This design comes from an exercise in tuning for small area on the open sky130 flow, not from production work. Function was checked by simulation only, so behaviour that the tests miss may differ from the original. Power is estimated from default activity; no workload was simulated.

The metal 1 layer:
Scale bar: 100 um. Supply wires on this layer in grey.
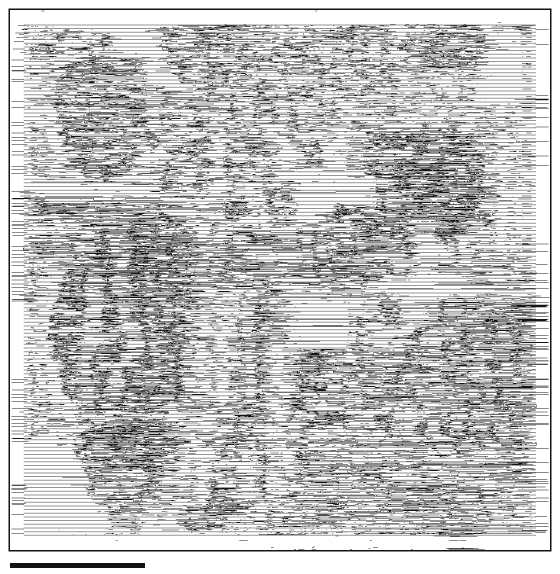
Signal wires on met2:
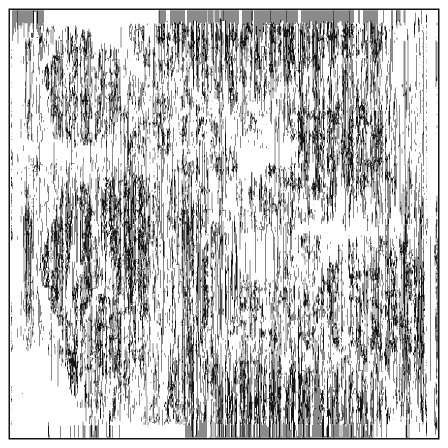
Signal wires on met3:
Scale bar: 100 um.
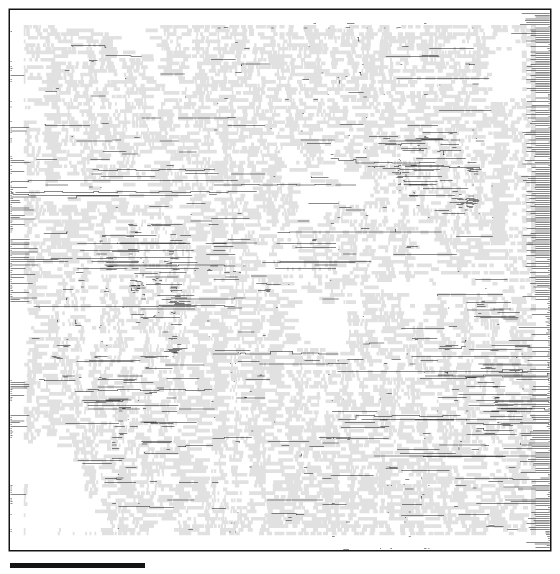
M4 wires:
Scale bar: 100 um. Supply wires on this layer in grey.
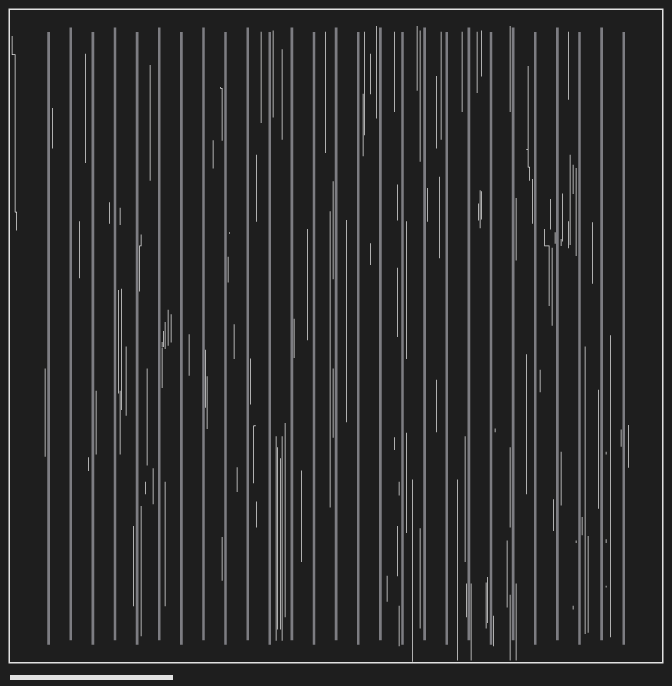
IR drop over the die:
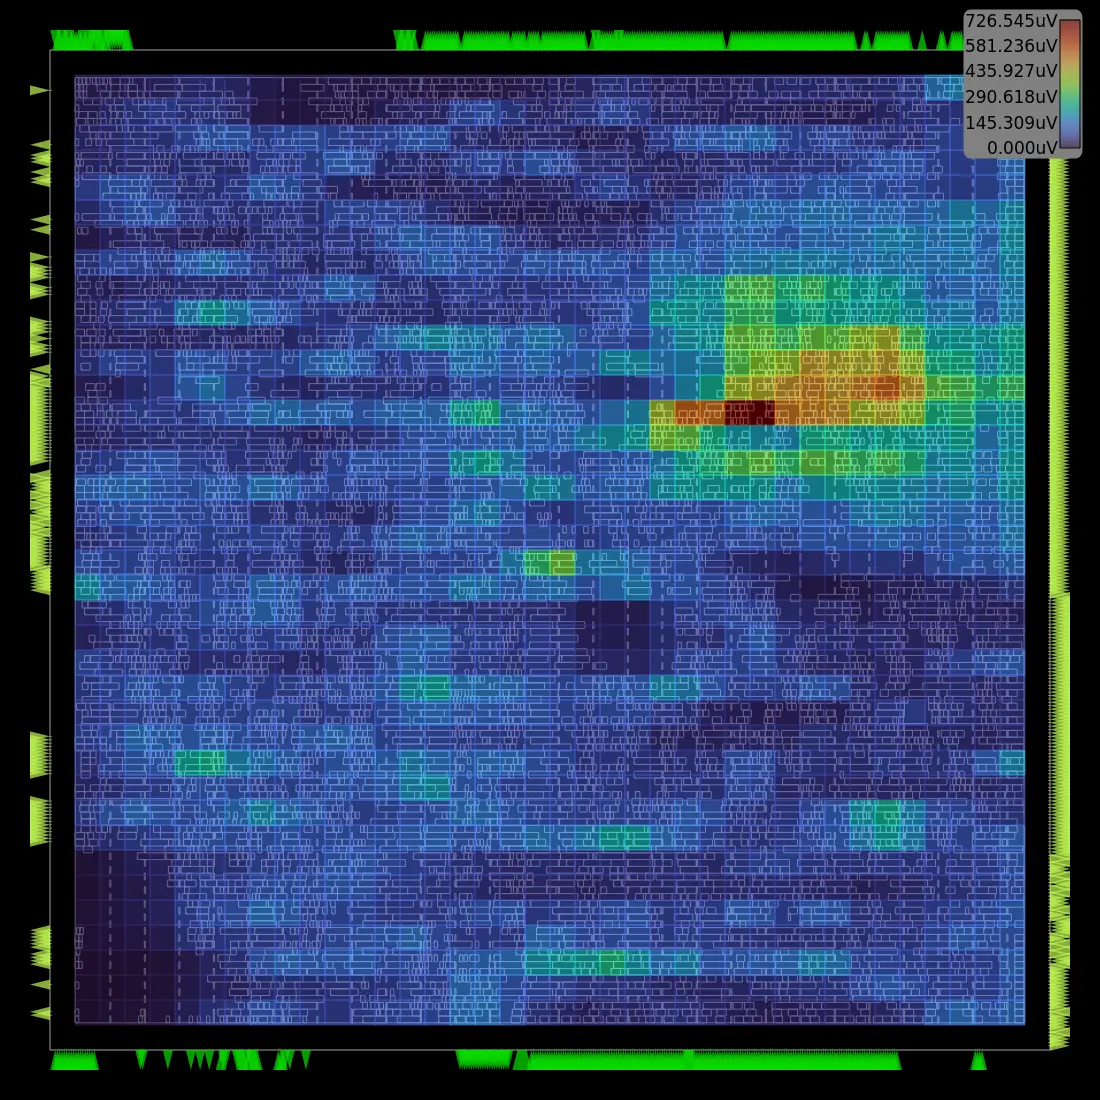
===== design.v =====
`timescale 100ps/10ps
module DdrWrDataGen   
#(
  parameter   AXI_DATA_WIDTH = 256
  )
(   
  input               SysClk    ,  
  input   [31:0]      WrAddrIn  ,  
  input               WrStartEn ,  
  input               WriteEn   ,  
  output  [ADW_C-1:0]  DdrWrData    
);
  localparam   TCo_C  = 1;    
  localparam  [15:0]  AXI_BYTE_NUM  =   AXI_DATA_WIDTH/8  ;
  localparam          ADW_C         =   AXI_DATA_WIDTH    ;
  reg   [ADW_C-1:0]  AddrData  ;    
  wire  [15:0]      Adder     [7:0];
  wire  [15:0]      AddValue  [7:0];
  genvar  j;
  generate  
    for (j=0;j<ADW_C/32;j=j+1)
    begin : DdrWrDataGen_AddrData_Output
      assign Adder[j]             = j*4;
      assign AddValue[j][15:0]    = WrAddrIn[31:16] + WrAddrIn[15:0] + Adder[j] ;
      always @( posedge SysClk)  
      begin
        if (WriteEn)
        begin
          AddrData[j*32+15:j*32   ]  <= AddValue[j][15:0] + AXI_BYTE_NUM;
          AddrData[j*32+31:j*32+16]  <= AddValue[j][2] ? 16'haaaa : 16'h5555;
        end
        else if (WrStartEn)
        begin         
          AddrData[j*32+15:j*32   ]  <= AddValue[j][15:0];
          AddrData[j*32+31:j*32+16]  <= AddValue[j][2] ? 16'haaaa : 16'h5555;
        end
      end 
    end
  endgenerate                       
  assign  DdrWrData   = AddrData;  
endmodule 
module DdrRdDataChk 
# (
    parameter RIGHT_CNT_WIDTH = 12  ,
    parameter AXI_DATA_WIDTH  = 256 
  )
(   
  input               SysClk    ,  
  input               Reset_N   ,  
  input   [     31:0] RdAddrIn  ,  
  input               RdDataEn  ,  
  input   [ADW_C-1:0] DdrRdData ,  
  output              DdrRdError,  
  output              DdrRdRight     
);
  localparam   TCo_C     = 1;    
  localparam  AXI_LONGWORD_NUM = AXI_DATA_WIDTH/32;
  localparam  ADW_C = AXI_DATA_WIDTH  ;  
  localparam  LWN_C = AXI_LONGWORD_NUM;
  wire [15:0] CalcAddrValue    = RdAddrIn[31:16] + RdAddrIn[15:0];  
  reg [LWN_C-1:0]  ChkValue  ;
  reg [LWN_C-1:0]  ChkFlag   ;
  always @( posedge SysClk)  
  begin
    ChkValue[0]   <= DdrRdData[15: 0] ==  CalcAddrValue    ;
    ChkFlag [0]   <= DdrRdData[31:16] == (CalcAddrValue[2] ? 16'haaaa : 16'h5555);
  end
  reg [15:0]  AddrValueReg ;
  always @( posedge SysClk)  AddrValueReg <= CalcAddrValue;
  genvar  j;
  generate  
    for (j=1;j<LWN_C;j=j+1)
    begin : DdrRdDataChk_Check
      always @( posedge SysClk)  
      begin
        ChkValue[j]   <= DdrRdData[j*32+15 : j*32   ] ==  ( DdrRdData[(j-1)*32+15 : (j-1)*32   ]  + 16'h4)  ;
        ChkFlag [j]   <= DdrRdData[j*32+31 : j*32+16] ==  (~DdrRdData[(j-1)*32+31 : (j-1)*32+16]  )         ;
      end
    end
  endgenerate
  reg  [2:0]  RdDataEnReg ;
  always @( posedge SysClk)  RdDataEnReg <= {RdDataEnReg[1:0],RdDataEn};
  reg  CheckDataErr ;
  always @( posedge SysClk)  if (RdDataEnReg[0])  CheckDataErr <= ~((&ChkValue) & (&ChkFlag));
  reg   RdDataErr ;
  always @( posedge SysClk)  RdDataErr <= (~((&ChkValue) & (&ChkFlag))) & RdDataEnReg[0];
  reg [RIGHT_CNT_WIDTH-1:0] TimeOutCnt ;
  always @( posedge SysClk)  
  begin
    if (RdDataEnReg[0])   TimeOutCnt <= {RIGHT_CNT_WIDTH{1'h0}};
    else                  TimeOutCnt <= TimeOutCnt + {{(RIGHT_CNT_WIDTH-1){1'h0}},(~&TimeOutCnt)};
  end
  wire  RightClr = TimeOutCnt[RIGHT_CNT_WIDTH-1];
  reg [RIGHT_CNT_WIDTH-1:0] AddrRightCnt ;
  always @( posedge SysClk or negedge Reset_N)
  if (~Reset_N) AddrRightCnt <= {RIGHT_CNT_WIDTH{1'h0}};
  else if (RdDataEnReg[1])
  begin
    if (RdDataErr)      AddrRightCnt <= {RIGHT_CNT_WIDTH{1'h0}};
    else if (RightClr)  AddrRightCnt <= {RIGHT_CNT_WIDTH{1'h0}};
    else                AddrRightCnt <= AddrRightCnt + {{(RIGHT_CNT_WIDTH-1){1'h0}},(~&AddrRightCnt)};
  end
  wire  AddrRight = &AddrRightCnt ;
  assign  DdrRdError  =   RdDataErr ;  
  assign  DdrRdRight  =   AddrRight ;  
endmodule 
`timescale 100ps/10ps
module  DdrWrCtrl
(
  SysClk      ,  
  Reset_N     ,  
  CfgWrAddr   ,  
  CfgWrBLen   ,  
  RamWrStart  ,  
  RamWrEnd    ,  
  RamWrAddr   ,  
  RamWrNext   ,  
  RamWrData   ,  
  RamWrBusy   ,  
  RamWrALoad  ,  
  AWID        ,  
  AWADDR      ,  
  AWLEN       ,  
  AWSIZE      ,  
  AWBURST     ,  
  AWLOCK      ,  
  AWVALID     ,  
  AWREADY     ,  
  WID         ,  
  WDATA       ,  
  WSTRB       ,  
  WLAST       ,  
  WVALID      ,  
  WREADY      ,  
  BID         ,  
  BVALID      ,  
  BREADY         
);
  parameter   TCo_C           = 1                 ;
  parameter   AXI_WR_ID       = 8'ha5             ;
  parameter   AXI_DATA_WIDTH  = 256               ;
  localparam  AXI_BYTE_NUMBER = AXI_DATA_WIDTH/8  ;
  localparam  AXI_DATA_SIZE   = $clog2(AXI_BYTE_NUMBER) ;  
  localparam  ADW_C           = AXI_DATA_WIDTH    ;
  localparam  ABN_C           = AXI_BYTE_NUMBER   ;
  input         SysClk    ;      
  input         Reset_N   ;      
  input             RamWrStart  ;  
  output            RamWrEnd    ;  
  output  [31:0]    RamWrAddr   ;  
  output            RamWrNext   ;  
  output            RamWrBusy   ;  
  input [ADW_C-1:0] RamWrData   ;  
  output            RamWrALoad  ;  
  input   [31:0]    CfgWrAddr   ;  
  input   [ 7:0]    CfgWrBLen   ;  
  output  [ 7:0]    AWID        ;  
  output  [31:0]    AWADDR      ;  
  output  [ 7:0]    AWLEN       ;  
  output  [ 2:0]    AWSIZE      ;  
  output  [ 1:0]    AWBURST     ;  
  output  [ 1:0]    AWLOCK      ;  
  output            AWVALID     ;  
  input             AWREADY     ;  
  output  [ 7:0]    WID         ;  
  output[ABN_C-1:0] WSTRB       ;  
  output            WLAST       ;  
  output            WVALID      ;  
  input             WREADY      ;  
  output[ADW_C-1:0] WDATA       ;  
  input   [ 7:0]    BID         ;  
  input             BVALID      ;  
  output            BREADY      ;  
  wire  AddrReady = AWREADY;
  reg   [ 7:0]  WrBurstLen  ;
  reg   [31:0]  WrStartAddr ;
  always @( posedge SysClk)   if(RamWrStart)  WrBurstLen  <= CfgWrBLen;
  always @( posedge SysClk)   if(RamWrStart)  WrStartAddr <= CfgWrAddr;
  reg     AddrValid ;
  always @( posedge SysClk or negedge Reset_N)
  begin
    if (!Reset_N)         AddrValid <= 1'h0;
    else if (RamWrStart)  AddrValid <= 1'h1;
    else if (AddrReady)   AddrValid <= 1'h0;
  end
  wire AddrWrEn = (AddrValid & AddrReady);
  wire  [ 7:0]  AWID    = AXI_WR_ID     ;  
  wire  [31:0]  AWADDR  = WrStartAddr   ;  
  wire  [ 7:0]  AWLEN   = WrBurstLen    ;  
  wire  [ 2:0]  AWSIZE  = AXI_DATA_SIZE ;  
  wire  [ 1:0]  AWBURST = 2'b01         ;  
  wire  [ 1:0]  AWLOCK  = 2'b00         ;  
  wire          AWVALID = AddrValid     ;  
  wire  DataWrReady     = WREADY  ;
  reg   DataWrValid     ;
  reg   DataWrLast      ;
  wire  DataWrEn        = DataWrValid & DataWrReady              ;
  wire  DataWrEnd       = DataWrValid & DataWrReady & DataWrLast ;
  reg   DataWrAddrAva   ;
  reg   DataWrStart     ;
  always @( posedge SysClk or negedge Reset_N)
  begin
    if (~Reset_N)       DataWrAddrAva <= 1'h0;
    else if (DataWrEnd) DataWrAddrAva <= 1'h0;
    else if (AddrWrEn)  DataWrAddrAva <= DataWrValid;
  end
  wire	DataWrNextBrst  = (AddrWrEn | DataWrAddrAva ) & DataWrEnd;
  always @( posedge SysClk)  DataWrStart    <= (AddrWrEn & (~DataWrValid)) | DataWrNextBrst;
  always @( posedge SysClk or negedge Reset_N)
  begin
    if (!Reset_N)           DataWrValid  <= 1'h0;
    else if (DataWrStart)   DataWrValid  <= 1'h1;
    else if (DataWrEnd)     DataWrValid  <= 1'h0;
  end
  reg   [7:0]   WrBurstCnt ;
  always @( posedge SysClk or negedge Reset_N)
  begin
    if (!Reset_N)           WrBurstCnt  <= 8'h0;
    else if (DataWrStart)   WrBurstCnt  <= WrBurstLen;
    else if (DataWrEn)      WrBurstCnt  <= WrBurstCnt - {7'h0,(|WrBurstCnt)};
  end
  always @( posedge SysClk or negedge Reset_N)
  begin
    if (~Reset_N) DataWrLast <= 1'h0;
    else if (DataWrStart)      DataWrLast <= (~|WrBurstLen);
    else if (DataWrEn)    DataWrLast <= (WrBurstCnt == 8'h1);
    else if (DataWrEnd)   DataWrLast <= 1'h0;
  end
  wire  [      7:0]   WID     = AXI_WR_ID     ;  
  wire  [ABN_C-1:0]   WSTRB   = {ABN_C{1'h1}} ;  
  wire                WVALID  = DataWrValid   ;  
  wire                WLAST   = DataWrLast    ;  
  wire  [ADW_C-1:0]   WDATA   = RamWrData     ;  
  wire  RamWrALoad  = DataWrStart;  
  wire  [ 7:0]  WrByteNum = AXI_BYTE_NUMBER ;
  reg   [31:0]  WrAddrCnt ;   
  always @( posedge SysClk)
  begin
    if (~DataWrValid)         WrAddrCnt <= WrStartAddr;
    else if (DataWrNextBrst)  WrAddrCnt <= WrStartAddr;
    else if (DataWrEn)        WrAddrCnt <= WrAddrCnt  + {24'h0,WrByteNum};
  end
  reg   RamWrBusy ;  
  always @( posedge SysClk) RamWrBusy <= DataWrAddrAva & DataWrValid;
  reg   DataWrBusy  ;
  reg   RamWrEnd    ;    
  always @( posedge SysClk or negedge Reset_N)
  begin
    if (~Reset_N) DataWrBusy <= 1'h0;
    else if (DataWrEnd)       DataWrBusy <= 1'h0;
    else if (DataWrEn)   DataWrBusy <= 1'h1;
  end
  always @( posedge SysClk)   RamWrEnd  <= (~DataWrBusy) & DataWrEn;   
  wire          RamWrNext = DataWrEn    ;                
  wire  [31:0]  RamWrAddr = WrAddrCnt   ;                
  wire    BackValid = BVALID;
  reg     BackReady ;  
  always @( posedge SysClk or negedge Reset_N)
  begin
    if (!Reset_N)           BackReady  <= 1'h0;
    else if (DataWrLast)    BackReady  <= 1'h1;
    else if (BackValid)     BackReady  <= 1'h0;
  end
  wire    BackRespond = BackReady & BackValid;
  wire    BREADY = BackReady;  
endmodule
module  DdrRdCtrl
(
  SysClk      ,  
  Reset_N     ,  
  RamRdStart  ,  
  RamRdEnd    ,  
  RamRdAddr   ,  
  RamRdData   ,  
  RamRdDAva   ,  
  RamRdBusy   ,  
  RamRdALoad  ,  
  CfgRdAddr   ,  
  CfgRdBLen   ,  
  ARID        ,  
  ARADDR      ,  
  ARLEN       ,  
  ARSIZE      ,  
  ARBURST     ,  
  ARLOCK      ,  
  ARVALID     ,  
  ARREADY     ,  
  RID         ,  
  RDATA       ,  
  RRESP       ,  
  RLAST       ,  
  RVALID      ,  
  RREADY         
);
  parameter   TCo_C           = 1;
  parameter   AXI_RD_ID       = 8'ha5             ;
  parameter   AXI_DATA_WIDTH  = 256               ;
  localparam  AXI_BYTE_NUMBER = AXI_DATA_WIDTH/8  ;
  localparam  AXI_DATA_SIZE   = $clog2(AXI_BYTE_NUMBER) ;  
  localparam  ADW_C           = AXI_DATA_WIDTH    ;
  localparam  ABN_C           = AXI_BYTE_NUMBER   ;
  input         SysClk    ;      
  input         Reset_N   ;      
  input               RamRdStart  ;  
  output              RamRdEnd    ;  
  output  [     31:0] RamRdAddr   ;  
  output              RamRdDAva   ;  
  output              RamRdBusy   ;  
  output              RamRdALoad  ;  
  output  [ADW_C-1:0] RamRdData   ;  
  input   [     31:0] CfgRdAddr   ;  
  input   [      7:0] CfgRdBLen   ;  
  output  [      7:0] ARID        ;  
  output  [     31:0] ARADDR      ;  
  output  [      7:0] ARLEN       ;  
  output  [      2:0] ARSIZE      ;  
  output  [      1:0] ARBURST     ;  
  output  [      1:0] ARLOCK      ;  
  output              ARVALID     ;  
  input               ARREADY     ;  
  input   [      7:0] RID         ;  
  input   [      1:0] RRESP       ;  
  input               RLAST       ;  
  input               RVALID      ;  
  output              RREADY      ;  
  input   [ADW_C-1:0] RDATA       ;  
  wire  AddrReady = ARREADY;
  reg   [7 :0]  RdBurstLen  ;
  reg   [31:0]  RdStartAddr ;
  always @( posedge SysClk)   if(RamRdStart)  RdBurstLen    <= CfgRdBLen;
  always @( posedge SysClk)   if(RamRdStart)  RdStartAddr   <= CfgRdAddr;
  reg     AddrValid ;  
  always @( posedge SysClk or negedge Reset_N)
  begin
    if (!Reset_N)         AddrValid <= 1'h0;
    else if (RamRdStart)  AddrValid <= 1'h1;
    else if (AddrReady)   AddrValid <= 1'h0;
  end
  wire AddrRdEn = (AddrValid & AddrReady);
  wire  [ 7:0]  ARID    = AXI_RD_ID     ;  
  wire  [31:0]  ARADDR  = RdStartAddr   ;  
  wire  [ 7:0]  ARLEN   = RdBurstLen    ;  
  wire  [ 2:0]  ARSIZE  = AXI_DATA_SIZE ;  
  wire  [ 1:0]  ARBURST = 2'b01         ;  
  wire  [ 1:0]  ARLOCK  = 2'h00         ;  
  wire          ARVALID = AddrValid     ;  
  wire  [     7:0]   DataRdId    = RID     ;  
  wire  [     1:0]   DataRdResp  = RRESP   ;  
  wire               DataRdLast  = RLAST   ;  
  wire               DataRdValid = RVALID  ;  
  wire  [ADW_C-1:0]  DataRdData  = RDATA   ;  
  reg   DataRdReady ;
  wire  DataRdEn    = DataRdReady & DataRdValid;
  wire  DataRdEnd   = DataRdReady & DataRdValid & DataRdLast;
  reg   DataRdAddrAva     ;
  reg   DataRdNextBrst    ;
  reg   DataRdStart       ;
  always @( posedge SysClk or negedge Reset_N)
  begin
    if (~Reset_N)       DataRdAddrAva <= 1'h0;
    else if (DataRdEnd) DataRdAddrAva <= 1'h0;
    else if (AddrRdEn)  DataRdAddrAva <= DataRdReady;
  end
  always @( posedge SysClk)  DataRdNextBrst <= (AddrRdEn | DataRdAddrAva ) & DataRdEnd;
  always @( posedge SysClk)  DataRdStart    <= (AddrRdEn & (~DataRdReady)) | DataRdNextBrst;
  wire  RamRdALoad =  DataRdStart;  
  reg [7:0] DataRdTimeOut   ;
  reg       DataRdReadyClr  ;
  always @( posedge SysClk or negedge Reset_N)
  begin
    if (~Reset_N) DataRdTimeOut <= 8'hff;
    else if (DataRdValid)  DataRdTimeOut <= 8'hff;
    else              DataRdTimeOut <= DataRdTimeOut - {7'h0, (|DataRdTimeOut)};
  end
  always @( posedge SysClk)  DataRdReadyClr <= (DataRdTimeOut == 5'h1);
  reg [7:0] RdBurstCnt      ;
  reg       DataRdLastFlag  ;
  always @( posedge SysClk or negedge Reset_N)
  begin
    if (! Reset_N)          RdBurstCnt <= 8'h0;
    else if (DataRdStart)   RdBurstCnt <= RdBurstLen;
    else if (DataRdEn)      RdBurstCnt <= RdBurstCnt - {7'h0,(|RdBurstCnt)};
  end
  always @( posedge SysClk)
  begin
    if (DataRdStart)    DataRdLastFlag <= (RdBurstLen == 8'h0);
    else if (DataRdEn)  DataRdLastFlag <= (RdBurstCnt == 8'h1);
    else if (DataRdEnd) DataRdLastFlag <= (RdBurstCnt == 8'h0);
  end
  wire  DataRdEndFlag = DataRdLastFlag & DataRdEn;
  reg   DataRdEndReg;
  always @( posedge SysClk)  DataRdEndReg <= DataRdEnd;
  always @( posedge SysClk or negedge Reset_N)
  begin
    if (!Reset_N)             DataRdReady  <= 1'h0;
    else if (DataRdReadyClr)  DataRdReady  <= 1'h0;
    else if (DataRdEndReg)    DataRdReady  <= 1'h0;
    else if (DataRdEnd  )     DataRdReady  <= 1'h0;
    else if (DataRdEndFlag)   DataRdReady  <= 1'h0;
    else if (DataRdStart)     DataRdReady  <= 1'h1;
    else if (DataRdValid)     DataRdReady  <= 1'h1;
  end
  wire  RREADY  = DataRdReady ;  
  wire [7:0]   RdByteNum =  AXI_BYTE_NUMBER ;
  reg  [31:0]  RdAddrCnt ;  
  always @( posedge SysClk)
  begin
    if (DataRdStart)    RdAddrCnt <= RdStartAddr;
    else  if (DataRdEn) RdAddrCnt <= RdAddrCnt + {24'h0,RdByteNum};
  end
  reg   RamRdBusy   ;  
  always @( posedge SysClk)   RamRdBusy <= DataRdReady | DataRdAddrAva;
  reg   DataRdBusy ;
  always @( posedge SysClk or negedge Reset_N)
  begin
    if (~Reset_N) DataRdBusy <= 1'h0;
    else if (DataRdEnd)      DataRdBusy <= 1'h0;
    else if (DataRdEn)  DataRdBusy <= 1'h1;
  end
  reg   RamRdEnd ;    
  always @( posedge SysClk)  RamRdEnd  <= DataRdEn & (~DataRdBusy) ;    
  reg                 RamRdDAva ;  
  reg   [ADW_C-1:0]   RamRdData ;  
  reg   [     31:0]   RamRdAddr ;  
  always @( posedge SysClk)                 RamRdDAva <= DataRdEn   ;  
  always @( posedge SysClk)  if (DataRdEn)  RamRdData <= DataRdData ;  
  always @( posedge SysClk)  if (DataRdEn)  RamRdAddr <= RdAddrCnt  ;  
endmodule
module Axi4FullDeplex
(
  SysClk    ,  
  Reset_N   ,  
  AWID      ,  
  AWADDR    ,  
  AWLEN     ,  
  AWSIZE    ,  
  AWBURST   ,  
  AWLOCK    ,  
  AWVALID   ,  
  AWREADY   ,  
  WID       ,  
  WDATA     ,  
  WSTRB     ,  
  WLAST     ,  
  WVALID    ,  
  WREADY    ,  
  BID       ,  
  BVALID    ,  
  BREADY    ,  
  ARID      ,  
  ARADDR    ,  
  ARLEN     ,  
  ARSIZE    ,  
  ARBURST   ,  
  ARLOCK    ,  
  ARVALID   ,  
  ARREADY   ,  
  RID       ,  
  RDATA     ,  
  RRESP     ,  
  RLAST     ,  
  RVALID    ,  
  RREADY    ,  
  aid       ,  
  aaddr     ,  
  alen      ,  
  asize     ,  
  aburst    ,  
  alock     ,  
  avalid    ,  
  aready    ,  
  atype     ,  
  wid       ,  
  wdata     ,  
  wstrb     ,  
  wlast     ,  
  wvalid    ,  
  wready    ,  
  rid       ,  
  rdata     ,  
  rlast     ,  
  rvalid    ,  
  rready    ,  
  rresp     ,  
  bid       ,  
  bvalid    ,  
  bready       
);
  parameter   TCo_C  = 1;
  parameter   DDR_WRITE_FIRST     = 1'h1;
  parameter   AXI_DATA_WIDTH      = 256 ;
  localparam  AXI_BYTE_NUMBER     = AXI_DATA_WIDTH/8  ;
  localparam  ADW_C               = AXI_DATA_WIDTH    ;
  localparam  ABN_C               = AXI_BYTE_NUMBER   ;
  input               SysClk  ;  
  input               Reset_N ;  
  input   [      7:0] AWID    ;  
  input   [     31:0] AWADDR  ;  
  input   [      7:0] AWLEN   ;  
  input   [      2:0] AWSIZE  ;  
  input   [      1:0] AWBURST ;  
  input   [      1:0] AWLOCK  ;  
  input               AWVALID ;  
  output              AWREADY ;  
  input   [      7:0] WID     ;  
  input   [ABN_C-1:0] WSTRB   ;  
  input               WLAST   ;  
  input               WVALID  ;  
  output              WREADY  ;  
  input   [ADW_C-1:0] WDATA   ;  
  output  [      7:0] BID     ;  
  output              BVALID  ;  
  input               BREADY  ;  
  input   [      7:0] ARID    ;  
  input   [     31:0] ARADDR  ;  
  input   [      7:0] ARLEN   ;  
  input   [      2:0] ARSIZE  ;  
  input   [      1:0] ARBURST ;  
  input   [      1:0] ARLOCK  ;  
  input               ARVALID ;  
  output              ARREADY ;  
  output  [      7:0] RID     ;  
  output  [      1:0] RRESP   ;  
  output              RLAST   ;  
  output              RVALID  ;  
  input               RREADY  ;  
  output  [ADW_C-1:0] RDATA   ;  
  output  [      7:0] aid     ;  
  output  [     31:0] aaddr   ;  
  output  [      7:0] alen    ;  
  output  [      2:0] asize   ;  
  output  [      1:0] aburst  ;  
  output  [      1:0] alock   ;  
  output              avalid  ;  
  input               aready  ;  
  output              atype   ;  
  output  [      7:0] wid     ;  
  output  [ABN_C-1:0] wstrb   ;  
  output              wlast   ;  
  output              wvalid  ;  
  input               wready  ;  
  output  [ADW_C-1:0] wdata   ;  
  input   [      7:0] rid     ;  
  input               rlast   ;  
  input               rvalid  ;  
  output              rready  ;  
  input   [      1:0] rresp   ;  
  input   [ADW_C-1:0] rdata   ;  
  input   [      7:0] bid     ;  
  input               bvalid  ;  
  output              bready  ;  
  reg           OpType ;
  wire          AWREADY =  OpType & aready  ;  
  wire          ARREADY = ~OpType & aready  ;  
  reg   OperateSel ;
  always @( posedge SysClk or negedge Reset_N)
  if (~Reset_N) OperateSel <= 1'h0;
  else if (aready)
  begin
    if      (AWVALID ^ ARVALID)   OperateSel <= ~DDR_WRITE_FIRST  ;
    else if (AWVALID & ARVALID)   OperateSel <= ~OperateSel       ;
  end
  reg   [1:0] OprateAva ;
  always @( posedge SysClk or negedge Reset_N )
  begin
    if ( ! Reset_N )      OprateAva <= 2'h3;
    else
    begin
      case (OprateAva)
        2'h0:               OprateAva <= 2'h3;
        2'h1: if (ARREADY)  OprateAva <= {AWVALID  , 1'h0   };
        2'h2: if (AWREADY)  OprateAva <= {1'h0     , ARVALID};
        2'h3:
        begin
          case ({AWVALID , ARVALID})
            2'h0:   OprateAva  <= 2'h3;
            2'h1:   OprateAva  <= 2'h1;
            2'h2:   OprateAva  <= 2'h2;
            2'h3:   OprateAva  <= OperateSel ? 2'h2 : 2'h1;
          endcase
        end
      endcase
    end
  end
  wire  [1:0]  AddrVal = {AWVALID , ARVALID} & OprateAva;
  always @( * )
  begin
    case (AddrVal)
      2'h0:   OpType  <= OperateSel;
      2'h1:   OpType  <= 1'h0;
      2'h2:   OpType  <= 1'h1;
      2'h3:   OpType  <= OperateSel;
    endcase
  end
  wire  [      7:0] aid     = OpType ? AWID     : (~ARID) ;  
  wire  [     31:0] aaddr   = OpType ? AWADDR   : ARADDR  ;  
  wire  [      7:0] alen    = OpType ? AWLEN    : ARLEN   ;  
  wire  [      2:0] asize   = OpType ? AWSIZE   : ARSIZE  ;  
  wire  [      1:0] aburst  = OpType ? AWBURST  : ARBURST ;  
  wire  [      1:0] alock   = OpType ? AWLOCK   : ARLOCK  ;  
  wire              avalid  = OpType ? AWVALID  : ARVALID ;  
  wire              atype   = OpType                      ;  
  wire  [      7:0] wid     = WID     ;  
  wire  [ABN_C-1:0] wstrb   = WSTRB   ;  
  wire              wlast   = WLAST   ;  
  wire              wvalid  = WVALID  ;  
  wire  [ADW_C-1:0] wdata   = WDATA   ;  
  wire              WREADY  = wready  ;  
  wire              bready  = BREADY  ;  
  wire  [     7:0]  BID     = bid     ;  
  wire              BVALID  = bvalid  ;  
  wire              rready  = RREADY  ;  
  wire  [     7:0]  RID     = (~rid)  ;  
  wire  [     1:0]  RRESP   = rresp   ;  
  wire              RLAST   = rlast   ;  
  wire              RVALID  = rvalid  ;  
  wire [ADW_C-1:0]  RDATA   = rdata   ;  
endmodule
`timescale 100ps/10ps
module DdrTest
# (
  parameter   AXI_DATA_WIDTH    = 256             ,
	parameter   DDR_START_ADDRESS = 32'h00_00_10_00 ,   
	parameter   DDR_END_ADDRESS   = 32'h0f_ff_ff_ff ,   
  parameter   DDR_WRITE_FIRST   = 1'h0            ,    
  parameter   RIGHT_CNT_WIDTH   = 27              ,      
	parameter   AXI_WR_ID         = 8'haa           ,
	parameter   AXI_RD_ID         = 8'h55           
  )
( 
  input               SysClk      ,  
  input               Reset_N     ,  
  input   [      1:0] CfgTestMode ,  
  input   [      7:0] CfgBurstLen ,  
  input   [     31:0] CfgStartAddr,  
  input   [     31:0] CfgEndAddr  ,  
  input   [     31:0] CfgTestLen  ,  
  input   [      1:0] CfgDataMode ,  
  input               TestStart   ,  
  output              TestBusy    ,  
  output              TestErr     ,  
  output              TestRight   ,  
  output              AxiWrEn     ,  
  output  [     31:0] AxiWrStartA ,  
  output  [     31:0] AxiWrAddr   ,  
  output  [ADW_C-1:0] AxiWrData   ,  
  output              AxiWrDMode  ,  
  output              AxiRdAva    ,  
  output  [     31:0] AxiRdStartA ,  
  output  [     31:0] AxiRdAddr   ,  
  output  [ADW_C-1:0] AxiRdData   ,  
  output              AxiRdDMode  ,  
  output  [      7:0] aid         ,  
  output  [     31:0] aaddr       ,  
  output  [      7:0] alen        ,  
  output  [      2:0] asize       ,  
  output  [      1:0] aburst      ,  
  output  [      1:0] alock       ,  
  output              avalid      ,  
  input               aready      ,  
  output              atype       ,  
  output  [      7:0] wid         ,  
  output  [ADW_C-1:0] wdata       ,  
  output  [ABN_C-1:0] wstrb       ,  
  output              wlast       ,  
  output              wvalid      ,  
  input               wready      ,  
  input   [      7:0] rid         ,  
  input   [ADW_C-1:0] rdata       ,  
  input               rlast       ,  
  input               rvalid      ,  
  output              rready      ,  
  input   [      1:0] rresp       ,  
  input   [      7:0] bid         ,  
  input               bvalid      ,  
  output              bready         
);
	parameter		TCo_C   		= 1;    
  localparam  AXI_BYTE_NUMBER   = AXI_DATA_WIDTH/8        ;
  localparam  AXI_DATA_SIZE     = $clog2(AXI_BYTE_NUMBER) ;  
  localparam  ADW_C             = AXI_DATA_WIDTH          ;
  localparam  ABN_C             = AXI_BYTE_NUMBER         ;   
  localparam  ADS_C             = AXI_DATA_SIZE           ;
  localparam  [7:0] AXI_MAX_BURST     = (4096 / AXI_BYTE_NUMBER) - 1;
  reg   [1:0] TestStartReg  ; 
  reg         TestConfInEn  ;    
  reg         TestStartEn   ;    
  reg         TestStopEn    ;
  always @( posedge SysClk)  TestStartReg <= {TestStartReg[0] , TestStart};  
  always @( posedge SysClk)  TestConfInEn <= (TestStartReg == 2'h1) & (~TestBusy)
                                                    & (|CfgTestMode);     
  always @( posedge SysClk)  TestStartEn  <= TestConfInEn;  
  always @( posedge SysClk)  TestStopEn   <= (TestStartReg == 2'h2);     
  reg   [31:0]  CalcStartAddr ;  
  reg   [31:0]  CalcEndAddr   ;  
  reg   [ 7:0]  CalcBurstLen  ;  
  always @( posedge SysClk)  CalcStartAddr  <= (CfgStartAddr  > DDR_START_ADDRESS ) ?
                                                        CfgStartAddr  : DDR_START_ADDRESS   ;
  always @( posedge SysClk)  CalcEndAddr    <= (CfgEndAddr    < DDR_END_ADDRESS   ) ?
                                                        CfgEndAddr    : DDR_END_ADDRESS     ;
  always @( posedge SysClk)  CalcBurstLen   <= (CfgBurstLen   < AXI_MAX_BURST     ) ?
                                                        CfgBurstLen   : AXI_MAX_BURST       ;
  reg   [ 1:0]  TestMode      ;   
  reg   [ 7:0]  BurstLen      ;  
  reg   [31:0]  StartAddr     ; 
  reg   [31:0]  EndAddr       ; 
  reg   [31:0]  TestLen       ;
  reg   [12:0]  TestBurstLen  ;
  always @( posedge SysClk)   if (TestConfInEn)
  begin
    TestMode      <= CfgTestMode   ;
    BurstLen      <= CalcBurstLen  ;
    TestLen       <= (|CfgTestLen) ? CfgTestLen :  {32{1'h1}};
    StartAddr     <= { CalcStartAddr[31:8]  , 8'h 0  } ;
    EndAddr       <= { CalcEndAddr  [31:8]  , 8'hff  } ;
    TestBurstLen  <= (CalcBurstLen + 8'h1) << AXI_DATA_SIZE;
  end
  reg         WrBurstEn;
  reg [31:0]  WrBurstCnt  ;
  always @( posedge SysClk or negedge Reset_N)  
  begin
    if (~Reset_N)           WrBurstCnt <= 32'h0   ;  
    else if (TestStopEn)    WrBurstCnt <= 32'h0   ;
    else if (TestStartEn)   WrBurstCnt <= TestLen ;
    else if (WrBurstEn )    WrBurstCnt <= WrBurstCnt - {31'h0,{|WrBurstCnt}};
  end
  reg   TestWrBusy  ;
  always @( posedge SysClk or negedge Reset_N) 
  begin
    if (~Reset_N)         TestWrBusy <= 1'h0;
    else if (TestWrBusy)
    begin
      if (TestStopEn)     TestWrBusy <= 1'h0;
      else if (~&TestLen) TestWrBusy <= (|WrBurstCnt);
    end
    else if (TestStartEn) TestWrBusy <= CfgTestMode[1];
  end
  reg [31:0]  NextWrAddrCnt   ;
  reg         TestDdrWrEnd    ;
  reg         WrAxiCross4K    ;
  always @( posedge SysClk or negedge Reset_N)  
  begin
    if (~Reset_N) NextWrAddrCnt <= 32'h0;
    else if (TestStartEn)          NextWrAddrCnt   <= StartAddr      + {18'h0,TestBurstLen };
    else if (WrBurstEn)  
    begin
      if (TestDdrWrEnd)       NextWrAddrCnt   <= StartAddr      + {18'h0,TestBurstLen };
      else if (WrAxiCross4K)  NextWrAddrCnt   <= {(NextWrAddrCnt[31:12] + 20'h1),12'h0};
      else                    NextWrAddrCnt   <= NextWrAddrCnt  + {18'h0,TestBurstLen };
    end
  end
  wire  [32:0]  WrAddrEndDiff   = {1'h0,EndAddr} - {1'h0,NextWrAddrCnt};  
  wire  [12:0]  WrAddr4KDiff    = 13'h1000 - {1'h0 , NextWrAddrCnt[11:0]} ; 
  always @( posedge SysClk)  TestDdrWrEnd   <= ( WrAddrEndDiff < {1'h0,TestBurstLen} );
  always @( posedge SysClk)  WrAxiCross4K   <= ( WrAddr4KDiff  < {1'h0,TestBurstLen} ); 
  reg   [7:0]  WrBurstLen       ;
  wire  [7:0]  WrAddrRemainder  = (WrAddr4KDiff[11:0] - 12'h1) >> AXI_DATA_SIZE;
  always @( posedge SysClk)  
  begin    
    if (TestStartEn)          WrBurstLen <= BurstLen; 
    else if (WrBurstEn)
    begin
      if (TestDdrWrEnd)       WrBurstLen <= BurstLen;   
      else if (WrAxiCross4K)  WrBurstLen <= WrAddrRemainder;
      else                    WrBurstLen <= BurstLen;
    end
  end
  reg [31:0]  TestWrStartAddr ;   
  always @( posedge SysClk)  
  begin
    if (TestStartEn)      TestWrStartAddr <= StartAddr ;
    else if (WrBurstEn)   TestWrStartAddr <= TestDdrWrEnd ? StartAddr : NextWrAddrCnt;
  end
  wire   RamWrStart  = WrBurstEn ;  
  wire  [ADW_C-1:0]  RamWrData   ;  
  wire               RamWrEnd    ;  
  wire  [     31:0]  RamWrAddr   ;  
  wire               RamWrNext   ;  
  wire               RamWrBusy   ;  
  wire               RamWrALoad  ;  
  wire  [31:0]    CfgWrAddr   = TestWrStartAddr ;  
  wire  [ 7:0]    CfgWrBLen   = WrBurstLen      ;  
  wire  [      7:0]   AWID    ;  
  wire  [     31:0]   AWADDR  ;  
  wire  [      7:0]   AWLEN   ;  
  wire  [      2:0]   AWSIZE  ;  
  wire  [      1:0]   AWBURST ;  
  wire  [      1:0]   AWLOCK  ;  
  wire                AWVALID ;  
  wire                AWREADY ;  
  wire  [      7:0]   WID     ;  
  wire  [ABN_C-1:0]   WSTRB   ;  
  wire                WLAST   ;  
  wire                WVALID  ;  
  wire                WREADY  ;  
  wire  [ADW_C-1:0]   WDATA   ;  
  wire  [       7:0]  BID     ;  
  wire                BVALID  ;  
  wire                BREADY  ;  
  DdrWrCtrl
  # (
      .AXI_WR_ID      ( AXI_WR_ID       ) ,
      .AXI_DATA_WIDTH ( AXI_DATA_WIDTH  )
    )
  U1_DdrWrCtrl
  (
    .SysClk     ( SysClk      ),  
    .Reset_N    ( Reset_N     ),  
    .CfgWrAddr  ( CfgWrAddr   ),  
    .CfgWrBLen  ( CfgWrBLen   ),  
    .RamWrStart ( RamWrStart  ),  
    .RamWrEnd   ( RamWrEnd    ),  
    .RamWrAddr  ( RamWrAddr   ),  
    .RamWrNext  ( RamWrNext   ),  
    .RamWrData  ( RamWrData   ),  
    .RamWrBusy  ( RamWrBusy   ),  
    .RamWrALoad ( RamWrALoad  ),  
    .AWID       ( AWID        ),  
    .AWADDR     ( AWADDR      ),  
    .AWLEN      ( AWLEN       ),  
    .AWSIZE     ( AWSIZE      ),  
    .AWBURST    ( AWBURST     ),  
    .AWLOCK     ( AWLOCK      ),  
    .AWVALID    ( AWVALID     ),  
    .AWREADY    ( AWREADY     ),  
    .WID        ( WID         ),  
    .WDATA      ( WDATA       ),  
    .WSTRB      ( WSTRB       ),  
    .WLAST      ( WLAST       ),  
    .WVALID     ( WVALID      ),  
    .WREADY     ( WREADY      ),  
    .BID        ( BID         ),  
    .BVALID     ( BVALID      ),  
    .BREADY     ( BREADY      )   
  );
  reg   [1:0] WrDdrReturn;
  reg         WrDataMode;
  always @( posedge SysClk or negedge Reset_N)
  if (~Reset_N) WrDdrReturn <= 2'h0;
  else if (RamWrALoad)
  begin
    WrDdrReturn[1] <=  WrDdrReturn[0];
    WrDdrReturn[0] <= (TestDdrWrEnd & (&CfgTestMode) & CfgDataMode[1]);
  end
  wire  WrDdrReturnEn = WrDdrReturn[1] & RamWrALoad;
  always @( posedge SysClk)  
  begin
    if (TestConfInEn)         WrDataMode  <= CfgDataMode[0];
    else if (WrDdrReturnEn)   WrDataMode  <= (~WrDataMode) ;
  end
  wire [ADW_C-1:0]  RamWrDOut;
	DdrWrDataGen  #(.AXI_DATA_WIDTH ( AXI_DATA_WIDTH ))
	U1_DdrWrDataGen
  (   
  	.SysClk     ( SysClk      ),   
  	.WrStartEn  ( RamWrALoad  ),   
  	.WrAddrIn   ( RamWrAddr   ),   
  	.WriteEn    ( RamWrNext   ),   
  	.DdrWrData  ( RamWrDOut   )    
  );
  assign RamWrData = WrDataMode ? (~RamWrDOut) : RamWrDOut;
  reg                 RamWrNextReg  ;  
  reg   [     31:0]   RamWrAddrReg  ;  
  reg   [ADW_C-1:0]   RamWrDataReg  ;  
  reg   [     31:0]   WrStartAReg   ;                   
  always @( posedge SysClk)                 RamWrNextReg <= RamWrNext       ;  
  always @( posedge SysClk) if(RamWrNext)   RamWrAddrReg <= RamWrAddr       ;  
  always @( posedge SysClk) if(RamWrNext)   RamWrDataReg <= RamWrData       ;  
  always @( posedge SysClk) if(RamWrALoad)  WrStartAReg  <= TestWrStartAddr ;  
  assign  AxiWrEn     = RamWrNextReg  ;  
  assign  AxiWrAddr   = RamWrAddrReg  ;  
  assign  AxiWrData   = RamWrDataReg  ;  
  assign  AxiWrStartA = WrStartAReg   ;  
  assign  AxiWrDMode  = WrDataMode    ;  
  reg         RdBurstEn   ;
  reg [31:0]  RdBurstCnt  ;
  always @( posedge SysClk or negedge Reset_N) 
  begin
    if (~Reset_N)           RdBurstCnt <= 32'h0   ;
    else if (TestStopEn)    RdBurstCnt <= 32'h0   ;
    else if (TestStartEn)   RdBurstCnt <= TestLen ;
    else if (RdBurstEn )    RdBurstCnt <= RdBurstCnt - {31'h0,{|RdBurstCnt}};
  end
  reg   TestRdBusy  ;
  always @( posedge SysClk or negedge Reset_N) 
  begin
    if (~Reset_N)         TestRdBusy <= 1'h0;
    else if (TestRdBusy)
    begin
      if (TestStopEn)     TestRdBusy <= 1'h0;
      else if (~&TestLen) TestRdBusy <= (|RdBurstCnt);
    end
    else if (TestStartEn) TestRdBusy <= CfgTestMode[0];
  end
  reg [31:0]  NextRdAddrCnt   ;
  reg         TestDdrRdEnd    ;
  reg         RdAxiCross4K    ;
  always @( posedge SysClk or negedge Reset_N)  
  begin
    if (~Reset_N) NextRdAddrCnt <= 32'h0;
    else if (TestStartEn)          NextRdAddrCnt   <= StartAddr      + {18'h0,TestBurstLen};
    else if (RdBurstEn)  
    begin
      if (TestDdrRdEnd)       NextRdAddrCnt   <= StartAddr      + {18'h0,TestBurstLen};
      else if (RdAxiCross4K)  NextRdAddrCnt   <= {(NextRdAddrCnt[31:12] + 20'h1),12'h0};
      else                    NextRdAddrCnt   <= NextRdAddrCnt  + {18'h0,TestBurstLen};
    end
  end
  wire  [32:0]  RdAddrEndDiff   = {1'h0,EndAddr} - {1'h0,NextRdAddrCnt};  
  wire  [12:0]  RdAddr4KDiff    = 13'h1000 - {1'h0 , NextRdAddrCnt[11:0]} ; 
  always @( posedge SysClk)  TestDdrRdEnd   <= (RdAddrEndDiff < {1'h0,TestBurstLen} );
  always @( posedge SysClk)  RdAxiCross4K   <= (RdAddr4KDiff  < {1'h0,TestBurstLen} ); 
  reg  [7:0]  RdBurstLen    ;
  wire  [7:0] RdAddrRemainder = (RdAddr4KDiff[11:0] - 12'h1) >> AXI_DATA_SIZE;
  always @( posedge SysClk) 
  begin
    if (TestStartEn)          RdBurstLen <= BurstLen; 
    else  if (RdBurstEn)
    begin
      if (TestDdrRdEnd)       RdBurstLen <= BurstLen; 
      else if (RdAxiCross4K)  RdBurstLen <= RdAddrRemainder;
      else                    RdBurstLen <= BurstLen;
    end
  end
  reg [31:0]  TestRdStartAddr ;   
  always @( posedge SysClk)  
  begin
    if (TestStartEn)        TestRdStartAddr <= StartAddr    ;
    else if (RdBurstEn)     TestRdStartAddr <= TestDdrRdEnd ? StartAddr : NextRdAddrCnt;
  end
  wire              RamRdStart  = RdBurstEn  ;  
  wire              RamRdEnd    ;  
  wire  [     31:0] RamRdAddr   ;  
  wire              RamRdDAva   ;  
  wire  [ADW_C-1:0] RamRdData   ;  
  wire              RamRdBusy   ;  
  wire              RamRdALoad  ;  
  wire  [     31:0] CfgRdAddr   = TestRdStartAddr ;  
  wire  [      7:0] CfgRdBLen   = RdBurstLen      ;  
  wire  [      7:0] ARID        ;  
  wire  [     31:0] ARADDR      ;  
  wire  [      7:0] ARLEN       ;  
  wire  [      2:0] ARSIZE      ;  
  wire  [      1:0] ARBURST     ;  
  wire  [      1:0] ARLOCK      ;  
  wire              ARVALID     ;  
  wire              ARREADY     ;  
  wire  [      7:0] RID         ;  
  wire  [      1:0] RRESP       ;  
  wire              RLAST       ;  
  wire              RVALID      ;  
  wire              RREADY      ;  
  wire [ADW_C-1:0]  RDATA       ;  
  DdrRdCtrl
  # (
      .AXI_RD_ID      (AXI_RD_ID      ) ,
      .AXI_DATA_WIDTH (AXI_DATA_WIDTH )
    )
  U2_DdrRdCtrl
  (
    .SysClk     ( SysClk    ),  
    .Reset_N    ( Reset_N   ),  
    .CfgRdAddr  ( CfgRdAddr ),  
    .CfgRdBLen  ( CfgRdBLen ),  
    .RamRdStart ( RamRdStart),  
    .RamRdEnd   ( RamRdEnd  ),  
    .RamRdAddr  ( RamRdAddr ),  
    .RamRdData  ( RamRdData ),  
    .RamRdDAva  ( RamRdDAva ),  
    .RamRdBusy  ( RamRdBusy ),  
    .RamRdALoad ( RamRdALoad),  
    .ARID       ( ARID      ),  
    .ARADDR     ( ARADDR    ),  
    .ARLEN      ( ARLEN     ),  
    .ARSIZE     ( ARSIZE    ),  
    .ARBURST    ( ARBURST   ),  
    .ARLOCK     ( ARLOCK    ),  
    .ARVALID    ( ARVALID   ),  
    .ARREADY    ( ARREADY   ),  
    .RID        ( RID       ),  
    .RDATA      ( RDATA     ),  
    .RRESP      ( RRESP     ),  
    .RLAST      ( RLAST     ),  
    .RVALID     ( RVALID    ),  
    .RREADY     ( RREADY    )   
  );
  reg   [1:0] RdDdrReturn;
  reg         RdDataMode;
  always @( posedge SysClk or negedge Reset_N)
  if (~Reset_N) RdDdrReturn <= 2'h0;
  else if (RamRdALoad)
  begin
    RdDdrReturn[1] <= RdDdrReturn[0];
    RdDdrReturn[0] <= TestDdrRdEnd & (&CfgTestMode) & CfgDataMode[1];
  end
  wire  RdDdrReturnEn = RdDdrReturn[1] & RamRdALoad;
  always @( posedge SysClk)  
  begin
    if (TestConfInEn)         RdDataMode  <= CfgDataMode[0];
    else if (RdDdrReturnEn)   RdDataMode  <= (~RdDataMode) ;
  end
  wire  [ADW_C-1:0] RamRdDIn    = RdDataMode ? (~RamRdData) : RamRdData;
  DdrRdDataChk 
  # (
      .RIGHT_CNT_WIDTH  ( RIGHT_CNT_WIDTH ),
      .AXI_DATA_WIDTH   ( AXI_DATA_WIDTH  )
    )
  U2_DdrRdDataChk
  (   
    .SysClk     ( SysClk    ),   
    .Reset_N    ( Reset_N   ),   
    .RdAddrIn   ( RamRdAddr ),   
    .RdDataEn   ( RamRdDAva ),   
    .DdrRdData  ( RamRdDIn  ),   
  	.DdrRdError ( TestErr   ),   
  	.DdrRdRight ( TestRight )    
  );
  reg               RamRdDAvaReg  ;  
  reg   [     31:0] RamRdAddrReg  ;  
  reg   [ADW_C-1:0] RamRdDataReg  ;  
  reg   [     31:0] RdStartAReg   ; 
  always @( posedge SysClk) RamRdDAvaReg  <= RamRdDAva  ;  
  always @( posedge SysClk) RamRdAddrReg  <= RamRdAddr  ;  
  always @( posedge SysClk) RamRdDataReg  <= RamRdData  ;  
  always @( posedge SysClk) if(RamRdALoad)  RdStartAReg  <= TestRdStartAddr  ; 
  assign  AxiRdAva    = RamRdDAvaReg  ;  
  assign  AxiRdAddr   = RamRdAddrReg  ;  
  assign  AxiRdData   = RamRdDataReg  ;  
  assign  AxiRdStartA = RdStartAReg   ;  
  assign  AxiRdDMode  = RdDataMode    ;  
  reg [1:0]   WrFirstDCnt ;
  always @( posedge SysClk or negedge Reset_N )  
  begin
    if (~Reset_N)           WrFirstDCnt <= 2'h0;
    else if (TestStopEn)    WrFirstDCnt <= 2'h0;
    else if (TestStartEn)   WrFirstDCnt <= (|TestLen[31:2]) ? 2'h3 : TestLen[1:0];
    else if (WrBurstEn )    WrFirstDCnt <= WrFirstDCnt - {1'h0,{|WrFirstDCnt}};
  end
  reg   TestWrBusyReg ;
  reg   TesrWrTestEnd ;
  always @( posedge SysClk)  TestWrBusyReg  <= TestWrBusy;
  always @( posedge SysClk)  TesrWrTestEnd  <= TestWrBusyReg & (~TestWrBusy)  ;
  always @( posedge SysClk)  
  begin
    case (TestMode)
      2'b00:
      begin
        WrBurstEn <= 1'h0;
        RdBurstEn <= 1'h0;
      end
      2'b01:
      begin
        WrBurstEn <= 1'h0;
        RdBurstEn <= (RamRdEnd & TestRdBusy)  | TestStartEn;
      end
      2'b10:
      begin
        WrBurstEn <= (RamWrEnd & TestWrBusy)  | TestStartEn;
        RdBurstEn <= 1'h0;
      end
      2'b11:
      begin
        if (|WrFirstDCnt)     WrBurstEn <= (RamWrEnd & TestWrBusy)  | TestStartEn;
        else                  WrBurstEn <= (RamRdEnd & TestWrBusy)  | TestStartEn;
        if (|WrFirstDCnt)     RdBurstEn <= 1'h0;
        else if (TestWrBusy)  RdBurstEn <= RamWrEnd;
        else                  RdBurstEn <= (RamRdEnd & TestRdBusy) | TesrWrTestEnd;    
      end
    endcase
  end
  assign    TestBusy  =  TestWrBusy | TestRdBusy ;  
  Axi4FullDeplex
  # (
      .DDR_WRITE_FIRST  ( DDR_WRITE_FIRST ),
      .AXI_DATA_WIDTH   ( AXI_DATA_WIDTH  )
    )
  U2_Axi4FullDeplex_0
  (
    .SysClk   ( SysClk    ),  
    .Reset_N  ( Reset_N   ),  
    .AWID     ( AWID      ),   
    .AWADDR   ( AWADDR    ),   
    .AWLEN    ( AWLEN     ),   
    .AWSIZE   ( AWSIZE    ),   
    .AWBURST  ( AWBURST   ),   
    .AWLOCK   ( AWLOCK    ),   
    .AWVALID  ( AWVALID   ),   
    .AWREADY  ( AWREADY   ),   
    .WID      ( WID       ),   
    .WDATA    ( WDATA     ),   
    .WSTRB    ( WSTRB     ),   
    .WLAST    ( WLAST     ),   
    .WVALID   ( WVALID    ),   
    .WREADY   ( WREADY    ),   
    .BID      ( BID       ),   
    .BVALID   ( BVALID    ),   
    .BREADY   ( BREADY    ),    
    .ARID     ( ARID      ),   
    .ARADDR   ( ARADDR    ),   
    .ARLEN    ( ARLEN     ),   
    .ARSIZE   ( ARSIZE    ),   
    .ARBURST  ( ARBURST   ),   
    .ARLOCK   ( ARLOCK    ),   
    .ARVALID  ( ARVALID   ),   
    .ARREADY  ( ARREADY   ),   
    .RID      ( RID       ),   
    .RDATA    ( RDATA     ),   
    .RRESP    ( RRESP     ),   
    .RLAST    ( RLAST     ),   
    .RVALID   ( RVALID    ),   
    .RREADY   ( RREADY    ),   
    .aid      ( aid       ),   
    .aaddr    ( aaddr     ),   
    .alen     ( alen      ),   
    .asize    ( asize     ),   
    .aburst   ( aburst    ),   
    .alock    ( alock     ),   
    .avalid   ( avalid    ),   
    .aready   ( aready    ),   
    .atype    ( atype     ),   
    .wid      ( wid       ),   
    .wdata    ( wdata     ),   
    .wstrb    ( wstrb     ),   
    .wlast    ( wlast     ),   
    .wvalid   ( wvalid    ),   
    .wready   ( wready    ),   
    .rid      ( rid       ),   
    .rdata    ( rdata     ),   
    .rlast    ( rlast     ),   
    .rvalid   ( rvalid    ),   
    .rready   ( rready    ),   
    .rresp    ( rresp     ),   
    .bid      ( bid       ),   
    .bvalid   ( bvalid    ),   
    .bready   ( bready    )    
  );
endmodule
`timescale 100ps/10ps
module DdrTestStatic
# (
  	parameter   DDR_CLK_PERIOD  = 32'd800_000_000 ,
  	parameter   AXI_CLK_PERIOD  = 32'd100_000_000 ,
  	parameter   DDR_DATA_WIDTH  = 32              ,
  	parameter   AXI_DATA_WIDTH  = 256             
  )
( 
  input           SysClk    ,  
  input           Reset_N   ,  
  input           TestBusy  ,  
  input           TestErr   ,  
  input           StatiClr  ,  
  output  [23:0]  TestTime  ,  
  output  [23:0]  ErrCnt    ,  
  output  [47:0]  OpTotCyc  ,  
  output  [47:0]  OpActCyc  ,  
  output  [ 9:0]  OpEffic   ,  
  output  [15:0]  BandWidth ,  
  output  [9:0]   WrPeriMin ,  
  output  [9:0]   WrPeriAvg ,  
  output  [9:0]   WrPeriMax ,  
  output  [9:0]   RdPeriMin ,  
  output  [9:0]   RdPeriAvg ,  
  output  [9:0]   RdPeriMax ,  
  output          TimeOut   ,  
  input           avalid    ,  
  input           aready    ,  
  input           atype     ,  
  input           wlast     ,  
  input           wvalid    ,  
  input           wready    ,  
  input           rlast     ,  
  input           rvalid    ,  
  input           rready       
);
	parameter		TCo_C   		= 1;    
	localparam [80:0] CalcEfficCoaf_C = ( AXI_CLK_PERIOD  * AXI_DATA_WIDTH  * {64'h0,17'h1_f4_00}) 
	                                  / ( DDR_CLK_PERIOD  * DDR_DATA_WIDTH );
	localparam [16:0] EFFICIENCY_COAF = CalcEfficCoaf_C[18:2]; 
	localparam [16:0] BANDWIDTH_COAF  = (AXI_DATA_WIDTH == 256) ? 17'h1_0c_70 : 17'h0_86_38;
  reg Reg_avalid  ;  
  reg Reg_aready  ;  
  reg Reg_atype   ;  
  reg Reg_wlast   ;  
  reg Reg_wvalid  ;  
  reg Reg_wready  ;  
  reg Reg_rlast   ;  
  reg Reg_rvalid  ;  
  reg Reg_rready  ;  
  always @( posedge SysClk)   Reg_avalid  <= avalid;  
  always @( posedge SysClk)   Reg_aready  <= aready;  
  always @( posedge SysClk)   Reg_atype   <= atype ;  
  always @( posedge SysClk)   Reg_wlast   <= wlast ;  
  always @( posedge SysClk)   Reg_wvalid  <= wvalid;  
  always @( posedge SysClk)   Reg_wready  <= wready;  
  always @( posedge SysClk)   Reg_rlast   <= rlast ;  
  always @( posedge SysClk)   Reg_rvalid  <= rvalid;  
  always @( posedge SysClk)   Reg_rready  <= rready;  
  reg   WrAddrAva;
  reg   WrDataAva;
  reg   WrDataEnd;
  always @( posedge SysClk)  WrAddrAva <= Reg_avalid & Reg_aready & Reg_atype ;
  always @( posedge SysClk)  WrDataAva <= Reg_wvalid & Reg_wready             ;
  always @( posedge SysClk)  WrDataEnd <= Reg_wvalid & Reg_wready & Reg_wlast ;
  reg   RdAddrAva;
  reg   RdDataAva;
  reg   RdDataEnd;
  always @( posedge SysClk)  RdAddrAva <= Reg_avalid & Reg_aready & (~Reg_atype);
  always @( posedge SysClk)  RdDataAva <= Reg_rvalid & Reg_rready               ;
  always @( posedge SysClk)  RdDataEnd <= Reg_rvalid & Reg_rready &   Reg_rlast ;
  reg         Axi4Active ; 
  reg   [7:0] TimeOutCnt ;
  reg         TimeOutAva ;
  always @( posedge SysClk)   Axi4Active  <= WrAddrAva | WrDataAva | RdAddrAva | RdDataAva;
  always @( posedge SysClk or negedge Reset_N)
    if (~Reset_N) TimeOutCnt <= 8'hff;
    else TimeOutCnt  <= Axi4Active ? 8'hff : (TimeOutCnt - {7'h0,(|TimeOutCnt)});
  always @( posedge SysClk)   TimeOutAva  <= (TimeOutCnt == 8'h1);
  assign  TimeOut = TimeOutAva;
  reg [27:0]  SecendCnt   ;
  reg         SecendEn    ;
  reg [23:0]  TestSecCnt  ;
  always @( posedge SysClk or negedge Reset_N)
  begin
    if (~Reset_N) SecendCnt <= AXI_CLK_PERIOD - 28'h1;
    else if (StatiClr)         SecendCnt <= AXI_CLK_PERIOD - 28'h1; 
    else if (|SecendCnt)  SecendCnt <= SecendCnt      - 28'h1;
    else                  SecendCnt <= AXI_CLK_PERIOD - 28'h1;
  end
  always @( posedge SysClk)  SecendEn <= (SecendCnt == 28'h0);  
  always @( posedge SysClk or negedge Reset_N)
  begin
    if (~Reset_N) TestSecCnt <= 24'h0;
    else if (StatiClr)       TestSecCnt <= 24'h0;
    else if (SecendEn)  TestSecCnt <= TestSecCnt + 24'h1;
  end
  reg [23:0]  OpErrCnt;
  always @( posedge SysClk or negedge Reset_N)    
  begin
    if (~Reset_N)       OpErrCnt <= 24'h0;
    else if (StatiClr)  OpErrCnt <= 24'h0;
    else if (TestErr )  OpErrCnt <= OpErrCnt + {23'h0,(~&OpErrCnt)};
  end
  assign  TestTime  = TestSecCnt ;  
  assign  ErrCnt    = OpErrCnt   ;  
  reg [7:0] WrBurstCnt  ;
  reg [7:0] RdBurstCnt  ;
  reg       OperateAva  ;
  always @( posedge SysClk or negedge Reset_N)  
  begin
    if (~Reset_N)         WrBurstCnt <= 8'h0;
    else if (WrAddrAva ^ WrDataEnd)
    begin
      if (WrAddrAva)        WrBurstCnt <= WrBurstCnt + {7'h0,(~&WrBurstCnt)};
      else if (WrDataEnd)   WrBurstCnt <= WrBurstCnt - {7'h0,( |WrBurstCnt)};
    end
  end
  always @( posedge SysClk or negedge Reset_N)  
  begin
    if (~Reset_N)         RdBurstCnt <= 8'h0;
    else if (RdAddrAva ^ RdDataEnd)
    begin
      if (RdAddrAva)      RdBurstCnt <= RdBurstCnt + {7'h0,(~&RdBurstCnt)};
      else if (RdDataEnd) RdBurstCnt <= RdBurstCnt - {7'h0,( |RdBurstCnt)};
    end
  end
  always @( posedge SysClk)  OperateAva <= (|WrBurstCnt) | (|RdBurstCnt);
  reg [23:0]  OpTotalCntL  ;
  reg [23:0]  OpTotalCntH  ;
  reg         OpTotalCryEn ;
  always @( posedge SysClk or negedge Reset_N)    
  begin
    if (~Reset_N)         OpTotalCntL <= 24'h0;
    else if (StatiClr)    OpTotalCntL <= 24'h0;
    else if (OperateAva)  OpTotalCntL <= OpTotalCntL + 24'h1;
  end
  always @( posedge SysClk)   OpTotalCryEn <= (OpTotalCntL == 24'hff_ff_fe);  
  always @( posedge SysClk or negedge Reset_N)    
  begin
    if (~Reset_N)         OpTotalCntH <= 24'h0;
    else if (StatiClr)    OpTotalCntH <= 24'h0;
    else if (OperateAva)  OpTotalCntH <= OpTotalCntH + {23'h0,OpTotalCryEn};
  end
  assign  OpTotCyc   = {OpTotalCntH , OpTotalCntL};  
  reg [1:0] OpAvaCycle;
  always @( posedge SysClk)  OpAvaCycle <= {1'h0,WrDataAva} + {1'h0,RdDataAva};
  reg [23:0]  OpActualCntL    ;
  reg [23:0]  OpActualCntH    ;
  reg         OpActualCryEn   ;
  wire  [24:0]  CalcOpActual = OpActualCntL + {23'h0,OpAvaCycle};
  always @( posedge SysClk or negedge Reset_N)    
  begin
    if (~Reset_N)             OpActualCntL <= 24'h0;
    else if (StatiClr)        OpActualCntL <= 24'h0;
    else                      OpActualCntL <= CalcOpActual[23:0];
  end
  always @( posedge SysClk)   OpActualCryEn <= CalcOpActual[24];  
  always @( posedge SysClk or negedge Reset_N)    
  begin
    if (~Reset_N)             OpActualCntH <= 24'h0;
    else if (StatiClr)        OpActualCntH <= 24'h0;
    else if (OpActualCryEn)   OpActualCntH <= OpActualCntH + 24'h1;
  end
  assign  OpActCyc    = {OpActualCntH , OpActualCntL}  ;  
  reg   [24:0]  OpEfficCnt;
  reg   [16:0]  OpEfficReg;    
  always @( posedge SysClk or negedge Reset_N)    
  begin
    if (~Reset_N)           OpEfficCnt <= 25'h0;
    else if (StatiClr)      OpEfficCnt <= 25'h0;
    else if (OpTotalCryEn)  OpEfficCnt <= {23'h0,OpAvaCycle};
    else                    OpEfficCnt <= {23'h0,OpAvaCycle} + OpEfficCnt; 
  end
  always @( posedge SysClk or negedge Reset_N)  
  begin
    if (~Reset_N)           OpEfficReg <= 17'h0;
    else if (StatiClr)      OpEfficReg <= 17'h0;
    else if (OpTotalCryEn)  OpEfficReg <= OpEfficCnt[24:8];
  end
  reg   [ 9:0]  EfficiencyReg ;
  wire  [33:0]  EfficiencyCalc  = OpEfficReg * EFFICIENCY_COAF;
  always @( posedge SysClk)  EfficiencyReg <= EfficiencyCalc[30:21];
  assign  OpEffic = EfficiencyReg ;  
  reg   [26:0]  OpCycSecCnt;
  reg   [16:0]  OpCycSecReg;    
  always @( posedge SysClk or negedge Reset_N)    
  begin
    if (~Reset_N)       OpCycSecCnt <= 27'h0;
    else if (StatiClr)  OpCycSecCnt <= 27'h0;
    else if (SecendEn)  OpCycSecCnt <= {25'h0,OpAvaCycle};
    else                OpCycSecCnt <= {25'h0,OpAvaCycle} + OpCycSecCnt; 
  end
  wire  BWCalcEn = SecendEn & TestBusy;
  always @( posedge SysClk or negedge Reset_N)  
  begin
    if (~Reset_N)       OpCycSecReg <= 10'h0;
    else if (StatiClr)  OpCycSecReg <= 10'h0;
    else if (BWCalcEn)  OpCycSecReg <= OpCycSecCnt[26:10];
  end
  reg   [33:0]  BandWidthReg  ;
  always @( posedge SysClk)  BandWidthReg <= OpCycSecReg * BANDWIDTH_COAF;
  assign  BandWidth =  BandWidthReg[33:18];   
  reg [19:0]  WrPeriodCnt     ;
  reg         WrPeriodStaEn   ;
  always @( posedge SysClk)
  begin
    if (StatiClr )            WrPeriodCnt     <= 20'h0 ;
    else if (WrDataEnd)       WrPeriodCnt     <= 20'h1 + WrPeriodCnt;
  end
  always @( posedge SysClk)   WrPeriodStaEn   <= &WrPeriodCnt & WrDataEnd;
  reg [29:0]  WrPeriodStaCnt  ;
  reg [ 9:0]  WrPeriodAvgReg  ;
  always @( posedge SysClk or negedge Reset_N)  
  begin
    if (!Reset_N)             WrPeriodStaCnt  <= 30'h0 ;
    else if (StatiClr)        WrPeriodStaCnt  <= 30'h0 ;
    else if (WrPeriodStaEn)   WrPeriodStaCnt  <= 30'h0 ;
    else                      WrPeriodStaCnt  <= 30'h1 + WrPeriodStaCnt;
  end                                                     
  always @( posedge SysClk or negedge Reset_N)            
  begin                                                   
    if (!Reset_N)             WrPeriodAvgReg  <= 10'h0;
    else if (StatiClr)        WrPeriodAvgReg  <= 10'h0;
    else if (WrPeriodStaEn)   WrPeriodAvgReg  <= WrPeriodStaCnt[29:20];
  end  
  reg [9:0] CalcWrPeriodCnt   ;
  reg [9:0] CalcWrPeriodReg   ;
  always @( posedge SysClk or negedge Reset_N)  
  begin
    if (!Reset_N)             CalcWrPeriodCnt <= 10'h0 ;
    else if (StatiClr)        CalcWrPeriodCnt <= 10'h0 ;
    else if (WrDataEnd)       CalcWrPeriodCnt <= 10'h0 ;
    else                      CalcWrPeriodCnt <= 10'h1 + CalcWrPeriodCnt;
  end                                                     
  always @( posedge SysClk or negedge Reset_N)            
  begin                                                   
    if (!Reset_N)             CalcWrPeriodReg <= 10'h0;
    else if (StatiClr)        CalcWrPeriodReg <= 10'h0;
    else if (WrDataEnd)       CalcWrPeriodReg <= CalcWrPeriodCnt;
  end
  reg       WrPeriGreatMax    ;
  reg [9:0] CalcWrPeriodMax   ;
  reg [9:0] WrPeriodMaxReg    ;
  always @( posedge SysClk)   WrPeriGreatMax  <= (CalcWrPeriodReg > CalcWrPeriodMax) & WrDataEnd;
  always @( posedge SysClk or negedge Reset_N)  
  begin
    if (!Reset_N)             CalcWrPeriodMax <= 10'h0;
    else if (StatiClr)        CalcWrPeriodMax <= 10'h0;
    else if (WrPeriGreatMax)  CalcWrPeriodMax <= CalcWrPeriodReg;
  end
  always @( posedge SysClk or negedge Reset_N)  
  begin
    if (!Reset_N)             WrPeriodMaxReg  <= 10'h0;
    else if (StatiClr)        WrPeriodMaxReg  <= 10'h0;
    else if (WrPeriodStaEn)   WrPeriodMaxReg  <= CalcWrPeriodMax;
  end  
  reg       WrPeriLessMin     ;
  reg [9:0] CalcWrPeriodMin   ;
  reg [9:0] WrPeriodMinReg    ;
  always @( posedge SysClk)   WrPeriLessMin   <= (CalcWrPeriodReg < CalcWrPeriodMin) & WrDataEnd;
  always @( posedge SysClk or negedge Reset_N)            
  begin                                                   
    if (!Reset_N)             CalcWrPeriodMin <= 10'h3ff;
    else if (StatiClr)        CalcWrPeriodMin <= 10'h3ff;
    else if (WrPeriLessMin)   CalcWrPeriodMin <= CalcWrPeriodReg;
  end
  always @( posedge SysClk or negedge Reset_N)  
  begin
    if (!Reset_N)             WrPeriodMinReg  <= 10'h3ff;
    else if (StatiClr)        WrPeriodMinReg  <= 10'h3ff;
    else if (WrPeriodStaEn)   WrPeriodMinReg  <= CalcWrPeriodMin;
  end
  assign WrPeriMin = WrPeriodMinReg ;  
  assign WrPeriAvg = WrPeriodAvgReg ;  
  assign WrPeriMax = WrPeriodMaxReg ;  
  reg [19:0]  RdPeriodCnt     ;
  reg         RdPeriodStaEn   ;
  always @( posedge SysClk)
  begin
    if (StatiClr )            RdPeriodCnt     <= 20'h0 ;
    else if (RdDataEnd)       RdPeriodCnt     <= 20'h1 + RdPeriodCnt  ;
  end                                            
  always @( posedge SysClk)   RdPeriodStaEn   <= &RdPeriodCnt & RdDataEnd;
  reg [29:0]  RdPeriodStaCnt    ;
  reg [9:0]   RdPeriodAvgReg    ;
  always @( posedge SysClk or negedge Reset_N)  
  begin
    if (!Reset_N)             RdPeriodStaCnt  <= 30'h0 ;
    else if (StatiClr)        RdPeriodStaCnt  <= 30'h0 ;
    else if (RdPeriodStaEn)   RdPeriodStaCnt  <= 30'h0 ;
    else                      RdPeriodStaCnt  <= 30'h1 + RdPeriodStaCnt;
  end                                                     
  always @( posedge SysClk or negedge Reset_N)            
  begin                                                   
    if (!Reset_N)             RdPeriodAvgReg  <= 10'h0 ;
    else if (StatiClr)        RdPeriodAvgReg  <= 10'h0 ;
    else if (RdPeriodStaEn)   RdPeriodAvgReg  <= RdPeriodStaCnt[29:20];
  end  
  reg [9:0] CalcRdPeriodCnt   ;
  reg [9:0] CalcRdPeriodReg   ;
  always @( posedge SysClk or negedge Reset_N)  
  begin
    if (!Reset_N)             CalcRdPeriodCnt <= 10'h0 ;
    else if (StatiClr)        CalcRdPeriodCnt <= 10'h0 ;
    else if (RdDataEnd)       CalcRdPeriodCnt <= 10'h0 ;
    else                      CalcRdPeriodCnt <= 10'h1 + CalcRdPeriodCnt;
  end
  always @( posedge SysClk or negedge Reset_N)  
  begin
    if (!Reset_N)             CalcRdPeriodReg <= 10'h0 ;
    else if (StatiClr)        CalcRdPeriodReg <= 10'h0 ;
    else if (RdDataEnd)       CalcRdPeriodReg <= CalcRdPeriodCnt;
  end
  reg       RdPeriGreatMax    ;
  reg [9:0] CalcRdPeriodMax   ;
  reg [9:0] RdPeriodMaxReg    ;
  always @( posedge SysClk)   RdPeriGreatMax  <= (CalcRdPeriodReg > CalcRdPeriodMax) & RdDataEnd;
  always @( posedge SysClk or negedge Reset_N)            
  begin                                                   
    if (!Reset_N)             CalcRdPeriodMax <= 10'h0;
    else if (StatiClr)        CalcRdPeriodMax <= 10'h0;
    else if (RdPeriGreatMax)  CalcRdPeriodMax <= CalcRdPeriodReg;
  end
  always @( posedge SysClk or negedge Reset_N)  
  begin
    if (!Reset_N)             RdPeriodMaxReg  <= 10'h0;
    else if (StatiClr)        RdPeriodMaxReg  <= 10'h0;
    else if (RdPeriodStaEn)   RdPeriodMaxReg  <= CalcRdPeriodMax;
  end  
  reg       RdPeriLessMin     ;
  reg [9:0] CalcRdPeriodMin   ;
  reg [9:0] RdPeriodMinReg    ;
  always @( posedge SysClk)   RdPeriLessMin   <= (CalcRdPeriodReg < CalcRdPeriodMin) & RdDataEnd;
  always @( posedge SysClk or negedge Reset_N)    
  begin                                         
    if (!Reset_N)             CalcRdPeriodMin <= 10'h3ff;
    else if (StatiClr)        CalcRdPeriodMin <= 10'h3ff;
    else if (RdPeriLessMin)   CalcRdPeriodMin <= CalcRdPeriodReg;
  end                                                     
  always @( posedge SysClk or negedge Reset_N)            
  begin                                                   
    if (!Reset_N)             RdPeriodMinReg  <= 10'h3ff;
    else if (StatiClr)        RdPeriodMinReg  <= 10'h3ff;
    else if (RdPeriodStaEn)   RdPeriodMinReg  <= CalcRdPeriodMin;
  end
  assign RdPeriMin = RdPeriodMinReg ;  
  assign RdPeriAvg = RdPeriodAvgReg ;  
  assign RdPeriMax = RdPeriodMaxReg ;  
endmodule
`timescale 100ps/10ps
module DdrTestAxi
(
  input           SysClk      ,  
  input           Reset_N     ,  
  input   [ 1:0]  CfgTestMode ,  
  input   [ 7:0]  CfgBurstLen ,  
  input   [31:0]  CfgStartAddr,  
  input   [31:0]  CfgEndAddr  ,  
  input   [31:0]  CfgTestLen  ,  
  input   [ 1:0]  CfgDataMode ,  
  input           TestStart   ,  
  output          TestBusy    ,
  output          TestErr     ,
  output          TestRight   ,
  output  [23:0]  TestTime    ,
  output  [23:0]  ErrCnt      ,
  output  [47:0]  OpTotCyc    ,
  output  [47:0]  OpActCyc    ,
  output          TimeOut     ,
  output  [ 7:0]  aid         ,
  output  [31:0]  aaddr       ,
  output  [ 7:0]  alen        ,
  output  [ 2:0]  asize       ,
  output  [ 1:0]  aburst      ,
  output  [ 1:0]  alock       ,
  output          avalid      ,
  input           aready      ,
  output          atype       ,
  output  [ 7:0]  wid         ,
  output  [255:0] wdata       ,
  output  [31:0]  wstrb       ,
  output          wlast       ,
  output          wvalid      ,
  input           wready      ,
  input   [ 7:0]  rid         ,
  input   [255:0] rdata       ,
  input           rlast       ,
  input           rvalid      ,
  output          rready      ,
  input   [ 1:0]  rresp       ,
  input   [ 7:0]  bid         ,
  input           bvalid      ,
  output          bready
);
  parameter   AXI_CLK_PERIOD    = 32'd4096        ;  
  parameter   DDR_CLK_PERIOD    = 32'd32768       ;  
  parameter   AXI_DATA_WIDTH    = 256             ;
  parameter   AXI_WR_ID         = 8'haa           ;
  parameter   AXI_RD_ID         = 8'h55           ;
  parameter   DDR_START_ADDRESS = 32'h00_00_10_00 ;
  parameter   DDR_END_ADDRESS   = 32'h3f_ff_ff_ff ;
  parameter   DDR_DATA_WIDTH    = 32              ;
  parameter   DDR_WRITE_FIRST   = 1'h1            ;
  parameter   RIGHT_CNT_WIDTH   = 8               ;
  DdrTest
  # (
      .AXI_DATA_WIDTH     ( AXI_DATA_WIDTH    ),
      .DDR_WRITE_FIRST    ( DDR_WRITE_FIRST   ),
      .RIGHT_CNT_WIDTH    ( RIGHT_CNT_WIDTH   ),
      .DDR_START_ADDRESS  ( DDR_START_ADDRESS ),
      .DDR_END_ADDRESS    ( DDR_END_ADDRESS   ),
      .AXI_WR_ID          ( AXI_WR_ID         ),
      .AXI_RD_ID          ( AXI_RD_ID         )
    )
  U1_DdrTest
  (
    .SysClk       ( SysClk        ),
    .Reset_N      ( Reset_N       ),
    .CfgTestMode  ( CfgTestMode   ),
    .CfgBurstLen  ( CfgBurstLen   ),
    .CfgStartAddr ( CfgStartAddr  ),
    .CfgEndAddr   ( CfgEndAddr    ),
    .CfgTestLen   ( CfgTestLen    ),
    .CfgDataMode  ( CfgDataMode   ),
    .TestStart    ( TestStart     ),
    .TestBusy     ( TestBusy      ),
    .TestErr      ( TestErr       ),
    .TestRight    ( TestRight     ),
    .AxiWrStartA  (               ),
    .AxiWrEn      (               ),
    .AxiWrAddr    (               ),
    .AxiWrData    (               ),
    .AxiRdStartA  (               ),
    .AxiRdAva     (               ),
    .AxiRdAddr    (               ),
    .AxiRdData    (               ),
    .AxiWrDMode   (               ),
    .AxiRdDMode   (               ),
    .aid          ( aid           ),
    .aaddr        ( aaddr         ),
    .alen         ( alen          ),
    .asize        ( asize         ),
    .aburst       ( aburst        ),
    .alock        ( alock         ),
    .avalid       ( avalid        ),
    .aready       ( aready        ),
    .atype        ( atype         ),
    .wid          ( wid           ),
    .wdata        ( wdata         ),
    .wstrb        ( wstrb         ),
    .wlast        ( wlast         ),
    .wvalid       ( wvalid        ),
    .wready       ( wready        ),
    .rid          ( rid           ),
    .rdata        ( rdata         ),
    .rlast        ( rlast         ),
    .rvalid       ( rvalid        ),
    .rready       ( rready        ),
    .rresp        ( rresp         ),
    .bid          ( bid           ),
    .bvalid       ( bvalid        ),
    .bready       ( bready        )
  );
  reg [1:0]   TestStartReg  ;
  reg         TestStartEn   ;
  always @( posedge SysClk or negedge Reset_N)
    if (~Reset_N) TestStartReg <= 2'h0;
    else          TestStartReg <= {TestStartReg[0],TestStart};
  always @( posedge SysClk or negedge Reset_N)
    if (~Reset_N) TestStartEn  <= 1'h0;
    else          TestStartEn  <= (TestStartReg == 2'h1);
  DdrTestStatic
  # (
      .DDR_CLK_PERIOD ( DDR_CLK_PERIOD  ),
      .DDR_DATA_WIDTH ( DDR_DATA_WIDTH  ),
      .AXI_CLK_PERIOD ( AXI_CLK_PERIOD  ),
      .AXI_DATA_WIDTH ( AXI_DATA_WIDTH  )
    )
  U2_DdrTestStatis
  (
    .SysClk     ( SysClk      ),
    .Reset_N    ( Reset_N     ),
    .TestBusy   ( TestBusy    ),
    .TestErr    ( TestErr     ),
    .StatiClr   ( TestStartEn ),
    .TestTime   ( TestTime    ),
    .ErrCnt     ( ErrCnt      ),
    .OpTotCyc   ( OpTotCyc    ),
    .OpActCyc   ( OpActCyc    ),
    .OpEffic    (             ),
    .BandWidth  (             ),
    .WrPeriMin  (             ),
    .WrPeriAvg  (             ),
    .WrPeriMax  (             ),
    .RdPeriMin  (             ),
    .RdPeriAvg  (             ),
    .RdPeriMax  (             ),
    .TimeOut    ( TimeOut     ),
    .avalid     ( avalid      ),
    .aready     ( aready      ),
    .atype      ( atype       ),
    .wlast      ( wlast       ),
    .wvalid     ( wvalid      ),
    .wready     ( wready      ),
    .rlast      ( rlast       ),
    .rvalid     ( rvalid      ),
    .rready     ( rready      )
  );
endmodule

===== run.sh =====
#!/bin/bash
# synth_recipe.tcl (not shown) runs the flow's synth.tcl, then flattens the netlist and writes it again
# the make line also repeats each setting of config.mk as NAME=value (left out here)
make -C /OpenROAD-flow-scripts/flow DESIGN_CONFIG=/design/flow/config.mk WORK_HOME=/design/flow/orfs CLKGATE_MAP_FILE= SYNTH_SCRIPT=/design/flow/synth_recipe.tcl finish

===== config.mk =====
export PLATFORM = sky130hd
export DESIGN_NAME = DdrTestAxi
export DESIGN_NICKNAME = DdrTestAxi
export VERILOG_FILES = /design/flow/design.v
export SDC_FILE = /design/flow/constraint.sdc
export NUM_CORES = 4
export LEC_CHECK = 0
export CAP_MARGIN = 20
export CORE_AREA = 10 10 390 390
export DIE_AREA = 0 0 400 400
export SLEW_MARGIN = 20

===== constraint.sdc =====
create_clock -name core_clock -period 5.0 [get_ports {SysClk}]
set_input_delay 1.0000 -clock core_clock [delete_from_list [all_inputs] [get_ports {SysClk}]]
set_output_delay 1.0000 -clock core_clock [all_outputs]
set_load 0.01 [all_outputs]

==> flow_summary.ini <==
[power_and_ir_drop]
p_seq_mw = 15.3
pwr-share-seq_pct = 29.8
power.switching_mw = 21.11
pg_clk_mw = 10.3
comb_power_share_pct = 50.1
power_leader = combinational cells
ir_drop_mv = 0.6628
swShare_pct = 41.14
p_comb_mw = 25.7
power_density_nw_per_um2 = 658.6
p_leak_nw = 29.47

[critical_path]
cpMaxStageDelayCell = fa_1
critPathMaxStageDelay_ps = 450
critical_path_required_ps = 5470
crit_chain = ha_1 -> fa_1 -> a211o_1 -> a21o_1 -> a211oi_4 -> inv_4 -> ha_1 -> xnor3_1 -> or2_2 -> mux2i_1 -> o2111ai_1 -> or3_1 -> nor3_1 -> xor2_1
cpMostUsedCell = ha_1
rr_startpoint = U1_DdrTest.U1_DdrWrCtrl.WrAddrCnt[16]
rrSetupSlack_ps = 260
end_kind = register
critPathKind = reg -> reg
crit_fanout = 10
crit_buf_inv = 1
critPathArrivalTime_ps = 5210
reg2reg_depth = 14
cp_top_family = compound AO/OA/AOI/OAI gates
reg2reg_to = U1_DdrTest.U1_DdrWrDataGen.AddrData[238]

[min_path]
worstHoldPathType = in -> async

[clock_network]
cts_tree = done
clkLatencyLatePin_ps = 760
post_cts_resize_count = 0
cts-buffers-inserted = 136
ctsHoldBuffers = 0
clk_path_buf_depth = 3
cts.htree.levels = 4
postCtsSetupBuffers = 0
root_buffer = clkbuf_16

[sta]
setup_violations = 0
skew_ps = 23.16
max_slew_margin_pct = 28.64
period_needed_ps = 4736
slew_viol_final = 0
fin_ws_ps = 264.2
hold_violations = 0
hold_slack_ps = 287.8
tightestPinTransition_ps = 1065
rsz0062_at_grt = false
max_freq_mhz = 211.2

[layout]
nNetsFinal = 7392
seqCellArea_um2 = 32540
final_common_cell = clkdlybuf4s50_1
largest_reg_flops = 256
fillers = 12530
seq_share_pct = 41.76
design_area_um2 = 77930
n_antenna_cell = 21
n_sequential_cell = 1186
buffers = 908
multi_input_cells = 4364
buf_share_pct = 11.55
drive_gt1_share_pct = 6.975
multi_input_area_share_pct = 36.66
clockNetworkAreaShare_pct = 5.997
layout_common_cells = clkdlybuf4s50_1 (820), edfxtp_1 (689), nand2_1 (614), xor2_1 (501), nor2_1 (435)
multi_input_area_um2 = 28570
regMostFlops = U1_DdrTest.U2_DdrRdCtrl.RamRdData
largestClassByArea = sequential cells
inverters = 188
clock_buffers = 182
top_regs = U1_DdrTest.U2_DdrRdCtrl.RamRdData (256), U1_DdrTest.U1_DdrWrDataGen.AddrData (104)

[logic_synthesis]
synth_top_family_by_area = simple AND/OR/NAND/NOR gates
synth-adder-area-share_pct = 4.407
synth_common_cells = edfxtp_1 (689), nand2_1 (615), xor2_1 (503)
synth.area.top_cells = edfxtp_1 (32%), dfrtp_1 (13%), xor2_1 (6.9%)
synth-simple-area-share_pct = 16.90
yosysMostFrequentCell = edfxtp_1
synth-seq-cells = 1186
synth_flop_cell = edfxtp_1
synth_edf_count = 689
ys_warn_count = 8
synth_top_area_cell = edfxtp_1
synth_cells = 6100
yosysTopAreaCellShare_pct = 32.42
yosys.area_share.xor_xnor_pct = 12.04
yosysSeqAreaShare_pct = 50.97

[die]
ios = 895
dieArea_um2 = 160000
rows = 139
fp.dieH_um = 400
core_um2 = 143500
initial_utilization_pct = 44.48
tap_cells = 1903
die_x_um = 400

[grt]
antenna_found_initial = 30
grt_usage_pct = 22.96
grt_pass1_vias = 46490
grt_overflow = 0

[placed_design]
dpl_cell_area_um2 = 73130
routabilityCongestion = 0.9489
dpl.hpwl_um = 148500
place_ws_ps = 104.2
portBuffers = 821

[routing]
first_pass_iters = 6
wl_met1_um = 79720
drt-vias-per-instance = 5.401
dr_wl_met3_um = 13130
highest_layer = met5
dr.first_iter.drc_count = 3591
route.met2.wl_um = 93940
remaining_drc_errors = 0
ant_nets = 0
wl_per_cell_um = 21.85

[outcome]
status = timing/DRC/antenna clean

[run]
maxCapViolations = 0
-- 'the metal 1 layer' (at the start) --
main direction	horizontal
share of all routed wire	41%
nets with wire on the layer	6878
longest straight run	124 um
final WL: 192700 um
total number of vias: 47640
grt met1 use: 29.25%

-- 'signal wires on met2' (at the start) --
nets with wire on the layer	6299
main direction	vertical
longest straight run	172 um
met2 GRT Util: 39.17%

-- 'signal wires on met3' (at the start) --
share of all routed wire	6.8%
main direction	horizontal
longest straight run	155 um
met3 Use GR: 4.431%

-- 'M4 wires' (at the start) --
share of all routed wire	3.0%
wire length on this layer	5780 um
main direction	vertical
nets with wire on the layer	93
longest straight run	185 um

-- 'IR drop over the die' (at the start) --
total power: 51.32 mW
Int Power: 30.21 mW

[metrics by stage]
step	util (%)	TNS, ps	cells
after global routing	54.30	0	8811
after floorplan	-	-221880	6158
final	54.31	0	8820
after global placement	50.96	0	8548
after detailed placement	50.96	0	8548
after CTS	54.22	0	8798
[worst max path at each step]
stage                                           from                                        to  depth (start not counted)
2_1_floorplan                                 rvalid    U1_DdrTest.U2_DdrRdCtrl.DataRdLastFlag                          6
5_1_grt        U1_DdrTest.U1_DdrWrCtrl.WrAddrCnt[16]   U1_DdrTest.U1_DdrWrDataGen.AddrData[78]                         15
6_report       U1_DdrTest.U1_DdrWrCtrl.WrAddrCnt[16]  U1_DdrTest.U1_DdrWrDataGen.AddrData[238]                         14
4_1_cts         U1_DdrTest.U1_DdrWrCtrl.WrAddrCnt[3]  U1_DdrTest.U1_DdrWrDataGen.AddrData[207]                         15
3_5_place_dp    U1_DdrTest.U1_DdrWrCtrl.WrAddrCnt[3]  U1_DdrTest.U1_DdrWrDataGen.AddrData[207]                         15
3_3_place_gp    U1_DdrTest.U1_DdrWrCtrl.WrAddrCnt[3]  U1_DdrTest.U1_DdrWrDataGen.AddrData[238]                         14

-- what the ideal ports hide --
No port has a modelled driver above. Below, the same layout with a new extraction and two added sets of constraints.
Step 1 assumes that a clkbuf_16 drives the clock port and a buf_2 every other input.
Step 2, shift: input delay + t, output delay - t, t = (earliest + latest rising clock arrival at the registers) / 2. This alone moves slack from input paths to output paths.
a / b / c = no drivers / after step 1 / after step 2; a / b = the first two.
t (ns): 0.816
slack for setup (ns): 0.264 / 0.264 / 0.264
worst data-port slew with drivers (ns): 0.21
pins driven straight from the clock port: 1
After both steps setup and hold are still met in this run. The setup slack of this run moves by 0.000 ns with the drivers and by 0.000 ns with both steps.
